This design comes from an exercise in tuning for small area and a short achievable clock period on the open sky130 flow, not from production work. Where RTL was checked, it was by simulation tests only, not by an equivalence proof against the original. The series may have gaps, and a smaller design here may also do less where the tests do not look. Function not checked in runs 3 and 4: the RTL went through the layout flow alone.

File: flow/flow/run.sh
#!/bin/bash
# Standard layout flow, with the timing repair steps asked to leave a setup
# margin below the clock period (the constraints themselves are unchanged).
set -euo pipefail
bash standard.sh SETUP_SLACK_MARGIN=${FLOW_MARGIN:-6.9} finish > standard.log 2>&1
File: flow/standard.sh
#!/bin/bash
# synth_recipe.tcl (not shown) runs the flow's synth.tcl, then flattens the netlist and writes it again
# the make line also repeats each setting of config.mk as NAME=value (left out here)
make -C /OpenROAD-flow-scripts/flow DESIGN_CONFIG=/design/flow/config.mk WORK_HOME=/design/flow/orfs CLKGATE_MAP_FILE= SYNTH_SCRIPT=/design/flow/synth_recipe.tcl "${@:-finish}"
File: flow/config.mk
export PLATFORM = sky130hd
export DESIGN_NAME = fir_pipe_1
export DESIGN_NICKNAME = fir_pipe_1
export VERILOG_FILES = /design/flow/design.v
export SDC_FILE = /design/flow/constraint.sdc
export NUM_CORES = 4
export LEC_CHECK = 0
export CAP_MARGIN = 20
export CORE_MARGIN = 2
export CORE_UTILIZATION = 50
export CTS_BUF_LIST = sky130_fd_sc_hd__clkbuf_16
export CTS_CLUSTER_DIAMETER = 80
export CTS_CLUSTER_SIZE = 25
export GPL_ROUTABILITY_DRIVEN = 0
export PLACE_DENSITY = 0.7
export SLEW_MARGIN = 20
export SYNTH_HIERARCHICAL = 1
File: flow/constraint.sdc
create_clock -name core_clock -period 10.0 [get_ports {clk}]
set_input_delay 2.0000 -clock core_clock [delete_from_list [all_inputs] [get_ports {clk}]]
set_output_delay 2.0000 -clock core_clock [all_outputs]
set_load 0.01 [all_outputs]
File: flow/design.v
`timescale 1ns / 1ps
module fir_pipe_1(
    input clk,
    input reset_p,
    input [15:0]x,
    output [15:0]y
    );
    reg [15:0] d [1:19];
    reg [3:0] fill;        
    integer i;
    always @(posedge clk or posedge reset_p) begin
        if (reset_p) begin
            fill <= 4'd0;
            d[1] <= 16'd0;
        end else begin
            if (fill != 4'd11) fill <= fill + 4'd1;
            d[1] <= x;
        end
    end
    always @(posedge clk) begin
        for (i = 2; i <= 10; i = i + 1) d[i] <= d[i-1];
        d[11] <= (fill >= 4'd10) ? d[10] : 16'd0;
        for (i = 12; i <= 19; i = i + 1) d[i] <= d[i-1];
    end
    reg [16:0] p0;
    reg [16:0] p1;
    reg [16:0] p2;
    reg [16:0] p3;
    reg [16:0] p4;
    wire [16:0] pa0_a = {d[9][15], d[9][15], d[9][14], d[9][13], d[9][12], d[9][11], d[9][10], d[9][9], d[9][8], d[9][7], d[9][6], d[9][5], d[9][4], d[9][3], d[9][2], d[9][1], d[9][0]};
    wire [16:0] pa0_b = {d[19][15], d[19][15], d[19][14], d[19][13], d[19][12], d[19][11], d[19][10], d[19][9], d[19][8], d[19][7], d[19][6], d[19][5], d[19][4], d[19][3], d[19][2], d[19][1], d[19][0]};
    wire [16:0] pa0_g = pa0_a & pa0_b;
    wire [16:0] pa0_p = pa0_a ^ pa0_b;
    wire pa0_G1 = pa0_g[1] | (pa0_p[1] & pa0_g[0]);
    wire pa0_P1 = pa0_p[1] & pa0_p[0];
    wire pa0_G2 = pa0_g[3] | (pa0_p[3] & pa0_g[2]);
    wire pa0_P2 = pa0_p[3] & pa0_p[2];
    wire pa0_G3 = pa0_g[5] | (pa0_p[5] & pa0_g[4]);
    wire pa0_P3 = pa0_p[5] & pa0_p[4];
    wire pa0_G4 = pa0_g[7] | (pa0_p[7] & pa0_g[6]);
    wire pa0_P4 = pa0_p[7] & pa0_p[6];
    wire pa0_G5 = pa0_g[9] | (pa0_p[9] & pa0_g[8]);
    wire pa0_P5 = pa0_p[9] & pa0_p[8];
    wire pa0_G6 = pa0_g[11] | (pa0_p[11] & pa0_g[10]);
    wire pa0_P6 = pa0_p[11] & pa0_p[10];
    wire pa0_G7 = pa0_g[13] | (pa0_p[13] & pa0_g[12]);
    wire pa0_P7 = pa0_p[13] & pa0_p[12];
    wire pa0_G8 = pa0_g[15] | (pa0_p[15] & pa0_g[14]);
    wire pa0_P8 = pa0_p[15] & pa0_p[14];
    wire pa0_G9 = pa0_G2 | (pa0_P2 & pa0_G1);
    wire pa0_P9 = pa0_P2 & pa0_P1;
    wire pa0_G10 = pa0_G4 | (pa0_P4 & pa0_G3);
    wire pa0_P10 = pa0_P4 & pa0_P3;
    wire pa0_G11 = pa0_G6 | (pa0_P6 & pa0_G5);
    wire pa0_P11 = pa0_P6 & pa0_P5;
    wire pa0_G12 = pa0_G8 | (pa0_P8 & pa0_G7);
    wire pa0_P12 = pa0_P8 & pa0_P7;
    wire pa0_G13 = pa0_G10 | (pa0_P10 & pa0_G9);
    wire pa0_P13 = pa0_P10 & pa0_P9;
    wire pa0_G14 = pa0_G12 | (pa0_P12 & pa0_G11);
    wire pa0_P14 = pa0_P12 & pa0_P11;
    wire pa0_G15 = pa0_G14 | (pa0_P14 & pa0_G13);
    wire pa0_P15 = pa0_P14 & pa0_P13;
    wire pa0_G16 = pa0_G11 | (pa0_P11 & pa0_G13);
    wire pa0_P16 = pa0_P11 & pa0_P13;
    wire pa0_G17 = pa0_G3 | (pa0_P3 & pa0_G9);
    wire pa0_P17 = pa0_P3 & pa0_P9;
    wire pa0_G18 = pa0_G5 | (pa0_P5 & pa0_G13);
    wire pa0_P18 = pa0_P5 & pa0_P13;
    wire pa0_G19 = pa0_G7 | (pa0_P7 & pa0_G16);
    wire pa0_P19 = pa0_P7 & pa0_P16;
    wire pa0_G20 = pa0_g[2] | (pa0_p[2] & pa0_G1);
    wire pa0_P20 = pa0_p[2] & pa0_P1;
    wire pa0_G21 = pa0_g[4] | (pa0_p[4] & pa0_G9);
    wire pa0_P21 = pa0_p[4] & pa0_P9;
    wire pa0_G22 = pa0_g[6] | (pa0_p[6] & pa0_G17);
    wire pa0_P22 = pa0_p[6] & pa0_P17;
    wire pa0_G23 = pa0_g[8] | (pa0_p[8] & pa0_G13);
    wire pa0_P23 = pa0_p[8] & pa0_P13;
    wire pa0_G24 = pa0_g[10] | (pa0_p[10] & pa0_G18);
    wire pa0_P24 = pa0_p[10] & pa0_P18;
    wire pa0_G25 = pa0_g[12] | (pa0_p[12] & pa0_G16);
    wire pa0_P25 = pa0_p[12] & pa0_P16;
    wire pa0_G26 = pa0_g[14] | (pa0_p[14] & pa0_G19);
    wire pa0_P26 = pa0_p[14] & pa0_P19;
    wire pa0_G27 = pa0_g[16] | (pa0_p[16] & pa0_G15);
    wire pa0_P27 = pa0_p[16] & pa0_P15;
    wire [16:0] pn0 = {pa0_p[16] ^ pa0_G15, pa0_p[15] ^ pa0_G26, pa0_p[14] ^ pa0_G19, pa0_p[13] ^ pa0_G25, pa0_p[12] ^ pa0_G16, pa0_p[11] ^ pa0_G24, pa0_p[10] ^ pa0_G18, pa0_p[9] ^ pa0_G23, pa0_p[8] ^ pa0_G13, pa0_p[7] ^ pa0_G22, pa0_p[6] ^ pa0_G17, pa0_p[5] ^ pa0_G21, pa0_p[4] ^ pa0_G9, pa0_p[3] ^ pa0_G20, pa0_p[2] ^ pa0_G1, pa0_p[1] ^ pa0_g[0], pa0_p[0]};
    wire [16:0] pa1_a = {d[10][15], d[10][15], d[10][14], d[10][13], d[10][12], d[10][11], d[10][10], d[10][9], d[10][8], d[10][7], d[10][6], d[10][5], d[10][4], d[10][3], d[10][2], d[10][1], d[10][0]};
    wire [16:0] pa1_b = {d[18][15], d[18][15], d[18][14], d[18][13], d[18][12], d[18][11], d[18][10], d[18][9], d[18][8], d[18][7], d[18][6], d[18][5], d[18][4], d[18][3], d[18][2], d[18][1], d[18][0]};
    wire [16:0] pa1_g = pa1_a & pa1_b;
    wire [16:0] pa1_p = pa1_a ^ pa1_b;
    wire pa1_G1 = pa1_g[1] | (pa1_p[1] & pa1_g[0]);
    wire pa1_P1 = pa1_p[1] & pa1_p[0];
    wire pa1_G2 = pa1_g[3] | (pa1_p[3] & pa1_g[2]);
    wire pa1_P2 = pa1_p[3] & pa1_p[2];
    wire pa1_G3 = pa1_g[5] | (pa1_p[5] & pa1_g[4]);
    wire pa1_P3 = pa1_p[5] & pa1_p[4];
    wire pa1_G4 = pa1_g[7] | (pa1_p[7] & pa1_g[6]);
    wire pa1_P4 = pa1_p[7] & pa1_p[6];
    wire pa1_G5 = pa1_g[9] | (pa1_p[9] & pa1_g[8]);
    wire pa1_P5 = pa1_p[9] & pa1_p[8];
    wire pa1_G6 = pa1_g[11] | (pa1_p[11] & pa1_g[10]);
    wire pa1_P6 = pa1_p[11] & pa1_p[10];
    wire pa1_G7 = pa1_g[13] | (pa1_p[13] & pa1_g[12]);
    wire pa1_P7 = pa1_p[13] & pa1_p[12];
    wire pa1_G8 = pa1_g[15] | (pa1_p[15] & pa1_g[14]);
    wire pa1_P8 = pa1_p[15] & pa1_p[14];
    wire pa1_G9 = pa1_G2 | (pa1_P2 & pa1_G1);
    wire pa1_P9 = pa1_P2 & pa1_P1;
    wire pa1_G10 = pa1_G4 | (pa1_P4 & pa1_G3);
    wire pa1_P10 = pa1_P4 & pa1_P3;
    wire pa1_G11 = pa1_G6 | (pa1_P6 & pa1_G5);
    wire pa1_P11 = pa1_P6 & pa1_P5;
    wire pa1_G12 = pa1_G8 | (pa1_P8 & pa1_G7);
    wire pa1_P12 = pa1_P8 & pa1_P7;
    wire pa1_G13 = pa1_G10 | (pa1_P10 & pa1_G9);
    wire pa1_P13 = pa1_P10 & pa1_P9;
    wire pa1_G14 = pa1_G12 | (pa1_P12 & pa1_G11);
    wire pa1_P14 = pa1_P12 & pa1_P11;
    wire pa1_G15 = pa1_G14 | (pa1_P14 & pa1_G13);
    wire pa1_P15 = pa1_P14 & pa1_P13;
    wire pa1_G16 = pa1_G11 | (pa1_P11 & pa1_G13);
    wire pa1_P16 = pa1_P11 & pa1_P13;
    wire pa1_G17 = pa1_G3 | (pa1_P3 & pa1_G9);
    wire pa1_P17 = pa1_P3 & pa1_P9;
    wire pa1_G18 = pa1_G5 | (pa1_P5 & pa1_G13);
    wire pa1_P18 = pa1_P5 & pa1_P13;
    wire pa1_G19 = pa1_G7 | (pa1_P7 & pa1_G16);
    wire pa1_P19 = pa1_P7 & pa1_P16;
    wire pa1_G20 = pa1_g[2] | (pa1_p[2] & pa1_G1);
    wire pa1_P20 = pa1_p[2] & pa1_P1;
    wire pa1_G21 = pa1_g[4] | (pa1_p[4] & pa1_G9);
    wire pa1_P21 = pa1_p[4] & pa1_P9;
    wire pa1_G22 = pa1_g[6] | (pa1_p[6] & pa1_G17);
    wire pa1_P22 = pa1_p[6] & pa1_P17;
    wire pa1_G23 = pa1_g[8] | (pa1_p[8] & pa1_G13);
    wire pa1_P23 = pa1_p[8] & pa1_P13;
    wire pa1_G24 = pa1_g[10] | (pa1_p[10] & pa1_G18);
    wire pa1_P24 = pa1_p[10] & pa1_P18;
    wire pa1_G25 = pa1_g[12] | (pa1_p[12] & pa1_G16);
    wire pa1_P25 = pa1_p[12] & pa1_P16;
    wire pa1_G26 = pa1_g[14] | (pa1_p[14] & pa1_G19);
    wire pa1_P26 = pa1_p[14] & pa1_P19;
    wire pa1_G27 = pa1_g[16] | (pa1_p[16] & pa1_G15);
    wire pa1_P27 = pa1_p[16] & pa1_P15;
    wire [16:0] pn1 = {pa1_p[16] ^ pa1_G15, pa1_p[15] ^ pa1_G26, pa1_p[14] ^ pa1_G19, pa1_p[13] ^ pa1_G25, pa1_p[12] ^ pa1_G16, pa1_p[11] ^ pa1_G24, pa1_p[10] ^ pa1_G18, pa1_p[9] ^ pa1_G23, pa1_p[8] ^ pa1_G13, pa1_p[7] ^ pa1_G22, pa1_p[6] ^ pa1_G17, pa1_p[5] ^ pa1_G21, pa1_p[4] ^ pa1_G9, pa1_p[3] ^ pa1_G20, pa1_p[2] ^ pa1_G1, pa1_p[1] ^ pa1_g[0], pa1_p[0]};
    wire [16:0] pa2_a = {d[11][15], d[11][15], d[11][14], d[11][13], d[11][12], d[11][11], d[11][10], d[11][9], d[11][8], d[11][7], d[11][6], d[11][5], d[11][4], d[11][3], d[11][2], d[11][1], d[11][0]};
    wire [16:0] pa2_b = {d[17][15], d[17][15], d[17][14], d[17][13], d[17][12], d[17][11], d[17][10], d[17][9], d[17][8], d[17][7], d[17][6], d[17][5], d[17][4], d[17][3], d[17][2], d[17][1], d[17][0]};
    wire [16:0] pa2_g = pa2_a & pa2_b;
    wire [16:0] pa2_p = pa2_a ^ pa2_b;
    wire pa2_G1 = pa2_g[1] | (pa2_p[1] & pa2_g[0]);
    wire pa2_P1 = pa2_p[1] & pa2_p[0];
    wire pa2_G2 = pa2_g[3] | (pa2_p[3] & pa2_g[2]);
    wire pa2_P2 = pa2_p[3] & pa2_p[2];
    wire pa2_G3 = pa2_g[5] | (pa2_p[5] & pa2_g[4]);
    wire pa2_P3 = pa2_p[5] & pa2_p[4];
    wire pa2_G4 = pa2_g[7] | (pa2_p[7] & pa2_g[6]);
    wire pa2_P4 = pa2_p[7] & pa2_p[6];
    wire pa2_G5 = pa2_g[9] | (pa2_p[9] & pa2_g[8]);
    wire pa2_P5 = pa2_p[9] & pa2_p[8];
    wire pa2_G6 = pa2_g[11] | (pa2_p[11] & pa2_g[10]);
    wire pa2_P6 = pa2_p[11] & pa2_p[10];
    wire pa2_G7 = pa2_g[13] | (pa2_p[13] & pa2_g[12]);
    wire pa2_P7 = pa2_p[13] & pa2_p[12];
    wire pa2_G8 = pa2_g[15] | (pa2_p[15] & pa2_g[14]);
    wire pa2_P8 = pa2_p[15] & pa2_p[14];
    wire pa2_G9 = pa2_G2 | (pa2_P2 & pa2_G1);
    wire pa2_P9 = pa2_P2 & pa2_P1;
    wire pa2_G10 = pa2_G4 | (pa2_P4 & pa2_G3);
    wire pa2_P10 = pa2_P4 & pa2_P3;
    wire pa2_G11 = pa2_G6 | (pa2_P6 & pa2_G5);
    wire pa2_P11 = pa2_P6 & pa2_P5;
    wire pa2_G12 = pa2_G8 | (pa2_P8 & pa2_G7);
    wire pa2_P12 = pa2_P8 & pa2_P7;
    wire pa2_G13 = pa2_G10 | (pa2_P10 & pa2_G9);
    wire pa2_P13 = pa2_P10 & pa2_P9;
    wire pa2_G14 = pa2_G12 | (pa2_P12 & pa2_G11);
    wire pa2_P14 = pa2_P12 & pa2_P11;
    wire pa2_G15 = pa2_G14 | (pa2_P14 & pa2_G13);
    wire pa2_P15 = pa2_P14 & pa2_P13;
    wire pa2_G16 = pa2_G11 | (pa2_P11 & pa2_G13);
    wire pa2_P16 = pa2_P11 & pa2_P13;
    wire pa2_G17 = pa2_G3 | (pa2_P3 & pa2_G9);
    wire pa2_P17 = pa2_P3 & pa2_P9;
    wire pa2_G18 = pa2_G5 | (pa2_P5 & pa2_G13);
    wire pa2_P18 = pa2_P5 & pa2_P13;
    wire pa2_G19 = pa2_G7 | (pa2_P7 & pa2_G16);
    wire pa2_P19 = pa2_P7 & pa2_P16;
    wire pa2_G20 = pa2_g[2] | (pa2_p[2] & pa2_G1);
    wire pa2_P20 = pa2_p[2] & pa2_P1;
    wire pa2_G21 = pa2_g[4] | (pa2_p[4] & pa2_G9);
    wire pa2_P21 = pa2_p[4] & pa2_P9;
    wire pa2_G22 = pa2_g[6] | (pa2_p[6] & pa2_G17);
    wire pa2_P22 = pa2_p[6] & pa2_P17;
    wire pa2_G23 = pa2_g[8] | (pa2_p[8] & pa2_G13);
    wire pa2_P23 = pa2_p[8] & pa2_P13;
    wire pa2_G24 = pa2_g[10] | (pa2_p[10] & pa2_G18);
    wire pa2_P24 = pa2_p[10] & pa2_P18;
    wire pa2_G25 = pa2_g[12] | (pa2_p[12] & pa2_G16);
    wire pa2_P25 = pa2_p[12] & pa2_P16;
    wire pa2_G26 = pa2_g[14] | (pa2_p[14] & pa2_G19);
    wire pa2_P26 = pa2_p[14] & pa2_P19;
    wire pa2_G27 = pa2_g[16] | (pa2_p[16] & pa2_G15);
    wire pa2_P27 = pa2_p[16] & pa2_P15;
    wire [16:0] pn2 = {pa2_p[16] ^ pa2_G15, pa2_p[15] ^ pa2_G26, pa2_p[14] ^ pa2_G19, pa2_p[13] ^ pa2_G25, pa2_p[12] ^ pa2_G16, pa2_p[11] ^ pa2_G24, pa2_p[10] ^ pa2_G18, pa2_p[9] ^ pa2_G23, pa2_p[8] ^ pa2_G13, pa2_p[7] ^ pa2_G22, pa2_p[6] ^ pa2_G17, pa2_p[5] ^ pa2_G21, pa2_p[4] ^ pa2_G9, pa2_p[3] ^ pa2_G20, pa2_p[2] ^ pa2_G1, pa2_p[1] ^ pa2_g[0], pa2_p[0]};
    wire [16:0] pa3_a = {d[12][15], d[12][15], d[12][14], d[12][13], d[12][12], d[12][11], d[12][10], d[12][9], d[12][8], d[12][7], d[12][6], d[12][5], d[12][4], d[12][3], d[12][2], d[12][1], d[12][0]};
    wire [16:0] pa3_b = {d[16][15], d[16][15], d[16][14], d[16][13], d[16][12], d[16][11], d[16][10], d[16][9], d[16][8], d[16][7], d[16][6], d[16][5], d[16][4], d[16][3], d[16][2], d[16][1], d[16][0]};
    wire [16:0] pa3_g = pa3_a & pa3_b;
    wire [16:0] pa3_p = pa3_a ^ pa3_b;
    wire pa3_G1 = pa3_g[1] | (pa3_p[1] & pa3_g[0]);
    wire pa3_P1 = pa3_p[1] & pa3_p[0];
    wire pa3_G2 = pa3_g[3] | (pa3_p[3] & pa3_g[2]);
    wire pa3_P2 = pa3_p[3] & pa3_p[2];
    wire pa3_G3 = pa3_g[5] | (pa3_p[5] & pa3_g[4]);
    wire pa3_P3 = pa3_p[5] & pa3_p[4];
    wire pa3_G4 = pa3_g[7] | (pa3_p[7] & pa3_g[6]);
    wire pa3_P4 = pa3_p[7] & pa3_p[6];
    wire pa3_G5 = pa3_g[9] | (pa3_p[9] & pa3_g[8]);
    wire pa3_P5 = pa3_p[9] & pa3_p[8];
    wire pa3_G6 = pa3_g[11] | (pa3_p[11] & pa3_g[10]);
    wire pa3_P6 = pa3_p[11] & pa3_p[10];
    wire pa3_G7 = pa3_g[13] | (pa3_p[13] & pa3_g[12]);
    wire pa3_P7 = pa3_p[13] & pa3_p[12];
    wire pa3_G8 = pa3_g[15] | (pa3_p[15] & pa3_g[14]);
    wire pa3_P8 = pa3_p[15] & pa3_p[14];
    wire pa3_G9 = pa3_G2 | (pa3_P2 & pa3_G1);
    wire pa3_P9 = pa3_P2 & pa3_P1;
    wire pa3_G10 = pa3_G4 | (pa3_P4 & pa3_G3);
    wire pa3_P10 = pa3_P4 & pa3_P3;
    wire pa3_G11 = pa3_G6 | (pa3_P6 & pa3_G5);
    wire pa3_P11 = pa3_P6 & pa3_P5;
    wire pa3_G12 = pa3_G8 | (pa3_P8 & pa3_G7);
    wire pa3_P12 = pa3_P8 & pa3_P7;
    wire pa3_G13 = pa3_G10 | (pa3_P10 & pa3_G9);
    wire pa3_P13 = pa3_P10 & pa3_P9;
    wire pa3_G14 = pa3_G12 | (pa3_P12 & pa3_G11);
    wire pa3_P14 = pa3_P12 & pa3_P11;
    wire pa3_G15 = pa3_G14 | (pa3_P14 & pa3_G13);
    wire pa3_P15 = pa3_P14 & pa3_P13;
    wire pa3_G16 = pa3_G11 | (pa3_P11 & pa3_G13);
    wire pa3_P16 = pa3_P11 & pa3_P13;
    wire pa3_G17 = pa3_G3 | (pa3_P3 & pa3_G9);
    wire pa3_P17 = pa3_P3 & pa3_P9;
    wire pa3_G18 = pa3_G5 | (pa3_P5 & pa3_G13);
    wire pa3_P18 = pa3_P5 & pa3_P13;
    wire pa3_G19 = pa3_G7 | (pa3_P7 & pa3_G16);
    wire pa3_P19 = pa3_P7 & pa3_P16;
    wire pa3_G20 = pa3_g[2] | (pa3_p[2] & pa3_G1);
    wire pa3_P20 = pa3_p[2] & pa3_P1;
    wire pa3_G21 = pa3_g[4] | (pa3_p[4] & pa3_G9);
    wire pa3_P21 = pa3_p[4] & pa3_P9;
    wire pa3_G22 = pa3_g[6] | (pa3_p[6] & pa3_G17);
    wire pa3_P22 = pa3_p[6] & pa3_P17;
    wire pa3_G23 = pa3_g[8] | (pa3_p[8] & pa3_G13);
    wire pa3_P23 = pa3_p[8] & pa3_P13;
    wire pa3_G24 = pa3_g[10] | (pa3_p[10] & pa3_G18);
    wire pa3_P24 = pa3_p[10] & pa3_P18;
    wire pa3_G25 = pa3_g[12] | (pa3_p[12] & pa3_G16);
    wire pa3_P25 = pa3_p[12] & pa3_P16;
    wire pa3_G26 = pa3_g[14] | (pa3_p[14] & pa3_G19);
    wire pa3_P26 = pa3_p[14] & pa3_P19;
    wire pa3_G27 = pa3_g[16] | (pa3_p[16] & pa3_G15);
    wire pa3_P27 = pa3_p[16] & pa3_P15;
    wire [16:0] pn3 = {pa3_p[16] ^ pa3_G15, pa3_p[15] ^ pa3_G26, pa3_p[14] ^ pa3_G19, pa3_p[13] ^ pa3_G25, pa3_p[12] ^ pa3_G16, pa3_p[11] ^ pa3_G24, pa3_p[10] ^ pa3_G18, pa3_p[9] ^ pa3_G23, pa3_p[8] ^ pa3_G13, pa3_p[7] ^ pa3_G22, pa3_p[6] ^ pa3_G17, pa3_p[5] ^ pa3_G21, pa3_p[4] ^ pa3_G9, pa3_p[3] ^ pa3_G20, pa3_p[2] ^ pa3_G1, pa3_p[1] ^ pa3_g[0], pa3_p[0]};
    wire [16:0] pa4_a = {d[13][15], d[13][15], d[13][14], d[13][13], d[13][12], d[13][11], d[13][10], d[13][9], d[13][8], d[13][7], d[13][6], d[13][5], d[13][4], d[13][3], d[13][2], d[13][1], d[13][0]};
    wire [16:0] pa4_b = {d[15][15], d[15][15], d[15][14], d[15][13], d[15][12], d[15][11], d[15][10], d[15][9], d[15][8], d[15][7], d[15][6], d[15][5], d[15][4], d[15][3], d[15][2], d[15][1], d[15][0]};
    wire [16:0] pa4_g = pa4_a & pa4_b;
    wire [16:0] pa4_p = pa4_a ^ pa4_b;
    wire pa4_G1 = pa4_g[1] | (pa4_p[1] & pa4_g[0]);
    wire pa4_P1 = pa4_p[1] & pa4_p[0];
    wire pa4_G2 = pa4_g[3] | (pa4_p[3] & pa4_g[2]);
    wire pa4_P2 = pa4_p[3] & pa4_p[2];
    wire pa4_G3 = pa4_g[5] | (pa4_p[5] & pa4_g[4]);
    wire pa4_P3 = pa4_p[5] & pa4_p[4];
    wire pa4_G4 = pa4_g[7] | (pa4_p[7] & pa4_g[6]);
    wire pa4_P4 = pa4_p[7] & pa4_p[6];
    wire pa4_G5 = pa4_g[9] | (pa4_p[9] & pa4_g[8]);
    wire pa4_P5 = pa4_p[9] & pa4_p[8];
    wire pa4_G6 = pa4_g[11] | (pa4_p[11] & pa4_g[10]);
    wire pa4_P6 = pa4_p[11] & pa4_p[10];
    wire pa4_G7 = pa4_g[13] | (pa4_p[13] & pa4_g[12]);
    wire pa4_P7 = pa4_p[13] & pa4_p[12];
    wire pa4_G8 = pa4_g[15] | (pa4_p[15] & pa4_g[14]);
    wire pa4_P8 = pa4_p[15] & pa4_p[14];
    wire pa4_G9 = pa4_G2 | (pa4_P2 & pa4_G1);
    wire pa4_P9 = pa4_P2 & pa4_P1;
    wire pa4_G10 = pa4_G4 | (pa4_P4 & pa4_G3);
    wire pa4_P10 = pa4_P4 & pa4_P3;
    wire pa4_G11 = pa4_G6 | (pa4_P6 & pa4_G5);
    wire pa4_P11 = pa4_P6 & pa4_P5;
    wire pa4_G12 = pa4_G8 | (pa4_P8 & pa4_G7);
    wire pa4_P12 = pa4_P8 & pa4_P7;
    wire pa4_G13 = pa4_G10 | (pa4_P10 & pa4_G9);
    wire pa4_P13 = pa4_P10 & pa4_P9;
    wire pa4_G14 = pa4_G12 | (pa4_P12 & pa4_G11);
    wire pa4_P14 = pa4_P12 & pa4_P11;
    wire pa4_G15 = pa4_G14 | (pa4_P14 & pa4_G13);
    wire pa4_P15 = pa4_P14 & pa4_P13;
    wire pa4_G16 = pa4_G11 | (pa4_P11 & pa4_G13);
    wire pa4_P16 = pa4_P11 & pa4_P13;
    wire pa4_G17 = pa4_G3 | (pa4_P3 & pa4_G9);
    wire pa4_P17 = pa4_P3 & pa4_P9;
    wire pa4_G18 = pa4_G5 | (pa4_P5 & pa4_G13);
    wire pa4_P18 = pa4_P5 & pa4_P13;
    wire pa4_G19 = pa4_G7 | (pa4_P7 & pa4_G16);
    wire pa4_P19 = pa4_P7 & pa4_P16;
    wire pa4_G20 = pa4_g[2] | (pa4_p[2] & pa4_G1);
    wire pa4_P20 = pa4_p[2] & pa4_P1;
    wire pa4_G21 = pa4_g[4] | (pa4_p[4] & pa4_G9);
    wire pa4_P21 = pa4_p[4] & pa4_P9;
    wire pa4_G22 = pa4_g[6] | (pa4_p[6] & pa4_G17);
    wire pa4_P22 = pa4_p[6] & pa4_P17;
    wire pa4_G23 = pa4_g[8] | (pa4_p[8] & pa4_G13);
    wire pa4_P23 = pa4_p[8] & pa4_P13;
    wire pa4_G24 = pa4_g[10] | (pa4_p[10] & pa4_G18);
    wire pa4_P24 = pa4_p[10] & pa4_P18;
    wire pa4_G25 = pa4_g[12] | (pa4_p[12] & pa4_G16);
    wire pa4_P25 = pa4_p[12] & pa4_P16;
    wire pa4_G26 = pa4_g[14] | (pa4_p[14] & pa4_G19);
    wire pa4_P26 = pa4_p[14] & pa4_P19;
    wire pa4_G27 = pa4_g[16] | (pa4_p[16] & pa4_G15);
    wire pa4_P27 = pa4_p[16] & pa4_P15;
    wire [16:0] pn4 = {pa4_p[16] ^ pa4_G15, pa4_p[15] ^ pa4_G26, pa4_p[14] ^ pa4_G19, pa4_p[13] ^ pa4_G25, pa4_p[12] ^ pa4_G16, pa4_p[11] ^ pa4_G24, pa4_p[10] ^ pa4_G18, pa4_p[9] ^ pa4_G23, pa4_p[8] ^ pa4_G13, pa4_p[7] ^ pa4_G22, pa4_p[6] ^ pa4_G17, pa4_p[5] ^ pa4_G21, pa4_p[4] ^ pa4_G9, pa4_p[3] ^ pa4_G20, pa4_p[2] ^ pa4_G1, pa4_p[1] ^ pa4_g[0], pa4_p[0]};
    always @(posedge clk) begin
        begin
            p0 <= pn0;
            p1 <= pn1;
            p2 <= pn2;
            p3 <= pn3;
            p4 <= pn4;
        end
    end
    wire fs1, fc2;
    assign fs1 = p0[6] ^ p1[7];
    assign fc2 = p0[6] & p1[7];
    wire fs3, fc4;
    fa3 ufs3 (.a(p1[8]), .b(p1[3]), .c(p2[10]), .s(fs3), .co(fc4));
    wire fs5, fc6;
    fa3 ufs5 (.a(p2[7]), .b(p2[5]), .c(p4[9]), .s(fs5), .co(fc6));
    wire fs7, fc8;
    fa3 ufs7 (.a(p0[8]), .b(p1[9]), .c(p1[4]), .s(fs7), .co(fc8));
    wire fs9, fc10;
    fa3 ufs9 (.a(p2[11]), .b(p2[8]), .c(p2[6]), .s(fs9), .co(fc10));
    wire fs11, fc12;
    fa3 ufs11 (.a(p0[9]), .b(p1[10]), .c(p1[5]), .s(fs11), .co(fc12));
    wire fs13, fc14;
    fa3 ufs13 (.a(p2[12]), .b(p2[9]), .c(p2[7]), .s(fs13), .co(fc14));
    wire fs15, fc16;
    fa3 ufs15 (.a(p3[0]), .b(p4[11]), .c(p4[8]), .s(fs15), .co(fc16));
    wire fs17, fc18;
    assign fs17 = p4[5] ^ d[15][9];
    assign fc18 = p4[5] & d[15][9];
    wire fs19, fc20;
    fa3 ufs19 (.a(p1[11]), .b(p1[6]), .c(p2[13]), .s(fs19), .co(fc20));
    wire fs21, fc22;
    fa3 ufs21 (.a(p2[10]), .b(p2[8]), .c(p3[1]), .s(fs21), .co(fc22));
    wire fs23, fc24;
    fa3 ufs23 (.a(p4[12]), .b(p4[9]), .c(p4[6]), .s(fs23), .co(fc24));
    wire fs25, fc26;
    fa3 ufs25 (.a(p0[10]), .b(p0[6]), .c(p1[13]), .s(fs25), .co(fc26));
    wire fs27, fc28;
    fa3 ufs27 (.a(p1[9]), .b(p1[4]), .c(p2[6]), .s(fs27), .co(fc28));
    wire fs29, fc30;
    fa3 ufs29 (.a(p1[12]), .b(p1[7]), .c(p2[14]), .s(fs29), .co(fc30));
    wire fs31, fc32;
    fa3 ufs31 (.a(p2[11]), .b(p2[9]), .c(p3[2]), .s(fs31), .co(fc32));
    wire fs33, fc34;
    fa3 ufs33 (.a(p4[13]), .b(p4[10]), .c(p4[7]), .s(fs33), .co(fc34));
    wire fs35, fc36;
    fa3 ufs35 (.a(p4[1]), .b(d[15][11]), .c(d[15][0]), .s(fs35), .co(fc36));
    wire fs37, fc38;
    fa3 ufs37 (.a(p0[11]), .b(p0[7]), .c(p1[14]), .s(fs37), .co(fc38));
    wire fs39, fc40;
    assign fs39 = p1[10] ^ p1[5];
    assign fc40 = ~p1[10] & ~p1[5];
    wire fs41, fc42;
    fa3 ufs41 (.a(p1[13]), .b(p1[8]), .c(p2[15]), .s(fs41), .co(fc42));
    wire fs43, fc44;
    fa3 ufs43 (.a(p2[12]), .b(p2[10]), .c(p3[3]), .s(fs43), .co(fc44));
    wire fs45, fc46;
    fa3 ufs45 (.a(p4[14]), .b(p4[11]), .c(p4[8]), .s(fs45), .co(fc46));
    wire fs47, fc48;
    fa3 ufs47 (.a(p4[2]), .b(d[15][12]), .c(d[15][1]), .s(fs47), .co(fc48));
    wire fs49, fc50;
    fa3 ufs49 (.a(p0[12]), .b(p0[8]), .c(p1[15]), .s(fs49), .co(fc50));
    wire fs51, fc52;
    fa3 ufs51 (.a(p1[11]), .b(p1[6]), .c(p2[8]), .s(fs51), .co(fc52));
    wire fs53, fc54;
    fa3 ufs53 (.a(p0[13]), .b(p1[16]), .c(p1[14]), .s(fs53), .co(fc54));
    wire fs55, fc56;
    fa3 ufs55 (.a(p1[9]), .b(p2[13]), .c(p2[11]), .s(fs55), .co(fc56));
    wire fs57, fc58;
    fa3 ufs57 (.a(p3[4]), .b(p4[15]), .c(p4[12]), .s(fs57), .co(fc58));
    wire fs59, fc60;
    fa3 ufs59 (.a(p4[9]), .b(p4[3]), .c(d[15][15]), .s(fs59), .co(fc60));
    wire fs61, fc62;
    fa3 ufs61 (.a(p0[9]), .b(p1[12]), .c(p1[7]), .s(fs61), .co(fc62));
    wire fs63, fc64;
    fa3 ufs63 (.a(p2[16]), .b(p2[9]), .c(p3[14]), .s(fs63), .co(fc64));
    wire fs65, fc66;
    fa3 ufs65 (.a(p0[14]), .b(p1[15]), .c(p1[10]), .s(fs65), .co(fc66));
    wire fs67, fc68;
    fa3 ufs67 (.a(p2[14]), .b(p2[12]), .c(p3[5]), .s(fs67), .co(fc68));
    wire fs69, fc70;
    fa3 ufs69 (.a(p4[13]), .b(p4[10]), .c(p4[4]), .s(fs69), .co(fc70));
    wire fs71, fc72;
    fa3 ufs71 (.a(p0[10]), .b(p1[13]), .c(p1[8]), .s(fs71), .co(fc72));
    wire fs73, fc74;
    fa3 ufs73 (.a(p2[10]), .b(p3[15]), .c(p3[11]), .s(fs73), .co(fc74));
    wire fs75, fc76;
    fa3 ufs75 (.a(p0[15]), .b(p1[11]), .c(p2[15]), .s(fs75), .co(fc76));
    wire fs77, fc78;
    fa3 ufs77 (.a(p2[13]), .b(p3[16]), .c(p3[6]), .s(fs77), .co(fc78));
    wire fs79, fc80;
    fa3 ufs79 (.a(p4[14]), .b(p4[11]), .c(p4[5]), .s(fs79), .co(fc80));
    wire fs81, fc82;
    fa3 ufs81 (.a(p0[11]), .b(p1[16]), .c(p1[14]), .s(fs81), .co(fc82));
    wire fs83, fc84;
    fa3 ufs83 (.a(p1[12]), .b(p2[14]), .c(p3[7]), .s(fs83), .co(fc84));
    wire fs85, fc86;
    fa3 ufs85 (.a(p4[15]), .b(p4[12]), .c(p4[6]), .s(fs85), .co(fc86));
    wire fs87, fc88;
    fa3 ufs87 (.a(p0[4]), .b(p1[5]), .c(p1[0]), .s(fs87), .co(fc88));
    wire fs89, fc90;
    fa3 ufs89 (.a(p2[7]), .b(p2[4]), .c(p2[2]), .s(fs89), .co(fc90));
    wire fs91, fc92;
    fa3 ufs91 (.a(p4[6]), .b(p4[3]), .c(p4[0]), .s(fs91), .co(fc92));
    wire fs93, fc94;
    fa3 ufs93 (.a(p0[5]), .b(p1[6]), .c(p1[1]), .s(fs93), .co(fc94));
    wire fs95, fc96;
    fa3 ufs95 (.a(p2[8]), .b(p2[5]), .c(p2[3]), .s(fs95), .co(fc96));
    wire fs97, fc98;
    fa3 ufs97 (.a(p4[7]), .b(p4[4]), .c(p4[1]), .s(fs97), .co(fc98));
    wire fs99, fc100;
    fa3 ufs99 (.a(p0[1]), .b(p1[8]), .c(p1[4]), .s(fs99), .co(fc100));
    wire fs101, fc102;
    assign fs101 = d[15][5] ^ p2[1];
    assign fc102 = d[15][5] & ~p2[1];
    wire fs103, fc104;
    fa3 ufs103 (.a(p1[2]), .b(p2[9]), .c(p2[6]), .s(fs103), .co(fc104));
    wire fs105, fc106;
    fa3 ufs105 (.a(p2[4]), .b(p4[8]), .c(p4[5]), .s(fs105), .co(fc106));
    wire fs107, fc108;
    fa3 ufs107 (.a(p4[2]), .b(d[15][6]), .c(fs1), .s(fs107), .co(fc108));
    wire fs109, fc110;
    fa3 ufs109 (.a(p0[2]), .b(p1[9]), .c(p1[5]), .s(fs109), .co(fc110));
    wire fs111, fc112;
    fa3 ufs111 (.a(p1[0]), .b(p2[2]), .c(p3[7]), .s(fs111), .co(fc112));
    wire fs113, fc114;
    assign fs113 = p3[3] ^ d[15][8];
    assign fc114 = ~p3[3] & ~d[15][8];
    wire fs115, fc116;
    fa3 ufs115 (.a(p4[6]), .b(p4[3]), .c(d[15][7]), .s(fs115), .co(fc116));
    wire fs117, fc118;
    fa3 ufs117 (.a(p0[7]), .b(p0[3]), .c(p1[10]), .s(fs117), .co(fc118));
    wire fs119, fc120;
    fa3 ufs119 (.a(p1[6]), .b(p1[1]), .c(p2[3]), .s(fs119), .co(fc120));
    wire fs121, fc122;
    fa3 ufs121 (.a(p3[8]), .b(p3[4]), .c(p3[0]), .s(fs121), .co(fc122));
    wire fs123, fc124;
    fa3 ufs123 (.a(d[15][9]), .b(d[15][3]), .c(d[15][0]), .s(fs123), .co(fc124));
    wire fs125, fc126;
    fa3 ufs125 (.a(fc2), .b(fs3), .c(fs5), .s(fs125), .co(fc126));
    wire fs127, fc128;
    fa3 ufs127 (.a(p4[10]), .b(p4[7]), .c(p4[4]), .s(fs127), .co(fc128));
    wire fs129, fc130;
    fa3 ufs129 (.a(d[15][8]), .b(fc4), .c(fc6), .s(fs129), .co(fc130));
    wire fs131, fc132;
    fa3 ufs131 (.a(p0[4]), .b(p1[11]), .c(p1[7]), .s(fs131), .co(fc132));
    wire fs133, fc134;
    fa3 ufs133 (.a(p1[2]), .b(p2[4]), .c(p3[9]), .s(fs133), .co(fc134));
    wire fs135, fc136;
    fa3 ufs135 (.a(p3[5]), .b(p3[1]), .c(d[15][10]), .s(fs135), .co(fc136));
    wire fs137, fc138;
    fa3 ufs137 (.a(d[15][4]), .b(d[15][1]), .c(~fs7), .s(fs137), .co(fc138));
    wire fs139, fc140;
    fa3 ufs139 (.a(p0[5]), .b(p1[12]), .c(p1[8]), .s(fs139), .co(fc140));
    wire fs141, fc142;
    fa3 ufs141 (.a(p1[3]), .b(p2[5]), .c(p3[10]), .s(fs141), .co(fc142));
    wire fs143, fc144;
    fa3 ufs143 (.a(p3[6]), .b(p3[2]), .c(d[15][11]), .s(fs143), .co(fc144));
    wire fs145, fc146;
    fa3 ufs145 (.a(d[15][5]), .b(d[15][2]), .c(d[15][0]), .s(fs145), .co(fc146));
    wire fs147, fc148;
    fa3 ufs147 (.a(fs17), .b(fc8), .c(fc10), .s(fs147), .co(fc148));
    wire fs149, fc150;
    fa3 ufs149 (.a(fs11), .b(fs13), .c(fs15), .s(fs149), .co(fc150));
    wire fs151, fc152;
    fa3 ufs151 (.a(p4[0]), .b(d[15][10]), .c(fc18), .s(fs151), .co(fc152));
    wire fs153, fc154;
    fa3 ufs153 (.a(p3[11]), .b(p3[7]), .c(p3[3]), .s(fs153), .co(fc154));
    wire fs155, fc156;
    fa3 ufs155 (.a(d[15][12]), .b(d[15][6]), .c(d[15][3]), .s(fs155), .co(fc156));
    wire fs157, fc158;
    fa3 ufs157 (.a(d[15][1]), .b(p0[9]), .c(fs25), .s(fs157), .co(fc158));
    wire fs159, fc160;
    fa3 ufs159 (.a(fc12), .b(fc14), .c(fc16), .s(fs159), .co(fc160));
    wire fs161, fc162;
    fa3 ufs161 (.a(fs19), .b(fs21), .c(fs23), .s(fs161), .co(fc162));
    wire fs163, fc164;
    fa3 ufs163 (.a(p2[7]), .b(p3[12]), .c(p3[8]), .s(fs163), .co(fc164));
    wire fs165, fc166;
    fa3 ufs165 (.a(p3[4]), .b(d[15][13]), .c(d[15][7]), .s(fs165), .co(fc166));
    wire fs167, fc168;
    fa3 ufs167 (.a(d[15][4]), .b(d[15][2]), .c(fc26), .s(fs167), .co(fc168));
    wire fs169, fc170;
    fa3 ufs169 (.a(fs39), .b(fc20), .c(fc22), .s(fs169), .co(fc170));
    wire fs171, fc172;
    fa3 ufs171 (.a(fc24), .b(fs29), .c(fs31), .s(fs171), .co(fc172));
    wire fs173, fc174;
    fa3 ufs173 (.a(~fc28), .b(fs33), .c(fs35), .s(fs173), .co(fc174));
    wire fs175, fc176;
    fa3 ufs175 (.a(p3[13]), .b(p3[9]), .c(p3[5]), .s(fs175), .co(fc176));
    wire fs177, fc178;
    fa3 ufs177 (.a(d[15][14]), .b(d[15][8]), .c(d[15][5]), .s(fs177), .co(fc178));
    wire fs179, fc180;
    fa3 ufs179 (.a(d[15][3]), .b(fc38), .c(fs49), .s(fs179), .co(fc180));
    wire fs181, fc182;
    fa3 ufs181 (.a(fc40), .b(fc30), .c(fc32), .s(fs181), .co(fc182));
    wire fs183, fc184;
    fa3 ufs183 (.a(fc34), .b(fc36), .c(fs41), .s(fs183), .co(fc184));
    wire fs185, fc186;
    fa3 ufs185 (.a(fs43), .b(fs45), .c(fs47), .s(fs185), .co(fc186));
    wire fs187, fc188;
    fa3 ufs187 (.a(d[15][13]), .b(d[15][2]), .c(fc42), .s(fs187), .co(fc188));
    wire fs189, fc190;
    fa3 ufs189 (.a(p3[10]), .b(p3[6]), .c(d[15][9]), .s(fs189), .co(fc190));
    wire fs191, fc192;
    fa3 ufs191 (.a(d[15][6]), .b(d[15][4]), .c(fc50), .s(fs191), .co(fc192));
    wire fs193, fc194;
    fa3 ufs193 (.a(fc44), .b(fc46), .c(fc48), .s(fs193), .co(fc194));
    wire fs195, fc196;
    fa3 ufs195 (.a(fc52), .b(fs61), .c(fs63), .s(fs195), .co(fc196));
    wire fs197, fc198;
    fa3 ufs197 (.a(fs53), .b(fs55), .c(fs57), .s(fs197), .co(fc198));
    wire fs199, fc200;
    fa3 ufs199 (.a(d[15][14]), .b(d[15][3]), .c(fc54), .s(fs199), .co(fc200));
    wire fs201, fc202;
    fa3 ufs201 (.a(p3[7]), .b(p4[16]), .c(d[15][10]), .s(fs201), .co(fc202));
    wire fs203, fc204;
    fa3 ufs203 (.a(d[15][7]), .b(d[15][5]), .c(p0[13]), .s(fs203), .co(fc204));
    wire fs205, fc206;
    fa3 ufs205 (.a(fc56), .b(fc58), .c(fc60), .s(fs205), .co(fc206));
    wire fs207, fc208;
    fa3 ufs207 (.a(fc62), .b(fc64), .c(fs71), .s(fs207), .co(fc208));
    wire fs209, fc210;
    fa3 ufs209 (.a(fs65), .b(fs67), .c(fs69), .s(fs209), .co(fc210));
    wire fs211, fc212;
    fa3 ufs211 (.a(d[15][4]), .b(fc66), .c(fc68), .s(fs211), .co(fc212));
    wire fs213, fc214;
    fa3 ufs213 (.a(p1[9]), .b(p2[11]), .c(p3[12]), .s(fs213), .co(fc214));
    wire fs215, fc216;
    fa3 ufs215 (.a(p3[8]), .b(d[15][15]), .c(d[15][11]), .s(fs215), .co(fc216));
    wire fs217, fc218;
    fa3 ufs217 (.a(d[15][8]), .b(d[15][6]), .c(p0[14]), .s(fs217), .co(fc218));
    wire fs219, fc220;
    fa3 ufs219 (.a(fc70), .b(fs75), .c(fs77), .s(fs219), .co(fc220));
    wire fs221, fc222;
    fa3 ufs221 (.a(fc72), .b(fc74), .c(fs81), .s(fs221), .co(fc222));
    wire fs223, fc224;
    fa3 ufs223 (.a(d[15][5]), .b(fc76), .c(fc78), .s(fs223), .co(fc224));
    wire fs225, fc226;
    fa3 ufs225 (.a(p0[16]), .b(p0[12]), .c(p1[15]), .s(fs225), .co(fc226));
    wire fs227, fc228;
    fa3 ufs227 (.a(p1[10]), .b(p2[16]), .c(p2[12]), .s(fs227), .co(fc228));
    wire fs229, fc230;
    fa3 ufs229 (.a(p3[13]), .b(p3[9]), .c(d[15][12]), .s(fs229), .co(fc230));
    wire fs231, fc232;
    fa3 ufs231 (.a(d[15][9]), .b(d[15][7]), .c(p0[15]), .s(fs231), .co(fc232));
    wire fs233, fc234;
    fa3 ufs233 (.a(fc80), .b(fs83), .c(fs85), .s(fs233), .co(fc234));
    wire fs235, fc236;
    fa3 ufs235 (.a(p0[13]), .b(p1[16]), .c(p1[13]), .s(fs235), .co(fc236));
    wire fs237, fc238;
    fa3 ufs237 (.a(p2[15]), .b(p3[8]), .c(p4[13]), .s(fs237), .co(fc238));
    wire fs239, fc240;
    fa3 ufs239 (.a(p4[7]), .b(d[15][6]), .c(p0[16]), .s(fs239), .co(fc240));
    wire fs241, fc242;
    fa3 ufs241 (.a(p1[11]), .b(p2[13]), .c(p3[14]), .s(fs241), .co(fc242));
    wire fs243, fc244;
    fa3 ufs243 (.a(p3[10]), .b(p4[16]), .c(d[15][13]), .s(fs243), .co(fc244));
    wire fs245, fc246;
    fa3 ufs245 (.a(d[15][10]), .b(d[15][8]), .c(~fc84), .s(fs245), .co(fc246));
    wire fs247, fc248;
    fa3 ufs247 (.a(p1[14]), .b(p3[9]), .c(p4[14]), .s(fs247), .co(fc248));
    wire fs249, fc250;
    fa3 ufs249 (.a(p0[14]), .b(p1[12]), .c(p2[16]), .s(fs249), .co(fc250));
    wire fs251, fc252;
    fa3 ufs251 (.a(p2[14]), .b(p3[15]), .c(p3[11]), .s(fs251), .co(fc252));
    wire fs253, fc254;
    fa3 ufs253 (.a(d[15][14]), .b(d[15][11]), .c(d[15][9]), .s(fs253), .co(fc254));
    wire fs255, fc256;
    fa3 ufs255 (.a(p1[15]), .b(p3[16]), .c(p3[10]), .s(fs255), .co(fc256));
    wire fs257, fc258;
    fa3 ufs257 (.a(p4[15]), .b(p4[9]), .c(d[15][15]), .s(fs257), .co(fc258));
    wire fs259, fc260;
    assign fs259 = p0[0] ^ p1[1];
    assign fc260 = p0[0] & p1[1];
    wire fs261, fc262;
    fa3 ufs261 (.a(p0[1]), .b(p1[2]), .c(p2[4]), .s(fs261), .co(fc262));
    wire fs263, fc264;
    fa3 ufs263 (.a(p2[1]), .b(p4[3]), .c(p4[0]), .s(fs263), .co(fc264));
    wire fs265, fc266;
    fa3 ufs265 (.a(p1[3]), .b(p2[5]), .c(p2[2]), .s(fs265), .co(fc266));
    wire fs267, fc268;
    fa3 ufs267 (.a(p2[0]), .b(p4[4]), .c(p4[1]), .s(fs267), .co(fc268));
    wire fs269, fc270;
    fa3 ufs269 (.a(p0[2]), .b(p1[5]), .c(p1[1]), .s(fs269), .co(fc270));
    wire fs271, fc272;
    fa3 ufs271 (.a(p0[3]), .b(p1[4]), .c(p2[6]), .s(fs271), .co(fc272));
    wire fs273, fc274;
    fa3 ufs273 (.a(p2[3]), .b(p2[1]), .c(p4[5]), .s(fs273), .co(fc274));
    wire fs275, fc276;
    fa3 ufs275 (.a(p1[6]), .b(p1[2]), .c(p3[4]), .s(fs275), .co(fc276));
    wire fs277, fc278;
    assign fs277 = p4[2] ^ d[15][3];
    assign fc278 = p4[2] & d[15][3];
    wire fs279, fc280;
    fa3 ufs279 (.a(d[15][4]), .b(fs87), .c(fs89), .s(fs279), .co(fc280));
    wire fs281, fc282;
    fa3 ufs281 (.a(p0[0]), .b(p1[7]), .c(p1[3]), .s(fs281), .co(fc282));
    wire fs283, fc284;
    fa3 ufs283 (.a(p2[0]), .b(p3[5]), .c(p3[1]), .s(fs283), .co(fc284));
    wire fs285, fc286;
    fa3 ufs285 (.a(d[15][6]), .b(d[15][0]), .c(p0[3]), .s(fs285), .co(fc286));
    wire fs287, fc288;
    fa3 ufs287 (.a(p3[6]), .b(p3[2]), .c(d[15][7]), .s(fs287), .co(fc288));
    wire fs289, fc290;
    fa3 ufs289 (.a(d[15][1]), .b(p0[4]), .c(fs101), .s(fs289), .co(fc290));
    wire fs291, fc292;
    fa3 ufs291 (.a(fc88), .b(fc90), .c(fc92), .s(fs291), .co(fc292));
    wire fs293, fc294;
    fa3 ufs293 (.a(fs93), .b(fs95), .c(fs97), .s(fs293), .co(fc294));
    wire fs295, fc296;
    fa3 ufs295 (.a(d[15][2]), .b(p0[5]), .c(fc100), .s(fs295), .co(fc296));
    wire fs297, fc298;
    fa3 ufs297 (.a(fc102), .b(fs113), .c(fc94), .s(fs297), .co(fc298));
    wire fs299, fc300;
    fa3 ufs299 (.a(fc96), .b(fc98), .c(fs103), .s(fs299), .co(fc300));
    wire fs301, fc302;
    fa3 ufs301 (.a(~fs105), .b(fs109), .c(fs111), .s(fs301), .co(fc302));
    wire fs303, fc304;
    fa3 ufs303 (.a(p0[6]), .b(fc110), .c(fc112), .s(fs303), .co(fc304));
    wire fs305, fc306;
    fa3 ufs305 (.a(fc114), .b(fc104), .c(fc106), .s(fs305), .co(fc306));
    wire fs307, fc308;
    fa3 ufs307 (.a(fs115), .b(fc108), .c(fs125), .s(fs307), .co(fc308));
    wire fs309, fc310;
    fa3 ufs309 (.a(fs117), .b(fs119), .c(fs121), .s(fs309), .co(fc310));
    wire fs311, fc312;
    fa3 ufs311 (.a(fc116), .b(fs127), .c(fs9), .s(fs311), .co(fc312));
    wire fs313, fc314;
    fa3 ufs313 (.a(fc118), .b(fc120), .c(fc122), .s(fs313), .co(fc314));
    wire fs315, fc316;
    fa3 ufs315 (.a(fc124), .b(fs131), .c(fs133), .s(fs315), .co(fc316));
    wire fs317, fc318;
    fa3 ufs317 (.a(~fs135), .b(fc126), .c(fs129), .s(fs317), .co(fc318));
    wire fs319, fc320;
    fa3 ufs319 (.a(p0[8]), .b(fc132), .c(fc134), .s(fs319), .co(fc320));
    wire fs321, fc322;
    fa3 ufs321 (.a(fc128), .b(fc130), .c(fs147), .s(fs321), .co(fc322));
    wire fs323, fc324;
    fa3 ufs323 (.a(fc136), .b(fs139), .c(fs141), .s(fs323), .co(fc324));
    wire fs325, fc326;
    fa3 ufs325 (.a(fs143), .b(fs145), .c(fc138), .s(fs325), .co(fc326));
    wire fs327, fc328;
    fa3 ufs327 (.a(fc140), .b(fc142), .c(fc144), .s(fs327), .co(fc328));
    wire fs329, fc330;
    fa3 ufs329 (.a(fc146), .b(fs153), .c(fs155), .s(fs329), .co(fc330));
    wire fs331, fc332;
    fa3 ufs331 (.a(fs151), .b(fc148), .c(fc150), .s(fs331), .co(fc332));
    wire fs333, fc334;
    fa3 ufs333 (.a(~fs27), .b(fs159), .c(fs161), .s(fs333), .co(fc334));
    wire fs335, fc336;
    fa3 ufs335 (.a(fc154), .b(fc156), .c(fs163), .s(fs335), .co(fc336));
    wire fs337, fc338;
    fa3 ufs337 (.a(fs165), .b(fs37), .c(fc158), .s(fs337), .co(fc338));
    wire fs339, fc340;
    fa3 ufs339 (.a(fc152), .b(fc160), .c(fc162), .s(fs339), .co(fc340));
    wire fs341, fc342;
    fa3 ufs341 (.a(fs169), .b(fs171), .c(fs173), .s(fs341), .co(fc342));
    wire fs343, fc344;
    fa3 ufs343 (.a(fc164), .b(fc166), .c(fs175), .s(fs343), .co(fc344));
    wire fs345, fc346;
    fa3 ufs345 (.a(fs177), .b(fs51), .c(fc168), .s(fs345), .co(fc346));
    wire fs347, fc348;
    fa3 ufs347 (.a(fc170), .b(fc172), .c(fs181), .s(fs347), .co(fc348));
    wire fs349, fc350;
    fa3 ufs349 (.a(fs183), .b(fs185), .c(fc174), .s(fs349), .co(fc350));
    wire fs351, fc352;
    fa3 ufs351 (.a(fc176), .b(fc178), .c(fs189), .s(fs351), .co(fc352));
    wire fs353, fc354;
    fa3 ufs353 (.a(fs59), .b(fc182), .c(fc184), .s(fs353), .co(fc354));
    wire fs355, fc356;
    fa3 ufs355 (.a(fc186), .b(fs187), .c(fs193), .s(fs355), .co(fc356));
    wire fs357, fc358;
    fa3 ufs357 (.a(fc180), .b(fs191), .c(fs195), .s(fs357), .co(fc358));
    wire fs359, fc360;
    fa3 ufs359 (.a(fc190), .b(fs201), .c(fs203), .s(fs359), .co(fc360));
    wire fs361, fc362;
    fa3 ufs361 (.a(fs73), .b(fc192), .c(fc196), .s(fs361), .co(fc362));
    wire fs363, fc364;
    fa3 ufs363 (.a(fc188), .b(fc194), .c(fc198), .s(fs363), .co(fc364));
    wire fs365, fc366;
    fa3 ufs365 (.a(fs199), .b(fs205), .c(fs209), .s(fs365), .co(fc366));
    wire fs367, fc368;
    fa3 ufs367 (.a(fc202), .b(fc204), .c(fs213), .s(fs367), .co(fc368));
    wire fs369, fc370;
    fa3 ufs369 (.a(fs79), .b(fc200), .c(fc206), .s(fs369), .co(fc370));
    wire fs371, fc372;
    fa3 ufs371 (.a(fs215), .b(fs217), .c(fc208), .s(fs371), .co(fc372));
    wire fs373, fc374;
    fa3 ufs373 (.a(fc210), .b(fs211), .c(fs219), .s(fs373), .co(fc374));
    wire fs375, fc376;
    fa3 ufs375 (.a(fc214), .b(fc216), .c(fc218), .s(fs375), .co(fc376));
    wire fs377, fc378;
    fa3 ufs377 (.a(fc82), .b(fs225), .c(fs227), .s(fs377), .co(fc378));
    wire fs379, fc380;
    fa3 ufs379 (.a(fs229), .b(fs231), .c(fc222), .s(fs379), .co(fc380));
    wire fs381, fc382;
    fa3 ufs381 (.a(fc212), .b(fc220), .c(fs223), .s(fs381), .co(fc382));
    wire fs383, fc384;
    fa3 ufs383 (.a(fc86), .b(fs235), .c(fs237), .s(fs383), .co(fc384));
    wire fs385, fc386;
    fa3 ufs385 (.a(fc226), .b(fc228), .c(fc230), .s(fs385), .co(fc386));
    wire fs387, fc388;
    fa3 ufs387 (.a(fc232), .b(fs241), .c(fs243), .s(fs387), .co(fc388));
    wire fs389, fc390;
    fa3 ufs389 (.a(fs239), .b(fc224), .c(fc234), .s(fs389), .co(fc390));
    wire fs391, fc392;
    fa3 ufs391 (.a(p4[8]), .b(d[15][7]), .c(fc236), .s(fs391), .co(fc392));
    wire fs393, fc394;
    fa3 ufs393 (.a(p0[13]), .b(fc242), .c(fc244), .s(fs393), .co(fc394));
    wire fs395, fc396;
    fa3 ufs395 (.a(fc238), .b(fc240), .c(fs247), .s(fs395), .co(fc396));
    wire fs397, fc398;
    fa3 ufs397 (.a(fs249), .b(fs251), .c(fs253), .s(fs397), .co(fc398));
    wire fs399, fc400;
    fa3 ufs399 (.a(d[15][8]), .b(fc248), .c(fs255), .s(fs399), .co(fc400));
    wire fs401, fc402;
    fa3 ufs401 (.a(p0[15]), .b(p1[13]), .c(p2[15]), .s(fs401), .co(fc402));
    wire fs403, fc404;
    fa3 ufs403 (.a(p3[12]), .b(d[15][12]), .c(d[15][10]), .s(fs403), .co(fc404));
    wire fs405, fc406;
    fa3 ufs405 (.a(fc250), .b(fc252), .c(fc254), .s(fs405), .co(fc406));
    wire fs407, fc408;
    fa3 ufs407 (.a(p0[16]), .b(p2[16]), .c(p3[11]), .s(fs407), .co(fc408));
    wire fs409, fc410;
    fa3 ufs409 (.a(p4[10]), .b(d[15][9]), .c(fc256), .s(fs409), .co(fc410));
    wire fs411, fc412;
    fa3 ufs411 (.a(p1[16]), .b(p1[14]), .c(p3[13]), .s(fs411), .co(fc412));
    wire fs413, fc414;
    fa3 ufs413 (.a(p4[16]), .b(d[15][13]), .c(d[15][11]), .s(fs413), .co(fc414));
    wire fs415, fc416;
    fa3 ufs415 (.a(p1[15]), .b(p3[12]), .c(p4[11]), .s(fs415), .co(fc416));
    wire fs417, fc418;
    assign fs417 = p1[2] ^ p1[0];
    assign fc418 = p1[2] & p1[0];
    wire fs419, fc420;
    fa3 ufs419 (.a(p2[3]), .b(p2[0]), .c(p4[2]), .s(fs419), .co(fc420));
    wire fs421, fc422;
    fa3 ufs421 (.a(p1[3]), .b(p3[1]), .c(d[15][2]), .s(fs421), .co(fc422));
    wire fs423, fc424;
    fa3 ufs423 (.a(d[15][1]), .b(fc260), .c(fs261), .s(fs423), .co(fc424));
    wire fs425, fc426;
    fa3 ufs425 (.a(p1[4]), .b(p1[0]), .c(p3[2]), .s(fs425), .co(fc426));
    wire fs427, fc428;
    assign fs427 = d[15][3] ^ p0[0];
    assign fc428 = ~d[15][3] & ~p0[0];
    wire fs429, fc430;
    fa3 ufs429 (.a(d[15][2]), .b(fc262), .c(fc264), .s(fs429), .co(fc430));
    wire fs431, fc432;
    fa3 ufs431 (.a(p3[3]), .b(d[15][4]), .c(p0[1]), .s(fs431), .co(fc432));
    wire fs433, fc434;
    fa3 ufs433 (.a(fs265), .b(fs267), .c(~fs269), .s(fs433), .co(fc434));
    wire fs435, fc436;
    fa3 ufs435 (.a(p3[0]), .b(d[15][5]), .c(fc270), .s(fs435), .co(fc436));
    wire fs437, fc438;
    fa3 ufs437 (.a(fs277), .b(fc266), .c(fc268), .s(fs437), .co(fc438));
    wire fs439, fc440;
    fa3 ufs439 (.a(fs271), .b(fs273), .c(~fs275), .s(fs439), .co(fc440));
    wire fs441, fc442;
    fa3 ufs441 (.a(fc278), .b(fc272), .c(fc274), .s(fs441), .co(fc442));
    wire fs443, fc444;
    fa3 ufs443 (.a(fc276), .b(fs281), .c(fs283), .s(fs443), .co(fc444));
    wire fs445, fc446;
    fa3 ufs445 (.a(fs91), .b(~fs285), .c(fs279), .s(fs445), .co(fc446));
    wire fs447, fc448;
    fa3 ufs447 (.a(fc282), .b(fc284), .c(fc286), .s(fs447), .co(fc448));
    wire fs449, fc450;
    fa3 ufs449 (.a(fs287), .b(fs99), .c(fs289), .s(fs449), .co(fc450));
    wire fs451, fc452;
    fa3 ufs451 (.a(fc280), .b(fs291), .c(fs293), .s(fs451), .co(fc452));
    wire fs453, fc454;
    fa3 ufs453 (.a(fc288), .b(fc290), .c(fs295), .s(fs453), .co(fc454));
    wire fs455, fc456;
    fa3 ufs455 (.a(fs107), .b(fc292), .c(fc294), .s(fs455), .co(fc456));
    wire fs457, fc458;
    fa3 ufs457 (.a(fs297), .b(fs299), .c(~fs301), .s(fs457), .co(fc458));
    wire fs459, fc460;
    fa3 ufs459 (.a(fs123), .b(fc296), .c(fs303), .s(fs459), .co(fc460));
    wire fs461, fc462;
    fa3 ufs461 (.a(fc298), .b(fc300), .c(fs305), .s(fs461), .co(fc462));
    wire fs463, fc464;
    fa3 ufs463 (.a(fs309), .b(fc302), .c(~fs307), .s(fs463), .co(fc464));
    wire fs465, fc466;
    fa3 ufs465 (.a(fc306), .b(fs311), .c(fc308), .s(fs465), .co(fc466));
    wire fs467, fc468;
    fa3 ufs467 (.a(fc304), .b(fc310), .c(fs313), .s(fs467), .co(fc468));
    wire fs469, fc470;
    fa3 ufs469 (.a(fs315), .b(fs137), .c(~fs317), .s(fs469), .co(fc470));
    wire fs471, fc472;
    fa3 ufs471 (.a(fc312), .b(fs149), .c(fc318), .s(fs471), .co(fc472));
    wire fs473, fc474;
    fa3 ufs473 (.a(fc314), .b(fc316), .c(fs319), .s(fs473), .co(fc474));
    wire fs475, fc476;
    fa3 ufs475 (.a(fs323), .b(~fs321), .c(fs325), .s(fs475), .co(fc476));
    wire fs477, fc478;
    fa3 ufs477 (.a(fc320), .b(fc324), .c(fs327), .s(fs477), .co(fc478));
    wire fs479, fc480;
    fa3 ufs479 (.a(fs329), .b(fs157), .c(fc326), .s(fs479), .co(fc480));
    wire fs481, fc482;
    fa3 ufs481 (.a(fc322), .b(fs331), .c(fs333), .s(fs481), .co(fc482));
    wire fs483, fc484;
    fa3 ufs483 (.a(fc328), .b(fc330), .c(fs335), .s(fs483), .co(fc484));
    wire fs485, fc486;
    fa3 ufs485 (.a(fc332), .b(fc334), .c(fs339), .s(fs485), .co(fc486));
    wire fs487, fc488;
    fa3 ufs487 (.a(fs167), .b(fs337), .c(~fs341), .s(fs487), .co(fc488));
    wire fs489, fc490;
    fa3 ufs489 (.a(fc336), .b(fs343), .c(fs179), .s(fs489), .co(fc490));
    wire fs491, fc492;
    fa3 ufs491 (.a(fc340), .b(fc342), .c(fs347), .s(fs491), .co(fc492));
    wire fs493, fc494;
    fa3 ufs493 (.a(fc338), .b(fs345), .c(~fs349), .s(fs493), .co(fc494));
    wire fs495, fc496;
    fa3 ufs495 (.a(fs197), .b(fc348), .c(fc350), .s(fs495), .co(fc496));
    wire fs497, fc498;
    fa3 ufs497 (.a(fc344), .b(fs351), .c(fc346), .s(fs497), .co(fc498));
    wire fs499, fc500;
    fa3 ufs499 (.a(fs353), .b(fs355), .c(~fs357), .s(fs499), .co(fc500));
    wire fs501, fc502;
    fa3 ufs501 (.a(fc352), .b(fs359), .c(fs207), .s(fs501), .co(fc502));
    wire fs503, fc504;
    fa3 ufs503 (.a(fc354), .b(fc356), .c(fs363), .s(fs503), .co(fc504));
    wire fs505, fc506;
    fa3 ufs505 (.a(~fs365), .b(fc358), .c(fs361), .s(fs505), .co(fc506));
    wire fs507, fc508;
    fa3 ufs507 (.a(fc360), .b(fs367), .c(fs221), .s(fs507), .co(fc508));
    wire fs509, fc510;
    fa3 ufs509 (.a(fc364), .b(fs369), .c(fc366), .s(fs509), .co(fc510));
    wire fs511, fc512;
    fa3 ufs511 (.a(fc362), .b(~fs373), .c(fs371), .s(fs511), .co(fc512));
    wire fs513, fc514;
    fa3 ufs513 (.a(fs233), .b(fc370), .c(fc374), .s(fs513), .co(fc514));
    wire fs515, fc516;
    fa3 ufs515 (.a(fc368), .b(fs375), .c(fs377), .s(fs515), .co(fc516));
    wire fs517, fc518;
    fa3 ufs517 (.a(fc372), .b(~fs381), .c(fs379), .s(fs517), .co(fc518));
    wire fs519, fc520;
    fa3 ufs519 (.a(fs383), .b(fc382), .c(fs389), .s(fs519), .co(fc520));
    wire fs521, fc522;
    fa3 ufs521 (.a(fc376), .b(fc378), .c(fs385), .s(fs521), .co(fc522));
    wire fs523, fc524;
    fa3 ufs523 (.a(fs387), .b(fs245), .c(fc380), .s(fs523), .co(fc524));
    wire fs525, fc526;
    fa3 ufs525 (.a(fc384), .b(fs391), .c(fs395), .s(fs525), .co(fc526));
    wire fs527, fc528;
    fa3 ufs527 (.a(fc386), .b(fc388), .c(fs393), .s(fs527), .co(fc528));
    wire fs529, fc530;
    fa3 ufs529 (.a(fs397), .b(fc246), .c(~fc390), .s(fs529), .co(fc530));
    wire fs531, fc532;
    fa3 ufs531 (.a(fs257), .b(fc392), .c(fc396), .s(fs531), .co(fc532));
    wire fs533, fc534;
    fa3 ufs533 (.a(fs401), .b(fs403), .c(fc394), .s(fs533), .co(fc534));
    wire fs535, fc536;
    fa3 ufs535 (.a(~fs399), .b(fc398), .c(fs405), .s(fs535), .co(fc536));
    wire fs537, fc538;
    fa3 ufs537 (.a(fc258), .b(fs407), .c(fc400), .s(fs537), .co(fc538));
    wire fs539, fc540;
    fa3 ufs539 (.a(fc402), .b(fc404), .c(fs411), .s(fs539), .co(fc540));
    wire fs541, fc542;
    fa3 ufs541 (.a(fs413), .b(~fs409), .c(fc406), .s(fs541), .co(fc542));
    wire fs543, fc544;
    fa3 ufs543 (.a(d[15][10]), .b(fc408), .c(fs415), .s(fs543), .co(fc544));
    wire fs545, fc546;
    fa3 ufs545 (.a(p3[14]), .b(d[15][14]), .c(d[15][12]), .s(fs545), .co(fc546));
    wire fs547, fc548;
    fa3 ufs547 (.a(fc412), .b(fc414), .c(~fc410), .s(fs547), .co(fc548));
    wire fs549, fc550;
    fa3 ufs549 (.a(p1[16]), .b(p3[13]), .c(p4[12]), .s(fs549), .co(fc550));
    wire fs551, fc552;
    fa3 ufs551 (.a(d[15][15]), .b(d[15][11]), .c(fc416), .s(fs551), .co(fc552));
    wire fs553, fc554;
    fa3 ufs553 (.a(p3[15]), .b(d[15][13]), .c(p1[15]), .s(fs553), .co(fc554));
    wire fs555, fc556;
    fa3 ufs555 (.a(p3[14]), .b(p4[13]), .c(d[15][12]), .s(fs555), .co(fc556));
    wire fs557, fc558;
    assign fs557 = p1[1] ^ p2[1];
    assign fc558 = p1[1] & p2[1];
    wire fs559, fc560;
    fa3 ufs559 (.a(p2[2]), .b(p4[1]), .c(fs417), .s(fs559), .co(fc560));
    wire fs561, fc562;
    assign fs561 = p3[0] ^ d[15][1];
    assign fc562 = ~p3[0] & ~d[15][1];
    wire fs563, fc564;
    fa3 ufs563 (.a(d[15][0]), .b(fc418), .c(fs259), .s(fs563), .co(fc564));
    wire fs565, fc566;
    fa3 ufs565 (.a(p1[2]), .b(~fs419), .c(fs421), .s(fs565), .co(fc566));
    wire fs567, fc568;
    fa3 ufs567 (.a(fs427), .b(fc420), .c(fs263), .s(fs567), .co(fc568));
    wire fs569, fc570;
    fa3 ufs569 (.a(fc422), .b(fs425), .c(~fs423), .s(fs569), .co(fc570));
    wire fs571, fc572;
    fa3 ufs571 (.a(~fc428), .b(fc426), .c(fs431), .s(fs571), .co(fc572));
    wire fs573, fc574;
    fa3 ufs573 (.a(fc424), .b(fs429), .c(fs433), .s(fs573), .co(fc574));
    wire fs575, fc576;
    fa3 ufs575 (.a(fc430), .b(fs437), .c(fc434), .s(fs575), .co(fc576));
    wire fs577, fc578;
    fa3 ufs577 (.a(fc432), .b(fs435), .c(~fs439), .s(fs577), .co(fc578));
    wire fs579, fc580;
    fa3 ufs579 (.a(fc438), .b(fs441), .c(fc440), .s(fs579), .co(fc580));
    wire fs581, fc582;
    fa3 ufs581 (.a(fc436), .b(fs443), .c(~fs445), .s(fs581), .co(fc582));
    wire fs583, fc584;
    fa3 ufs583 (.a(fc442), .b(fc446), .c(fs451), .s(fs583), .co(fc584));
    wire fs585, fc586;
    fa3 ufs585 (.a(fc444), .b(fs447), .c(fs449), .s(fs585), .co(fc586));
    wire fs587, fc588;
    fa3 ufs587 (.a(fc448), .b(fc450), .c(fs453), .s(fs587), .co(fc588));
    wire fs589, fc590;
    fa3 ufs589 (.a(fc452), .b(fs455), .c(fs457), .s(fs589), .co(fc590));
    wire fs591, fc592;
    fa3 ufs591 (.a(fc456), .b(fs461), .c(fc458), .s(fs591), .co(fc592));
    wire fs593, fc594;
    fa3 ufs593 (.a(fc454), .b(fs459), .c(fs463), .s(fs593), .co(fc594));
    wire fs595, fc596;
    fa3 ufs595 (.a(fc460), .b(fs467), .c(fc464), .s(fs595), .co(fc596));
    wire fs597, fc598;
    fa3 ufs597 (.a(fc462), .b(fs465), .c(~fs469), .s(fs597), .co(fc598));
    wire fs599, fc600;
    fa3 ufs599 (.a(fc468), .b(fs473), .c(fc470), .s(fs599), .co(fc600));
    wire fs601, fc602;
    fa3 ufs601 (.a(fc466), .b(fs471), .c(~fs475), .s(fs601), .co(fc602));
    wire fs603, fc604;
    fa3 ufs603 (.a(fc474), .b(fs477), .c(fc476), .s(fs603), .co(fc604));
    wire fs605, fc606;
    fa3 ufs605 (.a(fc472), .b(fs481), .c(~fs479), .s(fs605), .co(fc606));
    wire fs607, fc608;
    fa3 ufs607 (.a(fc478), .b(fs483), .c(fc480), .s(fs607), .co(fc608));
    wire fs609, fc610;
    fa3 ufs609 (.a(fc482), .b(fs485), .c(~fs487), .s(fs609), .co(fc610));
    wire fs611, fc612;
    fa3 ufs611 (.a(fc484), .b(fs489), .c(fc488), .s(fs611), .co(fc612));
    wire fs613, fc614;
    fa3 ufs613 (.a(fc486), .b(fs491), .c(~fs493), .s(fs613), .co(fc614));
    wire fs615, fc616;
    fa3 ufs615 (.a(fc490), .b(fs497), .c(fc494), .s(fs615), .co(fc616));
    wire fs617, fc618;
    fa3 ufs617 (.a(fc492), .b(fs495), .c(fs499), .s(fs617), .co(fc618));
    wire fs619, fc620;
    fa3 ufs619 (.a(fs501), .b(fc498), .c(fs505), .s(fs619), .co(fc620));
    wire fs621, fc622;
    fa3 ufs621 (.a(fc496), .b(fs503), .c(fc500), .s(fs621), .co(fc622));
    wire fs623, fc624;
    fa3 ufs623 (.a(fc502), .b(fs507), .c(fc506), .s(fs623), .co(fc624));
    wire fs625, fc626;
    fa3 ufs625 (.a(fc504), .b(fs509), .c(~fs511), .s(fs625), .co(fc626));
    wire fs627, fc628;
    fa3 ufs627 (.a(fc508), .b(fs515), .c(fc512), .s(fs627), .co(fc628));
    wire fs629, fc630;
    fa3 ufs629 (.a(fc510), .b(fs513), .c(~fs517), .s(fs629), .co(fc630));
    wire fs631, fc632;
    fa3 ufs631 (.a(fc516), .b(fs521), .c(fs523), .s(fs631), .co(fc632));
    wire fs633, fc634;
    fa3 ufs633 (.a(fc514), .b(fs519), .c(~fc518), .s(fs633), .co(fc634));
    wire fs635, fc636;
    fa3 ufs635 (.a(fc522), .b(fs527), .c(fc524), .s(fs635), .co(fc636));
    wire fs637, fc638;
    fa3 ufs637 (.a(fs525), .b(fc520), .c(~fs529), .s(fs637), .co(fc638));
    wire fs639, fc640;
    fa3 ufs639 (.a(fc528), .b(fs533), .c(fs535), .s(fs639), .co(fc640));
    wire fs641, fc642;
    fa3 ufs641 (.a(fc526), .b(fs531), .c(~fc530), .s(fs641), .co(fc642));
    wire fs643, fc644;
    fa3 ufs643 (.a(fs539), .b(fc534), .c(fc536), .s(fs643), .co(fc644));
    wire fs645, fc646;
    fa3 ufs645 (.a(fc532), .b(fs537), .c(~fs541), .s(fs645), .co(fc646));
    wire fs647, fc648;
    fa3 ufs647 (.a(fs545), .b(~fs543), .c(fc540), .s(fs647), .co(fc648));
    wire fs649, fc650;
    fa3 ufs649 (.a(~fc538), .b(fc542), .c(fs547), .s(fs649), .co(fc650));
    wire fs651, fc652;
    fa3 ufs651 (.a(fs549), .b(fc544), .c(fs551), .s(fs651), .co(fc652));
    wire fs653, fc654;
    fa3 ufs653 (.a(fc546), .b(fs553), .c(fc548), .s(fs653), .co(fc654));
    wire fs655, fc656;
    fa3 ufs655 (.a(p3[16]), .b(d[15][14]), .c(fc554), .s(fs655), .co(fc656));
    wire fs657, fc658;
    fa3 ufs657 (.a(fc550), .b(fs555), .c(fc552), .s(fs657), .co(fc658));
    wire fs659, fc660;
    fa3 ufs659 (.a(p4[14]), .b(d[15][15]), .c(d[15][13]), .s(fs659), .co(fc660));
    wire fs661, fc662;
    fa3 ufs661 (.a(p3[16]), .b(~p3[15]), .c(fc556), .s(fs661), .co(fc662));
    wire fs663, fc664;
    fa3 ufs663 (.a(p3[16]), .b(p4[15]), .c(d[15][14]), .s(fs663), .co(fc664));
    wire fs665, fc666;
    fa3 ufs665 (.a(fc640), .b(fs643), .c(~fs645), .s(fs665), .co(fc666));
    wire fs667, fc668;
    fa3 ufs667 (.a(fs647), .b(fc644), .c(~fc646), .s(fs667), .co(fc668));
    wire fs669, fc670;
    fa3 ufs669 (.a(~fs651), .b(fc648), .c(fs653), .s(fs669), .co(fc670));
    wire fs671, fc672;
    fa3 ufs671 (.a(~fs655), .b(fc652), .c(fs657), .s(fs671), .co(fc672));
    wire fs673, fc674;
    fa3 ufs673 (.a(fs659), .b(~fc656), .c(fs661), .s(fs673), .co(fc674));
    wire fs675, fc676;
    fa3 ufs675 (.a(fc658), .b(fs673), .c(fc672), .s(fs675), .co(fc676));
    wire fs677, fc678;
    fa3 ufs677 (.a(p3[15]), .b(fc660), .c(fs663), .s(fs677), .co(fc678));
    wire fs679, fc680;
    fa3 ufs679 (.a(fc662), .b(fs677), .c(fc674), .s(fs679), .co(fc680));
    wire fs681, fc682;
    fa3 ufs681 (.a(p4[16]), .b(d[15][15]), .c(p3[16]), .s(fs681), .co(fc682));
    wire fs683, fc684;
    fa3 ufs683 (.a(fc664), .b(~fs681), .c(fc678), .s(fs683), .co(fc684));
    reg [107:0] rr;
    wire [107:0] rr_d = {fc684, fc682, fc680, fs683, fc676, fs679, fs675, fc670, fs671, fc654, fc668, fs669, fc650, fs667, fc666, fs649, fs665, fc642, fs641, fc638, fc636, fs639, fs637, fc634, fs635, fc632, fc630, fs633, fc628, fs631, fs629, fc626, fs627, fc624, fs625, fs623, fc620, fc622, fs619, fs621, fc618, fc616, fc614, fs617, fs615, fc612, fs613, fc610, fs611, fc608, fs609, fc606, fc604, fs607, fs605, fc602, fs603, fc600, fs601, fc598, fs599, fc596, fs597, fs595, fc594, fc592, fs593, fs591, fc590, fc588, fs589, fc584, fs587, fc586, fc582, fs583, fs585, fc580, fs581, fc578, fs579, fc576, fs577, fc574, fs575, fc572, fs573, fc570, fs571, fc568, fs569, fc566, fs567, fc564, fs565, fs563, fc560, fc562, fs559, fs561, fc558, p1[1], fs557, p1[0], d[15][0], p4[0], p2[0], p1[0]};
    always @(posedge clk) rr <= rr_d;
    wire fs685, fc686;
    assign fs685 = rr[2] ^ rr[5];
    assign fc686 = rr[2] & rr[5];
    wire fs687, fc688;
    fa3 ufs687 (.a(rr[7]), .b(rr[8]), .c(rr[9]), .s(fs687), .co(fc688));
    wire fs689, fc690;
    fa3 ufs689 (.a(rr[10]), .b(rr[11]), .c(rr[12]), .s(fs689), .co(fc690));
    wire fs691, fc692;
    fa3 ufs691 (.a(rr[14]), .b(rr[15]), .c(~rr[16]), .s(fs691), .co(fc692));
    wire fs693, fc694;
    fa3 ufs693 (.a(rr[18]), .b(rr[21]), .c(~rr[19]), .s(fs693), .co(fc694));
    wire fs695, fc696;
    fa3 ufs695 (.a(rr[23]), .b(rr[24]), .c(~rr[22]), .s(fs695), .co(fc696));
    wire fs697, fc698;
    fa3 ufs697 (.a(rr[26]), .b(rr[27]), .c(~rr[28]), .s(fs697), .co(fc698));
    wire fs699, fc700;
    fa3 ufs699 (.a(rr[30]), .b(rr[32]), .c(~rr[31]), .s(fs699), .co(fc700));
    wire fs701, fc702;
    fa3 ufs701 (.a(rr[36]), .b(rr[37]), .c(~rr[34]), .s(fs701), .co(fc702));
    wire fs703, fc704;
    fa3 ufs703 (.a(rr[39]), .b(rr[40]), .c(~rr[38]), .s(fs703), .co(fc704));
    wire fs705, fc706;
    fa3 ufs705 (.a(rr[42]), .b(rr[45]), .c(~rr[43]), .s(fs705), .co(fc706));
    wire fs707, fc708;
    fa3 ufs707 (.a(rr[48]), .b(rr[49]), .c(~rr[46]), .s(fs707), .co(fc708));
    wire fs709, fc710;
    fa3 ufs709 (.a(rr[52]), .b(rr[53]), .c(~rr[50]), .s(fs709), .co(fc710));
    wire fs711, fc712;
    fa3 ufs711 (.a(rr[56]), .b(rr[57]), .c(~rr[54]), .s(fs711), .co(fc712));
    wire fs713, fc714;
    fa3 ufs713 (.a(rr[60]), .b(rr[61]), .c(~rr[58]), .s(fs713), .co(fc714));
    wire fs715, fc716;
    fa3 ufs715 (.a(rr[64]), .b(rr[65]), .c(~rr[62]), .s(fs715), .co(fc716));
    wire fs717, fc718;
    fa3 ufs717 (.a(rr[67]), .b(rr[68]), .c(~rr[66]), .s(fs717), .co(fc718));
    wire fs719, fc720;
    fa3 ufs719 (.a(rr[70]), .b(rr[73]), .c(~rr[71]), .s(fs719), .co(fc720));
    wire fs721, fc722;
    fa3 ufs721 (.a(rr[76]), .b(rr[77]), .c(~rr[74]), .s(fs721), .co(fc722));
    wire fs723, fc724;
    fa3 ufs723 (.a(rr[80]), .b(rr[81]), .c(~rr[78]), .s(fs723), .co(fc724));
    wire fs725, fc726;
    fa3 ufs725 (.a(rr[84]), .b(rr[85]), .c(~rr[82]), .s(fs725), .co(fc726));
    wire fs727, fc728;
    fa3 ufs727 (.a(rr[88]), .b(rr[89]), .c(~rr[86]), .s(fs727), .co(fc728));
    wire fs729, fc730;
    assign fs729 = rr[3] ^ rr[4];
    assign fc730 = ~rr[3] & ~rr[4];
    wire fs731, fc732;
    fa3 ufs731 (.a(~rr[6]), .b(fc686), .c(fs687), .s(fs731), .co(fc732));
    wire fs733, fc734;
    fa3 ufs733 (.a(~rr[13]), .b(fc688), .c(fs689), .s(fs733), .co(fc734));
    wire fs735, fc736;
    fa3 ufs735 (.a(~rr[17]), .b(fc690), .c(fs691), .s(fs735), .co(fc736));
    wire fs737, fc738;
    fa3 ufs737 (.a(~rr[20]), .b(fc692), .c(fs693), .s(fs737), .co(fc738));
    wire fs739, fc740;
    fa3 ufs739 (.a(~rr[25]), .b(fc694), .c(fs695), .s(fs739), .co(fc740));
    wire fs741, fc742;
    fa3 ufs741 (.a(~rr[29]), .b(fc696), .c(fs697), .s(fs741), .co(fc742));
    wire fs743, fc744;
    fa3 ufs743 (.a(~rr[33]), .b(fc698), .c(fs699), .s(fs743), .co(fc744));
    wire fs745, fc746;
    fa3 ufs745 (.a(~rr[35]), .b(fc700), .c(fs701), .s(fs745), .co(fc746));
    wire fs747, fc748;
    fa3 ufs747 (.a(~rr[41]), .b(fc702), .c(fs703), .s(fs747), .co(fc748));
    wire fs749, fc750;
    fa3 ufs749 (.a(~rr[44]), .b(fc704), .c(fs705), .s(fs749), .co(fc750));
    wire fs751, fc752;
    fa3 ufs751 (.a(~rr[47]), .b(fc706), .c(fs707), .s(fs751), .co(fc752));
    wire fs753, fc754;
    fa3 ufs753 (.a(~rr[51]), .b(fc708), .c(fs709), .s(fs753), .co(fc754));
    wire fs755, fc756;
    fa3 ufs755 (.a(~rr[55]), .b(fc710), .c(fs711), .s(fs755), .co(fc756));
    wire fs757, fc758;
    fa3 ufs757 (.a(~rr[59]), .b(fc712), .c(fs713), .s(fs757), .co(fc758));
    wire fs759, fc760;
    fa3 ufs759 (.a(~rr[63]), .b(fc714), .c(fs715), .s(fs759), .co(fc760));
    wire fs761, fc762;
    fa3 ufs761 (.a(~rr[69]), .b(fc716), .c(fs717), .s(fs761), .co(fc762));
    wire fs763, fc764;
    fa3 ufs763 (.a(~rr[72]), .b(fc718), .c(fs719), .s(fs763), .co(fc764));
    wire fs765, fc766;
    fa3 ufs765 (.a(~rr[75]), .b(fc720), .c(fs721), .s(fs765), .co(fc766));
    wire fs767, fc768;
    fa3 ufs767 (.a(~rr[79]), .b(fc722), .c(fs723), .s(fs767), .co(fc768));
    wire fs769, fc770;
    fa3 ufs769 (.a(~rr[83]), .b(fc724), .c(fs725), .s(fs769), .co(fc770));
    wire fs771, fc772;
    fa3 ufs771 (.a(~rr[87]), .b(fc726), .c(fs727), .s(fs771), .co(fc772));
    wire fs773, fc774;
    fa3 ufs773 (.a(rr[90]), .b(~rr[91]), .c(fc728), .s(fs773), .co(fc774));
    wire fs775, fc776;
    fa3 ufs775 (.a(rr[92]), .b(rr[93]), .c(rr[94]), .s(fs775), .co(fc776));
    wire fs777, fc778;
    fa3 ufs777 (.a(rr[95]), .b(rr[96]), .c(rr[97]), .s(fs777), .co(fc778));
    wire fs779, fc780;
    fa3 ufs779 (.a(~rr[99]), .b(rr[98]), .c(rr[100]), .s(fs779), .co(fc780));
    wire [31:0] fa_ = {1'b0, rr[107], rr[104], rr[102], ~fc780, ~fc778, ~fc776, fc774, fc772, fc770, fc768, fc766, fc764, fc762, fc760, fc758, fc756, fc754, fc752, fc750, fc748, fc746, fc744, fc742, fc740, fc738, fc736, fc734, fc732, fc730, fs729, rr[0]};
    wire [31:0] fb_ = {1'b0, ~rr[106], rr[105], rr[103], rr[101], ~fs779, ~fs777, ~fs775, fs773, fs771, fs769, fs767, fs765, fs763, fs761, fs759, fs757, fs755, fs753, fs751, fs749, fs747, fs745, fs743, fs741, fs739, fs737, fs735, fs733, fs731, fs685, rr[1]};
    wire [31:0] acc = fa_ + fb_ + 32'd2147483648;
    reg [15:0] y_r;
    always @(posedge clk) y_r <= (fill == 4'd11) ? acc[31:16] : 16'd0;
    assign y = y_r;
endmodule
module fa3(input a, input b, input c, output s, output co);
    assign s = a ^ b ^ c;
    assign co = (a & b) | (a & c) | (b & c);
endmodule
==> results by group, run 1 <==
Setup path
  – Worst R2R End: y_r[15]
  – Worst-path maximum fanout: 4
  – FF-to-FF Start: rr[7]
  – Worst reg-to-reg setup slack: 6.86 ns
  – Worst setup EP type: flip-flop
  – Data arrival time of the worst path: 3.57 ns
  – Critical path class: flip-flop to flip-flop
  – Required time reported for the critical path endpoint: 10.43 ns
  – Element type at the critical path start: flip-flop
  – Reg2Reg Depth: 10

Yosys
  – Post-synthesis register bit count: 515
  – Cell types with the largest area share after synthesis: dfxtp_1 (42%), fa_1 (36%), ha_1 (6.4%)
  – EDFF count, synth: 0
  – Simple-gate share of the synthesized area: 3.44%
  – Area fraction in compound gates after synthesis: 4.70%
  – Combinational family with the most area after synthesis: adder cells
  – Async S/R FF share, synth: 3.88%
  – Library cell with the largest summed area after synthesis: dfxtp_1
  – Seq/Total Area, Yosys: 44.5%
  – Fraction of post-synthesis cell area in the top cell type by area: 42.4%
  – Synth Instances: 1630
  – Summed instance area of the synthesized netlist: 23400 um2
  – Average instance area after synthesis: 14.3 um2
  – Synthesized Nets: 2185
  – Xor-xnor portion of the synthesized cell area: 1.76%
  – Total number of yosys warnings: 9
  – Multiplexer share of the synthesized area: 0.134%
  – Arithmetic-cell share of the synthesized area counting full adders, half adders and majority gates: 42.1%
  – Top FF cell, synth: dfxtp_1
  – Unique cell type count in the Yosys netlist: 53

CTS
  – Number of hold buffers added after CTS: 0
  – H-tree depth: 1
  – CTS tree: yes
  – CTS sink count: 515
  – CTS max path bufs: 3
  – Clock transition at the registers of the reported paths: 0.09 ns
  – Clock Latency Late Sink: 0.58 ns
  – Total clock buffers created by CTS: 27
  – Cell chosen for the clock root: clkbuf_16

Cells and area
  – Final-stage net count: 2267
  – Core occupancy in the finished layout: 55.4%
  – Final antenna diode count: 0
  – Most common cell after layout, fill and taps aside: dfxtp_1
  – Commonest non-fill, non-tap cells in the layout: dfxtp_1 (421), fa_1 (412), inv_1 (199)
  – Synth-to-Final Area Change: 9.84%
  – Ratio of cells with drive above 1 in the final layout: 11.0%

Detailed routing
  – Number of iterations in the first detailed-routing pass: 5
  – Routed wire length per instance: 19.9 um
  – Average vias per placed instance: 5.07
  – Antenna-violating nets left: 0
  – Remaining DRCs: 0
  – Number of violations reported at the end of detailed-routing iteration 0: 791

Placement
  – Half-perimeter wire length of the detailed placement result: 37.1 mm
  – Post-placement worst setup slack: 6.64 ns
  – Number of port buffers: 33

Global route
  – Initial antenna violation count: 0
  – Via count of the first global-routing pass: 13000
  – Maximum number of pins on one net before global-route repair: 27
  – Global-route wire length before repair: 73.3 mm
  – GR Util All Layers: 20.2%
  – Gr ovfl total: 0

Min path
  – WHS Path Cells: 0
  – Hold path start: d[14][12]
  – Type of the tightest min-delay check: flip-flop to flip-flop
  – Destination of the worst hold path: d[15][12]

Floorplanning
  – Count of pins on the block boundary: 34
  – Placeable core region: 46400 um2
  – Overall die width: 220 um
  – Number of core rows: 79
  – Starting Density: 50.4%
  – Vert. Die Dim: 220 um
  – Area enclosed by the die boundary: 48500 um2

STA
  – Number of max-slew violations in the final report: 0
  – Worst setup slack after layout: 6.86 ns
  – Final Critical Period: 3.14 ns
  – Worst-case hold slack: 0.314 ns
  – Unrepaired setup endpoints after global routing: yes
  – Final critical-path share of the clock period: 31.4%
  – Hold Fails Final Rpt: 0
  – Headroom to the max-slew limit: 40.6%
  – Clk_skew: 0.0238 ns
  – Sum Neg Setup Slack: 0 ns
  – Least-Margin Pin Slew: 0.890 ns
  – Fmax achieved: 319 MHz
  – Finish-stage setup viols: 0

Outcome
  – Outcome: no timing/DRC/antenna violations

Run
  – Max-capacitance violation count: 0
run 1: metrics by stage:
| stage | instance area, um2 | cells |
|---|---|---|
| after detailed placement | 24400 | 2265 |
| after global placement | 24400 | 2265 |
| final | 25700 | 2332 |
| after global routing | 25700 | 2332 |
| after floorplan | 23400 | 1630 |
| after CTS | 25300 | 2310 |
run 1: per-module statistics from Yosys (local to each module, per instance):
| module | cells | copies in the design | area (um2) | flip-flops and latches |
|---|---|---|---|---|
| fir_pipe_1 | 1253 | 1 | 15800 | 515 |
| fa3 | 1 | 377 | 20.0 | 0 |
run 1: how the worst max path moves through the flow:
stage,start,to,slack [ns],cells past startpoint
after floorplan,p1[15],rr[73],6.91,7
after global placement,p1[8],rr[61],6.67,7
after detailed placement,p1[11],rr[77],6.64,7
after CTS,y_r[12],y[12],6.75,1
after global routing,rr[66],y_r[13],6.72,9
final,rr[7],y_r[15],6.86,10
run 1: kinds of logic (layout without fill, tap and decap cells):
family	count (synthesis)	count (layout)
AOI/OAI and AO/OA	171	171
adders and majority gates	537	537
muxes	3	3
DFF	515	515
xor gates and xnor gates	47	47
buffers and inverters	201	296
and+or+nand+nor	156	156
run 1: synthesized netlist by cell type (all sizes together) (2+ instances only):
cell type  number
dfxtp         495
fa            417
inv           195
ha            120
a21oi          57
nand2          36
nor2           30
o21ai          30
a21o           27
xor2           26
xnor2          21
dfrtp          20
and2           17
nor2b          17
nand3          14
nand4          14
a211oi          8
a31oi           8
nand2b          8
o21bai          8
o21a            6
a21boi          5
nor3            5
and4            4
o211ai          4
or2             4
a211o           3
and3            3
buf             3
clkbuf          3
or3             3
a221o           2
a31o            2
mux2i           2
o221ai          2
o31ai           2
run 1: metal layers:
metal | part of all wire [%] | vias up | track usage [%]
li1 | - | 5307 | -
met2 | 47 | 410 | 33.1
met1 | 42 | 5981 | 27.5
met4 | 4.2 | 0 | 7.79
met5 | 0 | - | 0
met3 | 6.9 | 114 | 3.12
run 1: flip-flops by register name, summed over array words and instances (netlist names):
signal	cells
p4	17
p2	17
d	304
y_r	16
p1	17
p3	17
p0	17
fill	4
rr	106
run 1: critical path, stage by stage, from the launching register on:
cell	delay [ns]
dfxtp_2	0.33
fa_1	0.54
fa_1	0.42
ha_1	0.31
nand4_1	0.15
a21o_1	0.21
a211o_4	0.37
o211ai_4	0.27
a21oi_2	0.12
o21ai_1	0.17
a211oi_2	0.08
run 1: final cells by class:
cell class              instances  area, um2
multi-input cells             914      12300
inverters                     195        732
clock inverters                15        128
clock buffers                  27        676
flip-flops and latches        515      10600
fillers                      3646      20700
repair buffers                 59        445
well taps                     607        759
run 1: what timing repair did:
item / CTS / global route
setup buffers: 3 / 22
pin swaps: 7 / 18
endpoints found under the hold margin: 0 / 0
gates resized for setup: 146 / 65
endpoints found under the setup margin: 71 / 38
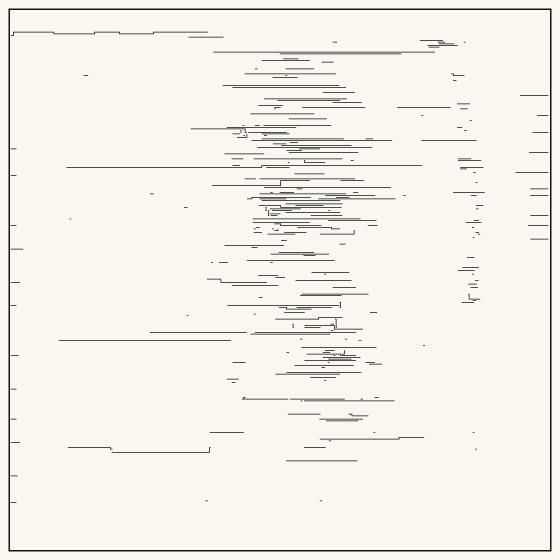
(run_1/m3.png)
The wires run mostly horizontal. The layer carries 3180 um of wire. The longest straight run is 90.2 um. The layer holds 6.9% of the routed length.
Final Routed Wirelength: 46.3 mm
grt met3 use: 3.12%
via count of the routed design: 11800

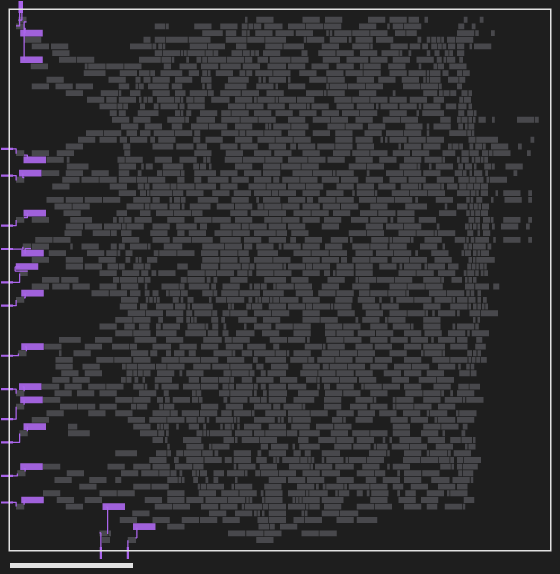
(run_1/port_trees.png)
Scale bar: 50 um.
`x`: shown in purple, direction input, edge 12 left, 2 bottom, 2 top, end cells 16, buffers 16, wire 150 um.

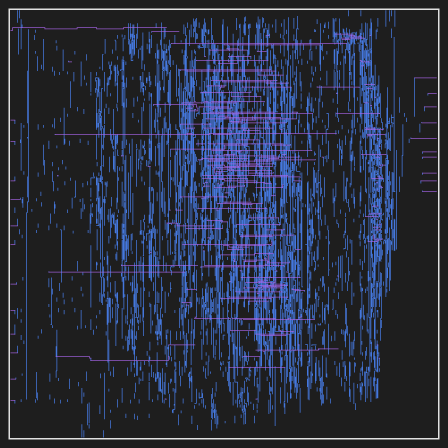
(run_1/layers.png)
Only two layers are drawn.
M2: shown in blue, wire length 21.7 mm. M3: shown in purple, wire length 3180 um.

==> run_1/congestion_map.png <==
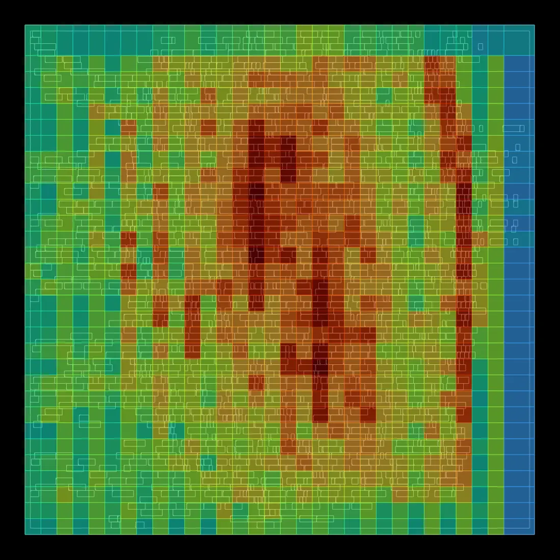

==> run 2, diff against run 1 <==
--- a/flow/config.mk
+++ b/flow/config.mk
@@ -13,5 +13,4 @@
 export CTS_CLUSTER_SIZE = 25
 export GPL_ROUTABILITY_DRIVEN = 0
-export PLACE_DENSITY = 0.7
 export SLEW_MARGIN = 20
 export SYNTH_HIERARCHICAL = 1
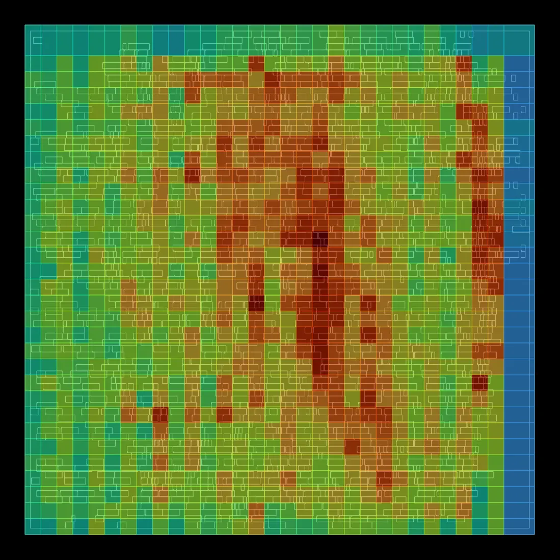
(run_2/congestion_map.png)
routed wire length per instance: 20.3 um
met2 capacity usage during global routing: 32.4%
Global Route met1 Usage: 29.3%
most utilized layer in the global route result: met2

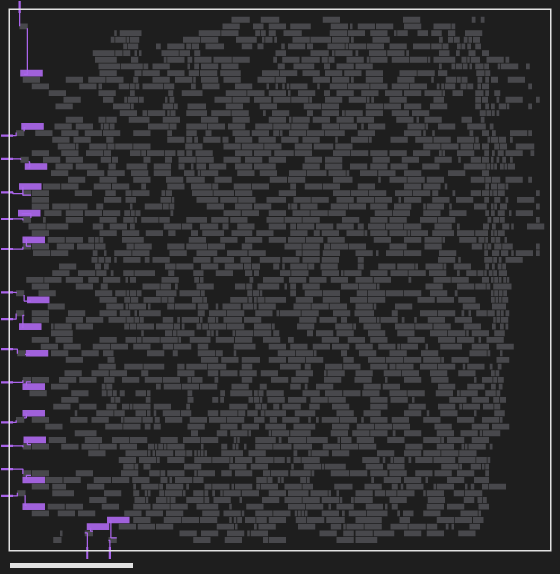
(run_2/port_trees.png)
Scale bar: 50 um.
`x`: shown in purple, direction input, edge 13 left, 2 bottom, 1 top, end cells 16, buffers 16, wire 160 um.

==> run 2 against run 1 <==
Still clean. Core utilization increased by 0.28 points. Synthesized area stayed put. Wire length up 2.7%. Critical path type unchanged.
==> results by group, run 2 <==
Cells and area
  – Core occupancy in the finished layout: 55.7% (+0.28 points)
  – Commonest non-fill, non-tap cells in the layout: dfxtp_1 (419), fa_1 (408), inv_1 (200)
  – Fillers: 3734 (+2.4%)
  – Most common cell after layout, fill and taps aside: dfxtp_1
  – Register name with the most flops: d
  – Ratio of cells with drive above 1 in the final layout: 12.1% (+1.1 points)
  – Final Cell Area: 25800 um2 (+0.50%)
  – Registers with the most flip-flops: d (304), rr (106)
  – Final-stage net count: 2281 (+0.62%)
  – Area of the multi-input gates: 12300 um2 (-0.11%)
  – Sequential cell area: 10600 um2 (about the same)
  – Synth-to-Final Area Change: 10.4%
  – Max FFs per register: 304 (unchanged)

Global route
  – GR Util All Layers: 20.7% (+0.41 points)
  – Initial antenna violation count: 0 (unchanged)
  – Gr ovfl total: 0 (unchanged)
  – Via count of the first global-routing pass: 12700 (-2.3%)
  – Maximum number of pins on one net before global-route repair: 27 (unchanged)
  – Global-route wire length before repair: 73.9 mm (+0.79%)

Yosys
  – Library cell with the largest summed area after synthesis: dfxtp_1
  – Total number of yosys warnings: 9 (unchanged)
  – Post-synthesis register bit count: 515 (unchanged)
  – Synth top cells by count: dfxtp_1 (495), fa_1 (417), inv_1 (194)
  – Synthesized Nets: 2185 (unchanged)
  – Unique cell type count in the Yosys netlist: 53 (unchanged)
  – Average instance area after synthesis: 14.3 um2 (unchanged)
  – Fraction of post-synthesis cell area in the top cell type by area: 42.4% (unchanged)
  – Seq/Total Area, Yosys: 44.5% (unchanged)
  – Top FF cell, synth: dfxtp_1
  – Synth Instances: 1630 (unchanged)
  – Cell types with the largest area share after synthesis: dfxtp_1 (42%), fa_1 (36%), ha_1 (6.4%)
  – EDFF count, synth: 0 (unchanged)
  – Most common cell in the synthesized netlist: dfxtp_1
  – Async S/R FF share, synth: 3.88% (unchanged)
  – Summed instance area of the synthesized netlist: 23400 um2 (unchanged)

CTS
  – Total clock buffers created by CTS: 26 (-3.7%)
  – Number of hold buffers added after CTS: 0 (unchanged)
  – H-tree depth: 1 (unchanged)
  – Cell chosen for the clock root: clkbuf_16
  – CTS max path bufs: 3 (unchanged)
  – Clock transition at the registers of the reported paths: 0.09 ns (about the same)
  – CTS sink count: 515 (unchanged)
  – CTS tree: yes
  – Clock Latency Late Sink: 0.57 ns (about the same)

Setup path
  – Cell type of the slowest stage on the worst timing path: fa_1
  – Element type at the critical path start: flip-flop
  – Reg2Reg Depth: 10 (unchanged)
  – Worst setup EP type: flip-flop
  – Worst-path maximum fanout: 7 (+3)
  – Required time reported for the critical path endpoint: 10.43 ns (about the same)
  – Critical path class: flip-flop to flip-flop
  – Cell-by-cell listing of the critical path: fa_1 -> fa_1 -> ha_2 -> or2_4 -> a21oi_2 -> a21oi_1 -> a311o_1 -> a21oi_2 -> xor2_1 -> nor2_1
  – Data arrival time of the worst path: 3.55 ns (-0.02 ns)
  – Stage delay of the slowest cell on the critical path: 0.52 ns (-0.02 ns)

STA
  – Headroom to the max-slew limit: 43.0% (+2.4 points)
  – Hold Fails Final Rpt: 0 (unchanged)
  – Unrepaired setup endpoints after global routing: yes
  – Worst-case hold slack: 0.321 ns (+0.00723 ns)
  – Clk_skew: 0.0123 ns (-0.0115 ns)
  – Final critical-path share of the clock period: 31.2% (-0.15 points)
  – Final Critical Period: 3.12 ns (-0.0152 ns)
  – Least-Margin Pin Slew: 0.854 ns (-0.0361 ns)
  – Number of max-slew violations in the final report: 0 (unchanged)
  – Finish-stage setup viols: 0 (unchanged)
  – Fmax achieved: 320 MHz (+0.49%)
  – Sum Neg Setup Slack: 0 ns (unchanged)

Floorplanning
  – Placeable core region: 46400 um2 (unchanged)
  – Area enclosed by the die boundary: 48500 um2 (unchanged)
  – Overall die width: 220 um (unchanged)
  – Starting Density: 50.4% (unchanged)
  – Count of pins on the block boundary: 34 (unchanged)
  – Number of core rows: 79 (unchanged)
  – Vert. Die Dim: 220 um (unchanged)

Run
  – Max-capacitance violation count: 0 (unchanged)

Min path
  – Type of the tightest min-delay check: flip-flop to flip-flop
  – WHS Path Cells: 0 (unchanged)

Outcome
  – Outcome: no timing/DRC/antenna violations

Placement
  – Number of port buffers: 33 (unchanged)
  – Post-Place Cell Area: 24400 um2 (unchanged)
  – Half-perimeter wire length of the detailed placement result: 38.4 mm (+3.4%)

Detailed routing
  – Remaining DRCs: 0 (unchanged)
  – Antenna-violating nets left: 0 (unchanged)
  – Number of iterations in the first detailed-routing pass: 5 (unchanged)
  – Average vias per placed instance: 5.00 (-1.2%)
  – Number of violations reported at the end of detailed-routing iteration 0: 726 (-8.2%)
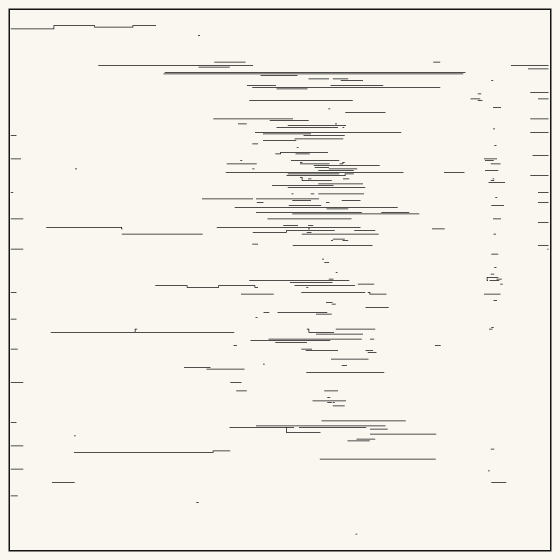
(run_2/m3.png)
131 nets have wire on it. The longest straight run is 122 um.
via count of the routed design: 11700
grt met3 use: 3.59%
Final Routed Wirelength: 47.6 mm

## run 2: metal layers
metal	GRT usage (%)	up-vias	share of wire (%)
met5	0	-	0
met3	3.59	104	6.0
li1	-	5336	-
met2	32.4	313	45
met1	29.3	5996	45
met4	7.16	0	3.7
## run 2: layout make-up
type	count	share of cell area, %
diodes	1	0.00970
clock buffers	27	2.62
clock inverters	15	0.499
inverters	195	2.84
multi-input cells	914	47.7
flip-flops and latches	515	41.2
well taps	607	2.94
repair buffers	74	2.23
## run 2: stage by stage
stage	instances	setup WS [ns]
CTS	2315	6.74
floorplan	1630	6.91
finish	2348	6.88
global route	2347	6.76
global placement	2265	6.64
detailed placement	2265	6.62
## run 2: final timing paths
path	from	slack, ns	to
setup / recovery	rr[84]	6.88	y_r[11]
hold / removal	d[6][2]	0.32	d[7][2]
setup reg to reg	rr[84]	6.88	y_r[11]
hold reg to reg	d[6][2]	0.32	d[7][2]
max in group asynchronous	reset_p	7.56	fill[0]
min in group asynchronous	reset_p	1.89	d[1][1]
## run 2: timing repair
item | CTS | global route
pin swaps | 8 | 26
setup endpoints to repair | 69 | 36
gates cloned | 0 | 0
resized for setup | 154 | 65
buffers inserted | 8 | 32
## run 2: cells by family after synthesis
group / after synthesis / share of synthesized area (%)
adders and majority gates: 537 / 42.1
DFF: 515 / 44.5
buffers and inverters: 201 / 3.29
AOI/OAI and AO/OA: 171 / 4.70
and+or+nand+nor: 156 / 3.44
xor gates and xnor gates: 47 / 1.76
muxes: 3 / 0.134
## run 2: critical path, delay by kind of cell (launching register included)
family | cells | cell delay [ns]
XOR/XNOR | 1 | 0.18
flip-flops | 1 | 0.32
AO/OA/AOI/OAI | 4 | 0.79
AND/OR/NAND/NOR | 2 | 0.35
adder cells (fa/ha/maj) | 3 | 1.35
## run 2: modules after synthesis, one instance, submodules excluded
module      flops+latches  times used  area, um2
fa3                     0         377       20.0
fir_pipe_1            515           1      15800
==> run_2/layers.png <==
Only two layers are drawn.
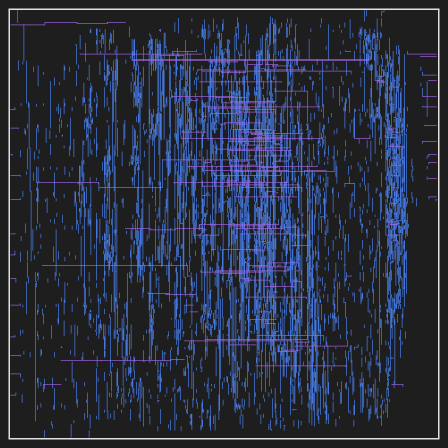

==> run 3, diff against run 2 <==
--- a/flow/design.v
+++ b/flow/design.v
@@ -1128,7 +1128,151 @@
     wire fs779, fc780;
     fa3 ufs779 (.a(~rr[99]), .b(rr[98]), .c(rr[100]), .s(fs779), .co(fc780));
-    wire [31:0] fa_ = {1'b0, rr[107], rr[104], rr[102], ~fc780, ~fc778, ~fc776, fc774, fc772, fc770, fc768, fc766, fc764, fc762, fc760, fc758, fc756, fc754, fc752, fc750, fc748, fc746, fc744, fc742, fc740, fc738, fc736, fc734, fc732, fc730, fs729, rr[0]};
-    wire [31:0] fb_ = {1'b0, ~rr[106], rr[105], rr[103], rr[101], ~fs779, ~fs777, ~fs775, fs773, fs771, fs769, fs767, fs765, fs763, fs761, fs759, fs757, fs755, fs753, fs751, fs749, fs747, fs745, fs743, fs741, fs739, fs737, fs735, fs733, fs731, fs685, rr[1]};
-    wire [31:0] acc = fa_ + fb_ + 32'd2147483648;
+    wire [31:0] fin_a = {1'b1, rr[107], rr[104], rr[102], ~fc780, ~fc778, ~fc776, fc774, fc772, fc770, fc768, fc766, fc764, fc762, fc760, fc758, fc756, fc754, fc752, fc750, fc748, fc746, fc744, fc742, fc740, fc738, fc736, fc734, fc732, fc730, fs729, rr[0]};
+    wire [31:0] fin_b = {1'b0, ~rr[106], rr[105], rr[103], rr[101], ~fs779, ~fs777, ~fs775, fs773, fs771, fs769, fs767, fs765, fs763, fs761, fs759, fs757, fs755, fs753, fs751, fs749, fs747, fs745, fs743, fs741, fs739, fs737, fs735, fs733, fs731, fs685, rr[1]};
+    wire [31:0] fin_g = fin_a & fin_b;
+    wire [31:0] fin_p = fin_a ^ fin_b;
+    wire fin_G1 = fin_g[1] | (fin_p[1] & fin_g[0]);
+    wire fin_P1 = fin_p[1] & fin_p[0];
+    wire fin_G2 = fin_g[3] | (fin_p[3] & fin_g[2]);
+    wire fin_P2 = fin_p[3] & fin_p[2];
+    wire fin_G3 = fin_g[5] | (fin_p[5] & fin_g[4]);
+    wire fin_P3 = fin_p[5] & fin_p[4];
+    wire fin_G4 = fin_g[7] | (fin_p[7] & fin_g[6]);
+    wire fin_P4 = fin_p[7] & fin_p[6];
+    wire fin_G5 = fin_g[9] | (fin_p[9] & fin_g[8]);
+    wire fin_P5 = fin_p[9] & fin_p[8];
+    wire fin_G6 = fin_g[11] | (fin_p[11] & fin_g[10]);
+    wire fin_P6 = fin_p[11] & fin_p[10];
+    wire fin_G7 = fin_g[13] | (fin_p[13] & fin_g[12]);
+    wire fin_P7 = fin_p[13] & fin_p[12];
+    wire fin_G8 = fin_g[15] | (fin_p[15] & fin_g[14]);
+    wire fin_P8 = fin_p[15] & fin_p[14];
+    wire fin_G9 = fin_G2 | (fin_P2 & fin_G1);
+    wire fin_P9 = fin_P2 & fin_P1;
+    wire fin_G10 = fin_G4 | (fin_P4 & fin_G3);
+    wire fin_P10 = fin_P4 & fin_P3;
+    wire fin_G11 = fin_G6 | (fin_P6 & fin_G5);
+    wire fin_P11 = fin_P6 & fin_P5;
+    wire fin_G12 = fin_G8 | (fin_P8 & fin_G7);
+    wire fin_P12 = fin_P8 & fin_P7;
+    wire fin_G13 = fin_G10 | (fin_P10 & fin_G9);
+    wire fin_P13 = fin_P10 & fin_P9;
+    wire fin_G14 = fin_G12 | (fin_P12 & fin_G11);
+    wire fin_P14 = fin_P12 & fin_P11;
+    wire fin_G15 = fin_G14 | (fin_P14 & fin_G13);
+    wire fin_G16 = fin_g[17] | (fin_p[17] & fin_g[16]);
+    wire fin_P16 = fin_p[17] & fin_p[16];
+    wire fin_G17 = fin_g[18] | (fin_p[18] & fin_g[17]);
+    wire fin_P17 = fin_p[18] & fin_p[17];
+    wire fin_G18 = fin_g[19] | (fin_p[19] & fin_g[18]);
+    wire fin_P18 = fin_p[19] & fin_p[18];
+    wire fin_G19 = fin_g[20] | (fin_p[20] & fin_g[19]);
+    wire fin_P19 = fin_p[20] & fin_p[19];
+    wire fin_G20 = fin_g[21] | (fin_p[21] & fin_g[20]);
+    wire fin_P20 = fin_p[21] & fin_p[20];
+    wire fin_G21 = fin_g[22] | (fin_p[22] & fin_g[21]);
+    wire fin_P21 = fin_p[22] & fin_p[21];
+    wire fin_G22 = fin_g[23] | (fin_p[23] & fin_g[22]);
+    wire fin_P22 = fin_p[23] & fin_p[22];
+    wire fin_G23 = fin_g[24] | (fin_p[24] & fin_g[23]);
+    wire fin_P23 = fin_p[24] & fin_p[23];
+    wire fin_G24 = fin_g[25] | (fin_p[25] & fin_g[24]);
+    wire fin_P24 = fin_p[25] & fin_p[24];
+    wire fin_G25 = fin_g[26] | (fin_p[26] & fin_g[25]);
+    wire fin_P25 = fin_p[26] & fin_p[25];
+    wire fin_G26 = fin_g[27] | (fin_p[27] & fin_g[26]);
+    wire fin_P26 = fin_p[27] & fin_p[26];
+    wire fin_G27 = fin_g[28] | (fin_p[28] & fin_g[27]);
+    wire fin_P27 = fin_p[28] & fin_p[27];
+    wire fin_G28 = fin_g[29] | (fin_p[29] & fin_g[28]);
+    wire fin_P28 = fin_p[29] & fin_p[28];
+    wire fin_G29 = fin_g[30] | (fin_p[30] & fin_g[29]);
+    wire fin_P29 = fin_p[30] & fin_p[29];
+    wire fin_G30 = fin_g[31] | (fin_p[31] & fin_g[30]);
+    wire fin_P30 = fin_p[31] & fin_p[30];
+    wire fin_G31 = fin_G17 | (fin_P17 & fin_g[16]);
+    wire fin_P31 = fin_P17 & fin_p[16];
+    wire fin_G32 = fin_G18 | (fin_P18 & fin_G16);
+    wire fin_P32 = fin_P18 & fin_P16;
+    wire fin_G33 = fin_G19 | (fin_P19 & fin_G17);
+    wire fin_P33 = fin_P19 & fin_P17;
+    wire fin_G34 = fin_G20 | (fin_P20 & fin_G18);
+    wire fin_P34 = fin_P20 & fin_P18;
+    wire fin_G35 = fin_G21 | (fin_P21 & fin_G19);
+    wire fin_P35 = fin_P21 & fin_P19;
+    wire fin_G36 = fin_G22 | (fin_P22 & fin_G20);
+    wire fin_P36 = fin_P22 & fin_P20;
+    wire fin_G37 = fin_G23 | (fin_P23 & fin_G21);
+    wire fin_P37 = fin_P23 & fin_P21;
+    wire fin_G38 = fin_G24 | (fin_P24 & fin_G22);
+    wire fin_P38 = fin_P24 & fin_P22;
+    wire fin_G39 = fin_G25 | (fin_P25 & fin_G23);
+    wire fin_P39 = fin_P25 & fin_P23;
+    wire fin_G40 = fin_G26 | (fin_P26 & fin_G24);
+    wire fin_P40 = fin_P26 & fin_P24;
+    wire fin_G41 = fin_G27 | (fin_P27 & fin_G25);
+    wire fin_P41 = fin_P27 & fin_P25;
+    wire fin_G42 = fin_G28 | (fin_P28 & fin_G26);
+    wire fin_P42 = fin_P28 & fin_P26;
+    wire fin_G43 = fin_G29 | (fin_P29 & fin_G27);
+    wire fin_P43 = fin_P29 & fin_P27;
+    wire fin_G44 = fin_G30 | (fin_P30 & fin_G28);
+    wire fin_P44 = fin_P30 & fin_P28;
+    wire fin_G45 = fin_G33 | (fin_P33 & fin_g[16]);
+    wire fin_P45 = fin_P33 & fin_p[16];
+    wire fin_G46 = fin_G34 | (fin_P34 & fin_G16);
+    wire fin_P46 = fin_P34 & fin_P16;
+    wire fin_G47 = fin_G35 | (fin_P35 & fin_G31);
+    wire fin_P47 = fin_P35 & fin_P31;
+    wire fin_G48 = fin_G36 | (fin_P36 & fin_G32);
+    wire fin_P48 = fin_P36 & fin_P32;
+    wire fin_G49 = fin_G37 | (fin_P37 & fin_G33);
+    wire fin_P49 = fin_P37 & fin_P33;
+    wire fin_G50 = fin_G38 | (fin_P38 & fin_G34);
+    wire fin_P50 = fin_P38 & fin_P34;
+    wire fin_G51 = fin_G39 | (fin_P39 & fin_G35);
+    wire fin_P51 = fin_P39 & fin_P35;
+    wire fin_G52 = fin_G40 | (fin_P40 & fin_G36);
+    wire fin_P52 = fin_P40 & fin_P36;
+    wire fin_G53 = fin_G41 | (fin_P41 & fin_G37);
+    wire fin_P53 = fin_P41 & fin_P37;
+    wire fin_G54 = fin_G42 | (fin_P42 & fin_G38);
+    wire fin_P54 = fin_P42 & fin_P38;
+    wire fin_G55 = fin_G43 | (fin_P43 & fin_G39);
+    wire fin_P55 = fin_P43 & fin_P39;
+    wire fin_G56 = fin_G44 | (fin_P44 & fin_G40);
+    wire fin_P56 = fin_P44 & fin_P40;
+    wire fin_G57 = fin_G49 | (fin_P49 & fin_g[16]);
+    wire fin_P57 = fin_P49 & fin_p[16];
+    wire fin_G58 = fin_G50 | (fin_P50 & fin_G16);
+    wire fin_P58 = fin_P50 & fin_P16;
+    wire fin_G59 = fin_G51 | (fin_P51 & fin_G31);
+    wire fin_P59 = fin_P51 & fin_P31;
+    wire fin_G60 = fin_G52 | (fin_P52 & fin_G32);
+    wire fin_P60 = fin_P52 & fin_P32;
+    wire fin_G61 = fin_G53 | (fin_P53 & fin_G45);
+    wire fin_P61 = fin_P53 & fin_P45;
+    wire fin_G62 = fin_G54 | (fin_P54 & fin_G46);
+    wire fin_P62 = fin_P54 & fin_P46;
+    wire fin_G63 = fin_G55 | (fin_P55 & fin_G47);
+    wire fin_P63 = fin_P55 & fin_P47;
+    wire fin_G64 = fin_G56 | (fin_P56 & fin_G48);
+    wire fin_P64 = fin_P56 & fin_P48;
+    wire fin_C65 = fin_g[16] | (fin_p[16] & fin_G15);
+    wire fin_C66 = fin_G16 | (fin_P16 & fin_G15);
+    wire fin_C67 = fin_G31 | (fin_P31 & fin_G15);
+    wire fin_C68 = fin_G32 | (fin_P32 & fin_G15);
+    wire fin_C69 = fin_G45 | (fin_P45 & fin_G15);
+    wire fin_C70 = fin_G46 | (fin_P46 & fin_G15);
+    wire fin_C71 = fin_G47 | (fin_P47 & fin_G15);
+    wire fin_C72 = fin_G48 | (fin_P48 & fin_G15);
+    wire fin_C73 = fin_G57 | (fin_P57 & fin_G15);
+    wire fin_C74 = fin_G58 | (fin_P58 & fin_G15);
+    wire fin_C75 = fin_G59 | (fin_P59 & fin_G15);
+    wire fin_C76 = fin_G60 | (fin_P60 & fin_G15);
+    wire fin_C77 = fin_G61 | (fin_P61 & fin_G15);
+    wire fin_C78 = fin_G62 | (fin_P62 & fin_G15);
+    wire fin_C79 = fin_G63 | (fin_P63 & fin_G15);
+    wire [31:0] acc = {fin_p[31] ^ fin_C79, fin_p[30] ^ fin_C78, fin_p[29] ^ fin_C77, fin_p[28] ^ fin_C76, fin_p[27] ^ fin_C75, fin_p[26] ^ fin_C74, fin_p[25] ^ fin_C73, fin_p[24] ^ fin_C72, fin_p[23] ^ fin_C71, fin_p[22] ^ fin_C70, fin_p[21] ^ fin_C69, fin_p[20] ^ fin_C68, fin_p[19] ^ fin_C67, fin_p[18] ^ fin_C66, fin_p[17] ^ fin_C65, fin_p[16] ^ fin_G15, 1'b0, 1'b0, 1'b0, 1'b0, 1'b0, 1'b0, 1'b0, 1'b0, 1'b0, 1'b0, 1'b0, 1'b0, 1'b0, 1'b0, 1'b0, 1'b0};
     reg [15:0] y_r;
     always @(posedge clk) y_r <= (fill == 4'd11) ? acc[31:16] : 16'd0;
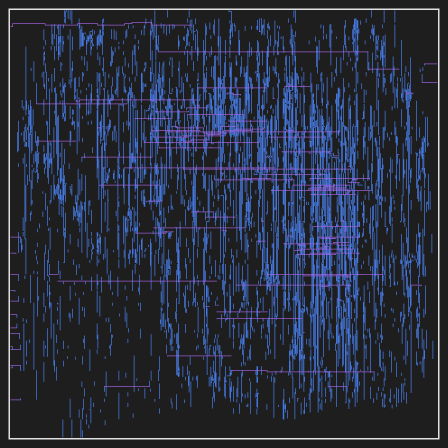
(run_3/layers.png)
Only two layers are drawn.
M3: shown in purple, wire length 2200 um. M2: shown in blue, wire length 21.0 mm.
via count of the routed design: 10900
GR Util All Layers: 20.2%
routed wire length per instance: 19.8 um

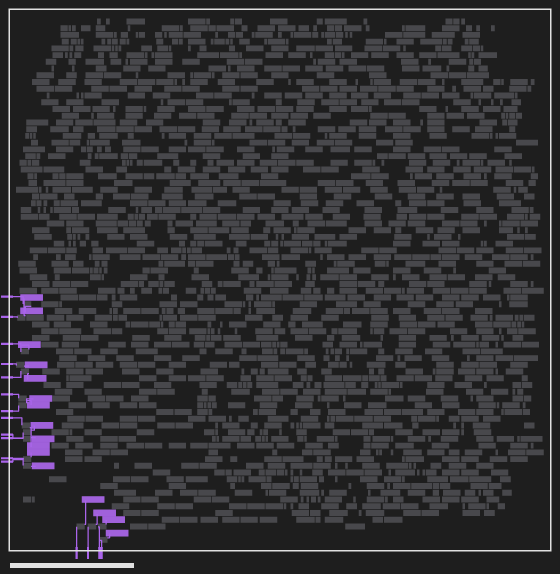
(run_3/port_trees.png)
Scale bar: 50 um.
count of pins on the block boundary: 34
number of port buffers: 33

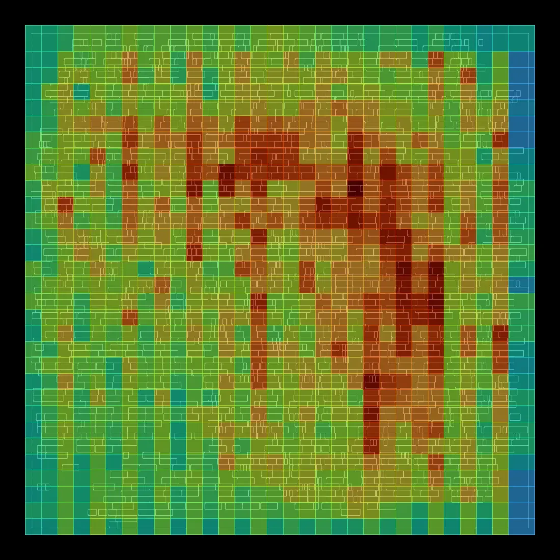
(run_3/congestion_map.png)
met2 capacity usage during global routing: 33.0%
core occupancy in the finished layout: 56.5%

==> run 3 against run 2 <==
Still clean on timing, DRC and antenna. First-iteration DRC count is 33% lower. Wire length is 6.2% lower. Critical path depth is 1 higher. Core utilization is 0.84 points higher. Die area is 1.9% lower. Critical endpoint is now y_r[12]. Highest routed layer unchanged.
==> results by group, run 3 <==
CTS
  – H-tree depth: 1 (unchanged)
  – CTS tree: yes
  – Cell chosen for the clock root: clkbuf_16
  – CTS max path bufs: 3 (unchanged)
  – Clock Latency Late Sink: 0.61 ns (+0.04 ns)
  – Total clock buffers created by CTS: 28 (+7.7%)
  – CTS sink count: 515 (unchanged)
  – Clock transition at the registers of the reported paths: 0.10 ns (about the same)
  – Number of hold buffers added after CTS: 0 (unchanged)

Cells and area
  – Commonest non-fill, non-tap cells in the layout: fa_1 (406), dfxtp_1 (405), inv_1 (188)
  – Ratio of cells with drive above 1 in the final layout: 15.0% (+3.0 points)
  – Final-stage net count: 2190 (-4.0%)
  – Sequential cell area: 10600 um2 (about the same)
  – Most common cell after layout, fill and taps aside: fa_1
  – Fillers: 3718 (-0.43%)
  – Register name with the most flops: d
  – Max FFs per register: 304 (unchanged)
  – Registers with the most flip-flops: d (304), rr (106)
  – Area of the multi-input gates: 12100 um2 (-1.6%)
  – Final cell count without fillers: 2249 (-4.2%)
  – Final antenna diode count: 0 (-1)
  – Synth-to-Final Area Change: 11.6%

Floorplanning
  – Starting Density: 50.6% (+0.22 points)
  – Placeable core region: 45300 um2 (-2.3%)
  – Number of core rows: 78 (-1.3%)
  – Area enclosed by the die boundary: 47600 um2 (-1.9%)
  – Vert. Die Dim: 218 um (-0.94%)
  – Overall die width: 218 um (-0.94%)

Detailed routing
  – Number of iterations in the first detailed-routing pass: 4 (-1)
  – Number of violations reported at the end of detailed-routing iteration 0: 483 (-33%)
  – Average vias per placed instance: 4.86 (-2.9%)
  – Antenna-violating nets left: 0 (unchanged)
  – Final Routed Wirelength: 44.6 mm (-6.2%)
  – Remaining DRCs: 0 (unchanged)

STA
  – Sum Neg Setup Slack: 0 ns (unchanged)
  – Least-Margin Pin Slew: 0.786 ns (-0.0682 ns)
  – Clk_skew: 0.0192 ns (+0.00694 ns)
  – Final critical-path share of the clock period: 33.1% (+1.9 points)
  – Headroom to the max-slew limit: 47.6% (+4.6 points)
  – Finish-stage setup viols: 0 (unchanged)
  – Number of max-slew violations in the final report: 0 (unchanged)
  – Final Critical Period: 3.31 ns (+0.191 ns)
  – Unrepaired setup endpoints after global routing: yes
  – Hold Fails Final Rpt: 0 (unchanged)
  – Fmax achieved: 302 MHz (-5.8%)

Yosys
  – Synthesized Nets: 2096 (-4.1%)
  – Total number of yosys warnings: 9 (unchanged)
  – Cell types with the largest area share after synthesis: dfxtp_1 (43%), fa_1 (36%), ha_1 (6.5%)
  – Async S/R FF share, synth: 3.88% (unchanged)
  – Most common cell in the synthesized netlist: dfxtp_1
  – Library cell with the largest summed area after synthesis: dfxtp_1
  – EDFF count, synth: 0 (unchanged)
  – Top FF cell, synth: dfxtp_1
  – Average instance area after synthesis: 14.9 um2 (+3.8%)
  – Seq/Total Area, Yosys: 45.4% (+0.86 points)
  – Unique cell type count in the Yosys netlist: 59 (+11%)
  – Summed instance area of the synthesized netlist: 22900 um2 (-1.9%)
  – Synth top cells by count: dfxtp_1 (495), fa_1 (418), inv_1 (185)
  – Synth Instances: 1540 (-5.5%)
  – Post-synthesis register bit count: 515 (unchanged)
  – Fraction of post-synthesis cell area in the top cell type by area: 43.2% (+0.82 points)

Outcome
  – Outcome: no timing/DRC/antenna violations

Placement
  – Half-perimeter wire length of the detailed placement result: 35.5 mm (-7.5%)
  – # placed instances: 2170 (-4.2%)

Setup path
  – Worst-path maximum fanout: 6 (-1)
  – Required time reported for the critical path endpoint: 10.48 ns (+0.05 ns)
  – Critical path class: flip-flop to flip-flop
  – Stage delay of the slowest cell on the critical path: 0.57 ns (+0.05 ns)
  – Element type at the critical path start: flip-flop
  – Worst setup EP type: flip-flop
  – Data arrival time of the worst path: 3.79 ns (+0.24 ns)
  – Reg2Reg Depth: 11 (+1)
  – Cell type of the slowest stage on the worst timing path: fa_1
  – Cell-by-cell listing of the critical path: fa_1 -> fa_1 -> ha_4 -> and3_4 -> a221oi_4 -> o21a_1 -> o21a_1 -> o31ai_4 -> o311a_1 -> nor3_1 -> nor3b_1

Global route
  – Gr ovfl total: 0 (unchanged)
  – Via count of the first global-routing pass: 12300 (-3.0%)
  – Maximum number of pins on one net before global-route repair: 27 (unchanged)
  – Initial antenna violation count: 0 (unchanged)
  – Global-route wire length before repair: 70.4 mm (-4.8%)

Min path
  – WHS Path Cells: 0 (unchanged)
  – Type of the tightest min-delay check: flip-flop to flip-flop

Run
  – Max-capacitance violation count: 0 (unchanged)
run 3: cell count changes after synthesis, sizes merged, moves of 10 or more:
cell | previous run | this run
o21a | 6 | 16
nand2 | 36 | 25
inv | 195 | 185
a21oi | 57 | 30
nand4 | 14 | 3
o21ai | 30 | 18
run 3: timing repair:
action                                  CTS  global route
resized for setup                       192            65
buffers inserted                         10            24
hold endpoints to repair                  0             0
endpoints found under the setup margin   90            54
pin swaps                                32            34
run 3: cells by family (layout without fill, tap and decap cells):
logic type / Yosys count / count (layout) / share of synthesized area [%]
adder cells (fa/ha/maj): 538 / 538 / 43.0
XOR/XNOR: 47 / 47 / 1.80
multiplexers: 1 / 1 / 0.0437
AO/OA/AOI/OAI: 116 / 116 / 3.60
buffers and inverters: 188 / 297 / 3.08
flip-flops: 515 / 515 / 45.4
AND/OR/NAND/NOR: 135 / 135 / 3.03
run 3: stage by stage:
step / area [um2] / util [%] / hold slack [ns] / setup slack, ns
global route: 25600 / 56.5 / 0.317 / 6.54
global placement: 24000 / 53.0 / 0.310 / 6.48
CTS: 25200 / 55.6 / 0.314 / 6.63
detailed placement: 24000 / 53.0 / 0.312 / 6.40
floorplan: 22900 / - / 0.310 / 6.91
finish: 25600 / 56.5 / 0.313 / 6.69
run 3: per-module statistics from Yosys, one instance, submodules excluded:
module      cell area, um2  cells  flip-flops and latches  times used
fa3                   20.0      1                       0         377
fir_pipe_1           15400   1163                     515           1
run 3: routing by layer:
metal / vias up / part of all wire [%] / track usage [%]
met2: 215 / 47 / 33.0
met1: 5623 / 44 / 27.2
li1: 4997 / - / -
met3: 89 / 4.9 / 3.77
met4: 0 / 4.0 / 7.48
met5: - / 0 / 0
run 3: cell type report:
cell class	instances	share of cell area [%]
well taps	600	2.93
repair buffers	67	2.09
flip-flops and latches	515	41.5
clock inverters	17	0.719
inverters	185	2.71
multi-input cells	837	47.3
clock buffers	28	2.74
run 3: worst paths after layout:
| kind | startpoint | to | slack (ns) |
|---|---|---|---|
| worst max-delay path | rr[80] | y_r[12] | 6.69 |
| worst min-delay path | d[14][9] | d[15][9] | 0.31 |
| worst max register to register | rr[80] | y_r[12] | 6.69 |
| worst min register to register | d[14][9] | d[15][9] | 0.31 |
| max in group asynchronous | reset_p | d[1][14] | 7.68 |
| min in group asynchronous | reset_p | fill[1] | 1.83 |
run 3: critical path, delay by kind of cell (launching register included):
kind                     cells  cell delay, ns
adder cells (fa/ha/maj)      3            1.31
AO/OA/AOI/OAI                5            1.14
AND/OR/NAND/NOR              3            0.43
flip-flops                   1            0.33
==> run_3/m3.png <==
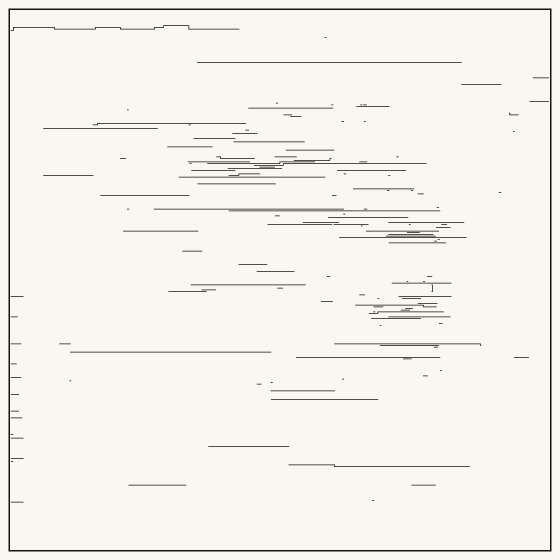

## Run 4: large edit since run 3, in outline
flow/design.v: 1284 -> 1140 lines; modules unchanged: 1
  fir_pipe_1: edited, 1279 -> 1135 lines
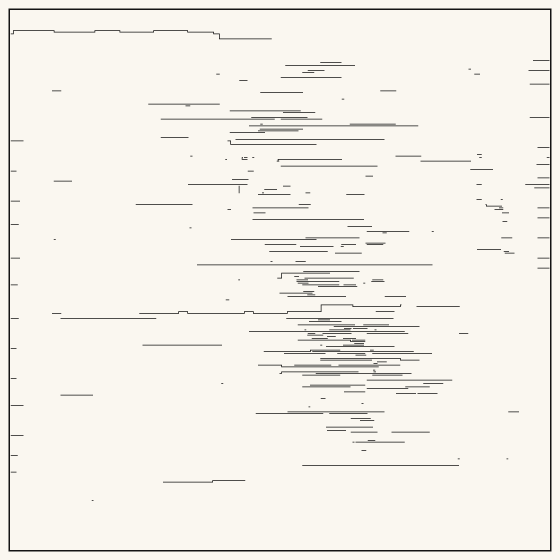
(run_4/m3.png)
The wires run mostly horizontal. 150 nets have wire on it. The layer carries 2880 um of wire.

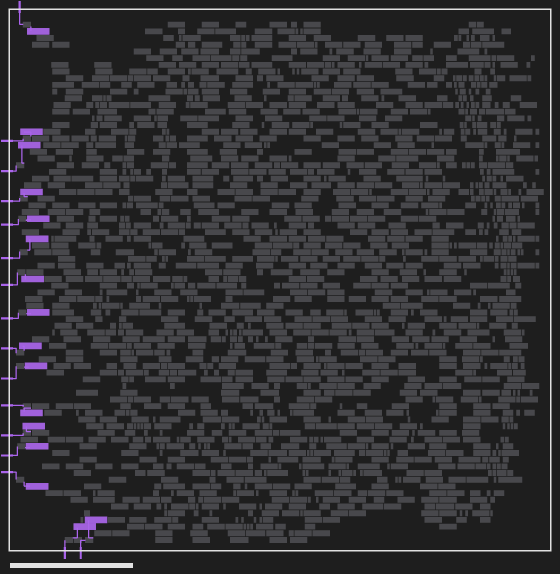
(run_4/port_trees.png)
Scale bar: 50 um.

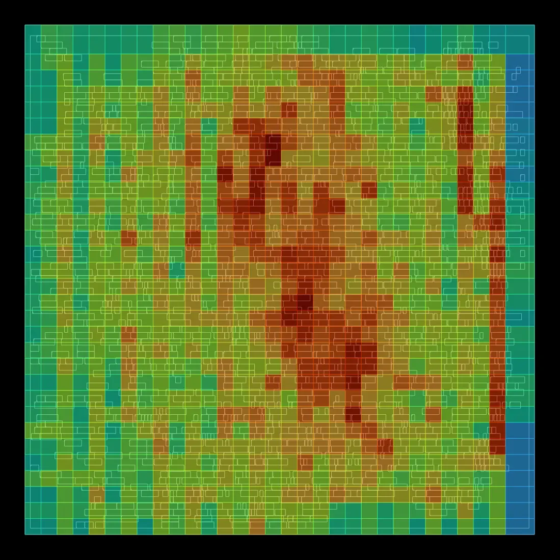
(run_4/congestion_map.png)
GR Util All Layers: 21.0%
grt met3 use: 3.85%
met2 capacity usage during global routing: 32.9%

==> run 4 against run 3 <==
Still clean on timing, DRC and antenna. Synthesized area rose by 1.3%. First-iteration DRC count increased by 65%. Via count up 6.9%. Non-clock buffer count rose by 13.
==> results by group, run 4 <==
Yosys
  – Cell types with the largest area share after synthesis: dfxtp_1 (43%), fa_1 (36%), ha_1 (6.5%)
  – Total number of yosys warnings: 9 (unchanged)
  – Summed instance area of the synthesized netlist: 23200 um2 (+1.3%)
  – Synthesized Nets: 2149 (+2.5%)
  – Top FF cell, synth: dfxtp_1
  – Fraction of post-synthesis cell area in the top cell type by area: 42.7% (-0.54 points)
  – Async S/R FF share, synth: 3.88% (unchanged)

STA
  – Number of max-slew violations in the final report: 0 (unchanged)
  – Least-Margin Pin Slew: 0.903 ns (+0.118 ns)
  – Finish-stage setup viols: 0 (unchanged)
  – Sum Neg Setup Slack: 0 ns (unchanged)

Detailed routing
  – Remaining DRCs: 0 (unchanged)
  – Routed wire length per instance: 20.6 um (+3.9%)
  – Number of iterations in the first detailed-routing pass: 4 (unchanged)
  – Via count of the routed design: 11700 (+6.9%)

Setup path
  – FF-to-FF Start: rr[7]
  – Cell-by-cell listing of the critical path: fa_1 -> fa_1 -> ha_1 -> a21oi_1 -> and4_4 -> or4_4 -> a211o_1 -> a211oi_2 -> o21a_1 -> nor3_2
  – Cell type of the slowest stage on the worst timing path: or4_4
  – Largest delay contributor family on the critical path: adder cells
  – Worst setup EP type: flip-flop
  – Stage delay of the slowest cell on the critical path: 0.57 ns (about the same)
  – Data arrival time of the worst path: 3.88 ns (+0.09 ns)
  – Worst reg-to-reg setup slack: 6.59 ns (-0.10 ns)
  – Worst-path maximum fanout: 3 (-3)
  – Beginning of the critical path: rr[7]
  – Required time reported for the critical path endpoint: 10.47 ns (about the same)
  – End point of the critical path: y_r[13]

Cells and area
  – Sequential cell area: 10600 um2 (+0.29%)
  – Max FFs per register: 304 (unchanged)
  – Ratio of cells with drive above 1 in the final layout: 13.4% (-1.6 points)
  – Synth-to-Final Area Change: 11.4%
  – Final-stage net count: 2252 (+2.8%)
  – Fillers: 3650 (-1.8%)
  – Area of the multi-input gates: 12400 um2 (+2.2%)

CTS
  – Clock Latency Late Sink: 0.61 ns (about the same)
  – CTS sink count: 515 (unchanged)
  – Clock transition at the registers of the reported paths: 0.09 ns (about the same)
  – CTS max path bufs: 3 (unchanged)
  – H-tree depth: 1 (unchanged)

Outcome
  – Outcome: no timing/DRC/antenna violations

Global route
  – Maximum number of pins on one net before global-route repair: 27 (unchanged)
  – Via count of the first global-routing pass: 12800 (+3.7%)

Floorplanning
  – Area enclosed by the die boundary: 48200 um2 (+1.2%)
  – Vert. Die Dim: 219 um (+0.62%)
  – Starting Density: 50.9% (+0.31 points)
  – Placeable core region: 45600 um2 (+0.65%)

Run
  – Max-capacitance violation count: 0 (unchanged)

Min path
  – Type of the tightest min-delay check: flip-flop to flip-flop

Placement
  – Post-placement worst setup slack: 6.40 ns (+0.00157 ns)
-- run 4: layer usage --
layer  global-route usage, %  part of all wire, %  wire length [um]
met5                       0                    0                 0
met3                    3.85                  6.1              2880
met2                    32.9                   45             21200
met4                    5.72                  3.5              1640
met1                    30.3                   46             21800
-- run 4: worst register-to-register path, stage by stage, from the launching register on --
cell and delay (ns):
dfxtp_2 0.33, fa_1 0.55, fa_1 0.42, ha_1 0.31, a21oi_1 0.12, and4_4 0.22
or4_4 0.58, a211o_1 0.34, a211oi_2 0.23, o21a_1 0.16, nor3_2 0.04
-- run 4: modules after synthesis, one instance, submodules excluded --
| module | flops+latches | cells | area [um2] |
|---|---|---|---|
| fa3 | 0 | 1 | 20.0 |
| fir_pipe_1 | 515 | 1217 | 15700 |
-- run 4: stage by stage --
| step | cell area [um2] | cells | utilization [%] | hold WS (ns) |
|---|---|---|---|---|
| detailed placement | 24400 | 2224 | 53.5 | 0.312 |
| global route | 25900 | 2309 | 56.8 | 0.324 |
| floorplan | 23300 | 1594 | - | 0.310 |
| finish | 25900 | 2310 | 56.8 | 0.321 |
| global placement | 24400 | 2224 | 53.5 | 0.310 |
| CTS | 25400 | 2274 | 55.7 | 0.325 |
-- run 4: repair_timing --
item / in CTS / in global routing
hold buffers: 0 / 0
setup buffers: 9 / 35
pin swaps: 8 / 45
gates resized for setup: 169 / 74
endpoints found under the setup margin: 77 / 42
-- run 4: kinds of logic after synthesis --
| logic type | after synthesis | synth area share, % |
|---|---|---|
| adders and majority gates | 537 | 42.4 |
| DFF | 515 | 44.8 |
| buffers and inverters | 181 | 2.93 |
| AOI/OAI and AO/OA | 159 | 4.53 |
| and+or+nand+nor | 153 | 3.41 |
| xor gates and xnor gates | 45 | 1.70 |
| muxes | 4 | 0.178 |
-- run 4: worst min path at each step --
stage / start / cells after the start / slack (ns) / end
6_report: d[6][14] / 0 / 0.32 / d[7][14]
5_1_grt: d[6][14] / 0 / 0.32 / d[7][14]
4_1_cts: d[6][14] / 0 / 0.33 / d[7][14]
3_5_place_dp: d[14][5] / 0 / 0.31 / d[15][5]
3_3_place_gp: d[14][15] / 0 / 0.31 / d[15][15]
2_1_floorplan: d[14][12] / 0 / 0.31 / d[15][12]
-- run 4: area by class of cell --
class / count / share of cell area, %
Multi-Input combinational cell: 898 / 47.8
Sequential cell: 515 / 41.1
Tap cell: 600 / 2.90
Clock buffer: 27 / 2.61
Inverter: 175 / 2.54
Timing Repair Buffer: 80 / 2.40
Clock inverter: 14 / 0.571
Antenna cell: 1 / 0.00967

-- port drivers added, routing unchanged --
No port has a modelled driver above. Below, the same layouts with a new extraction and two added sets of constraints.
Step 1 (the two cells are an assumption about what drives the block):
set clk [get_ports {clk}]
set_driving_cell -lib_cell sky130_fd_sc_hd__clkbuf_16 $clk
set_driving_cell -lib_cell sky130_fd_sc_hd__buf_2 [delete_from_list [all_inputs] $clk]
Step 2 also shifts input and output timing later by t, the mid clock arrival at the registers, as if the neighbouring blocks saw the same clock.
a / b / c = ideal ports / drivers / drivers and shift; a / b = the first two.
run	shift t [ns]	slack for setup (ns)	worst setup path at the end	worst data-port slew with drivers (ns)	cell pins on the clock port's net
run 1	0.627	6.864 / 6.863 / 6.864	register to register	0.03	1
run 2	0.619	6.879 / 6.879 / 6.879	register to register	0.03	1
run 3	0.655	6.688 / 6.688 / 6.688	register to register	0.03	1
run 4	0.647	6.592 / 6.592 / 6.592	register to register	0.03	1
After both steps every run listed still meets setup and hold.
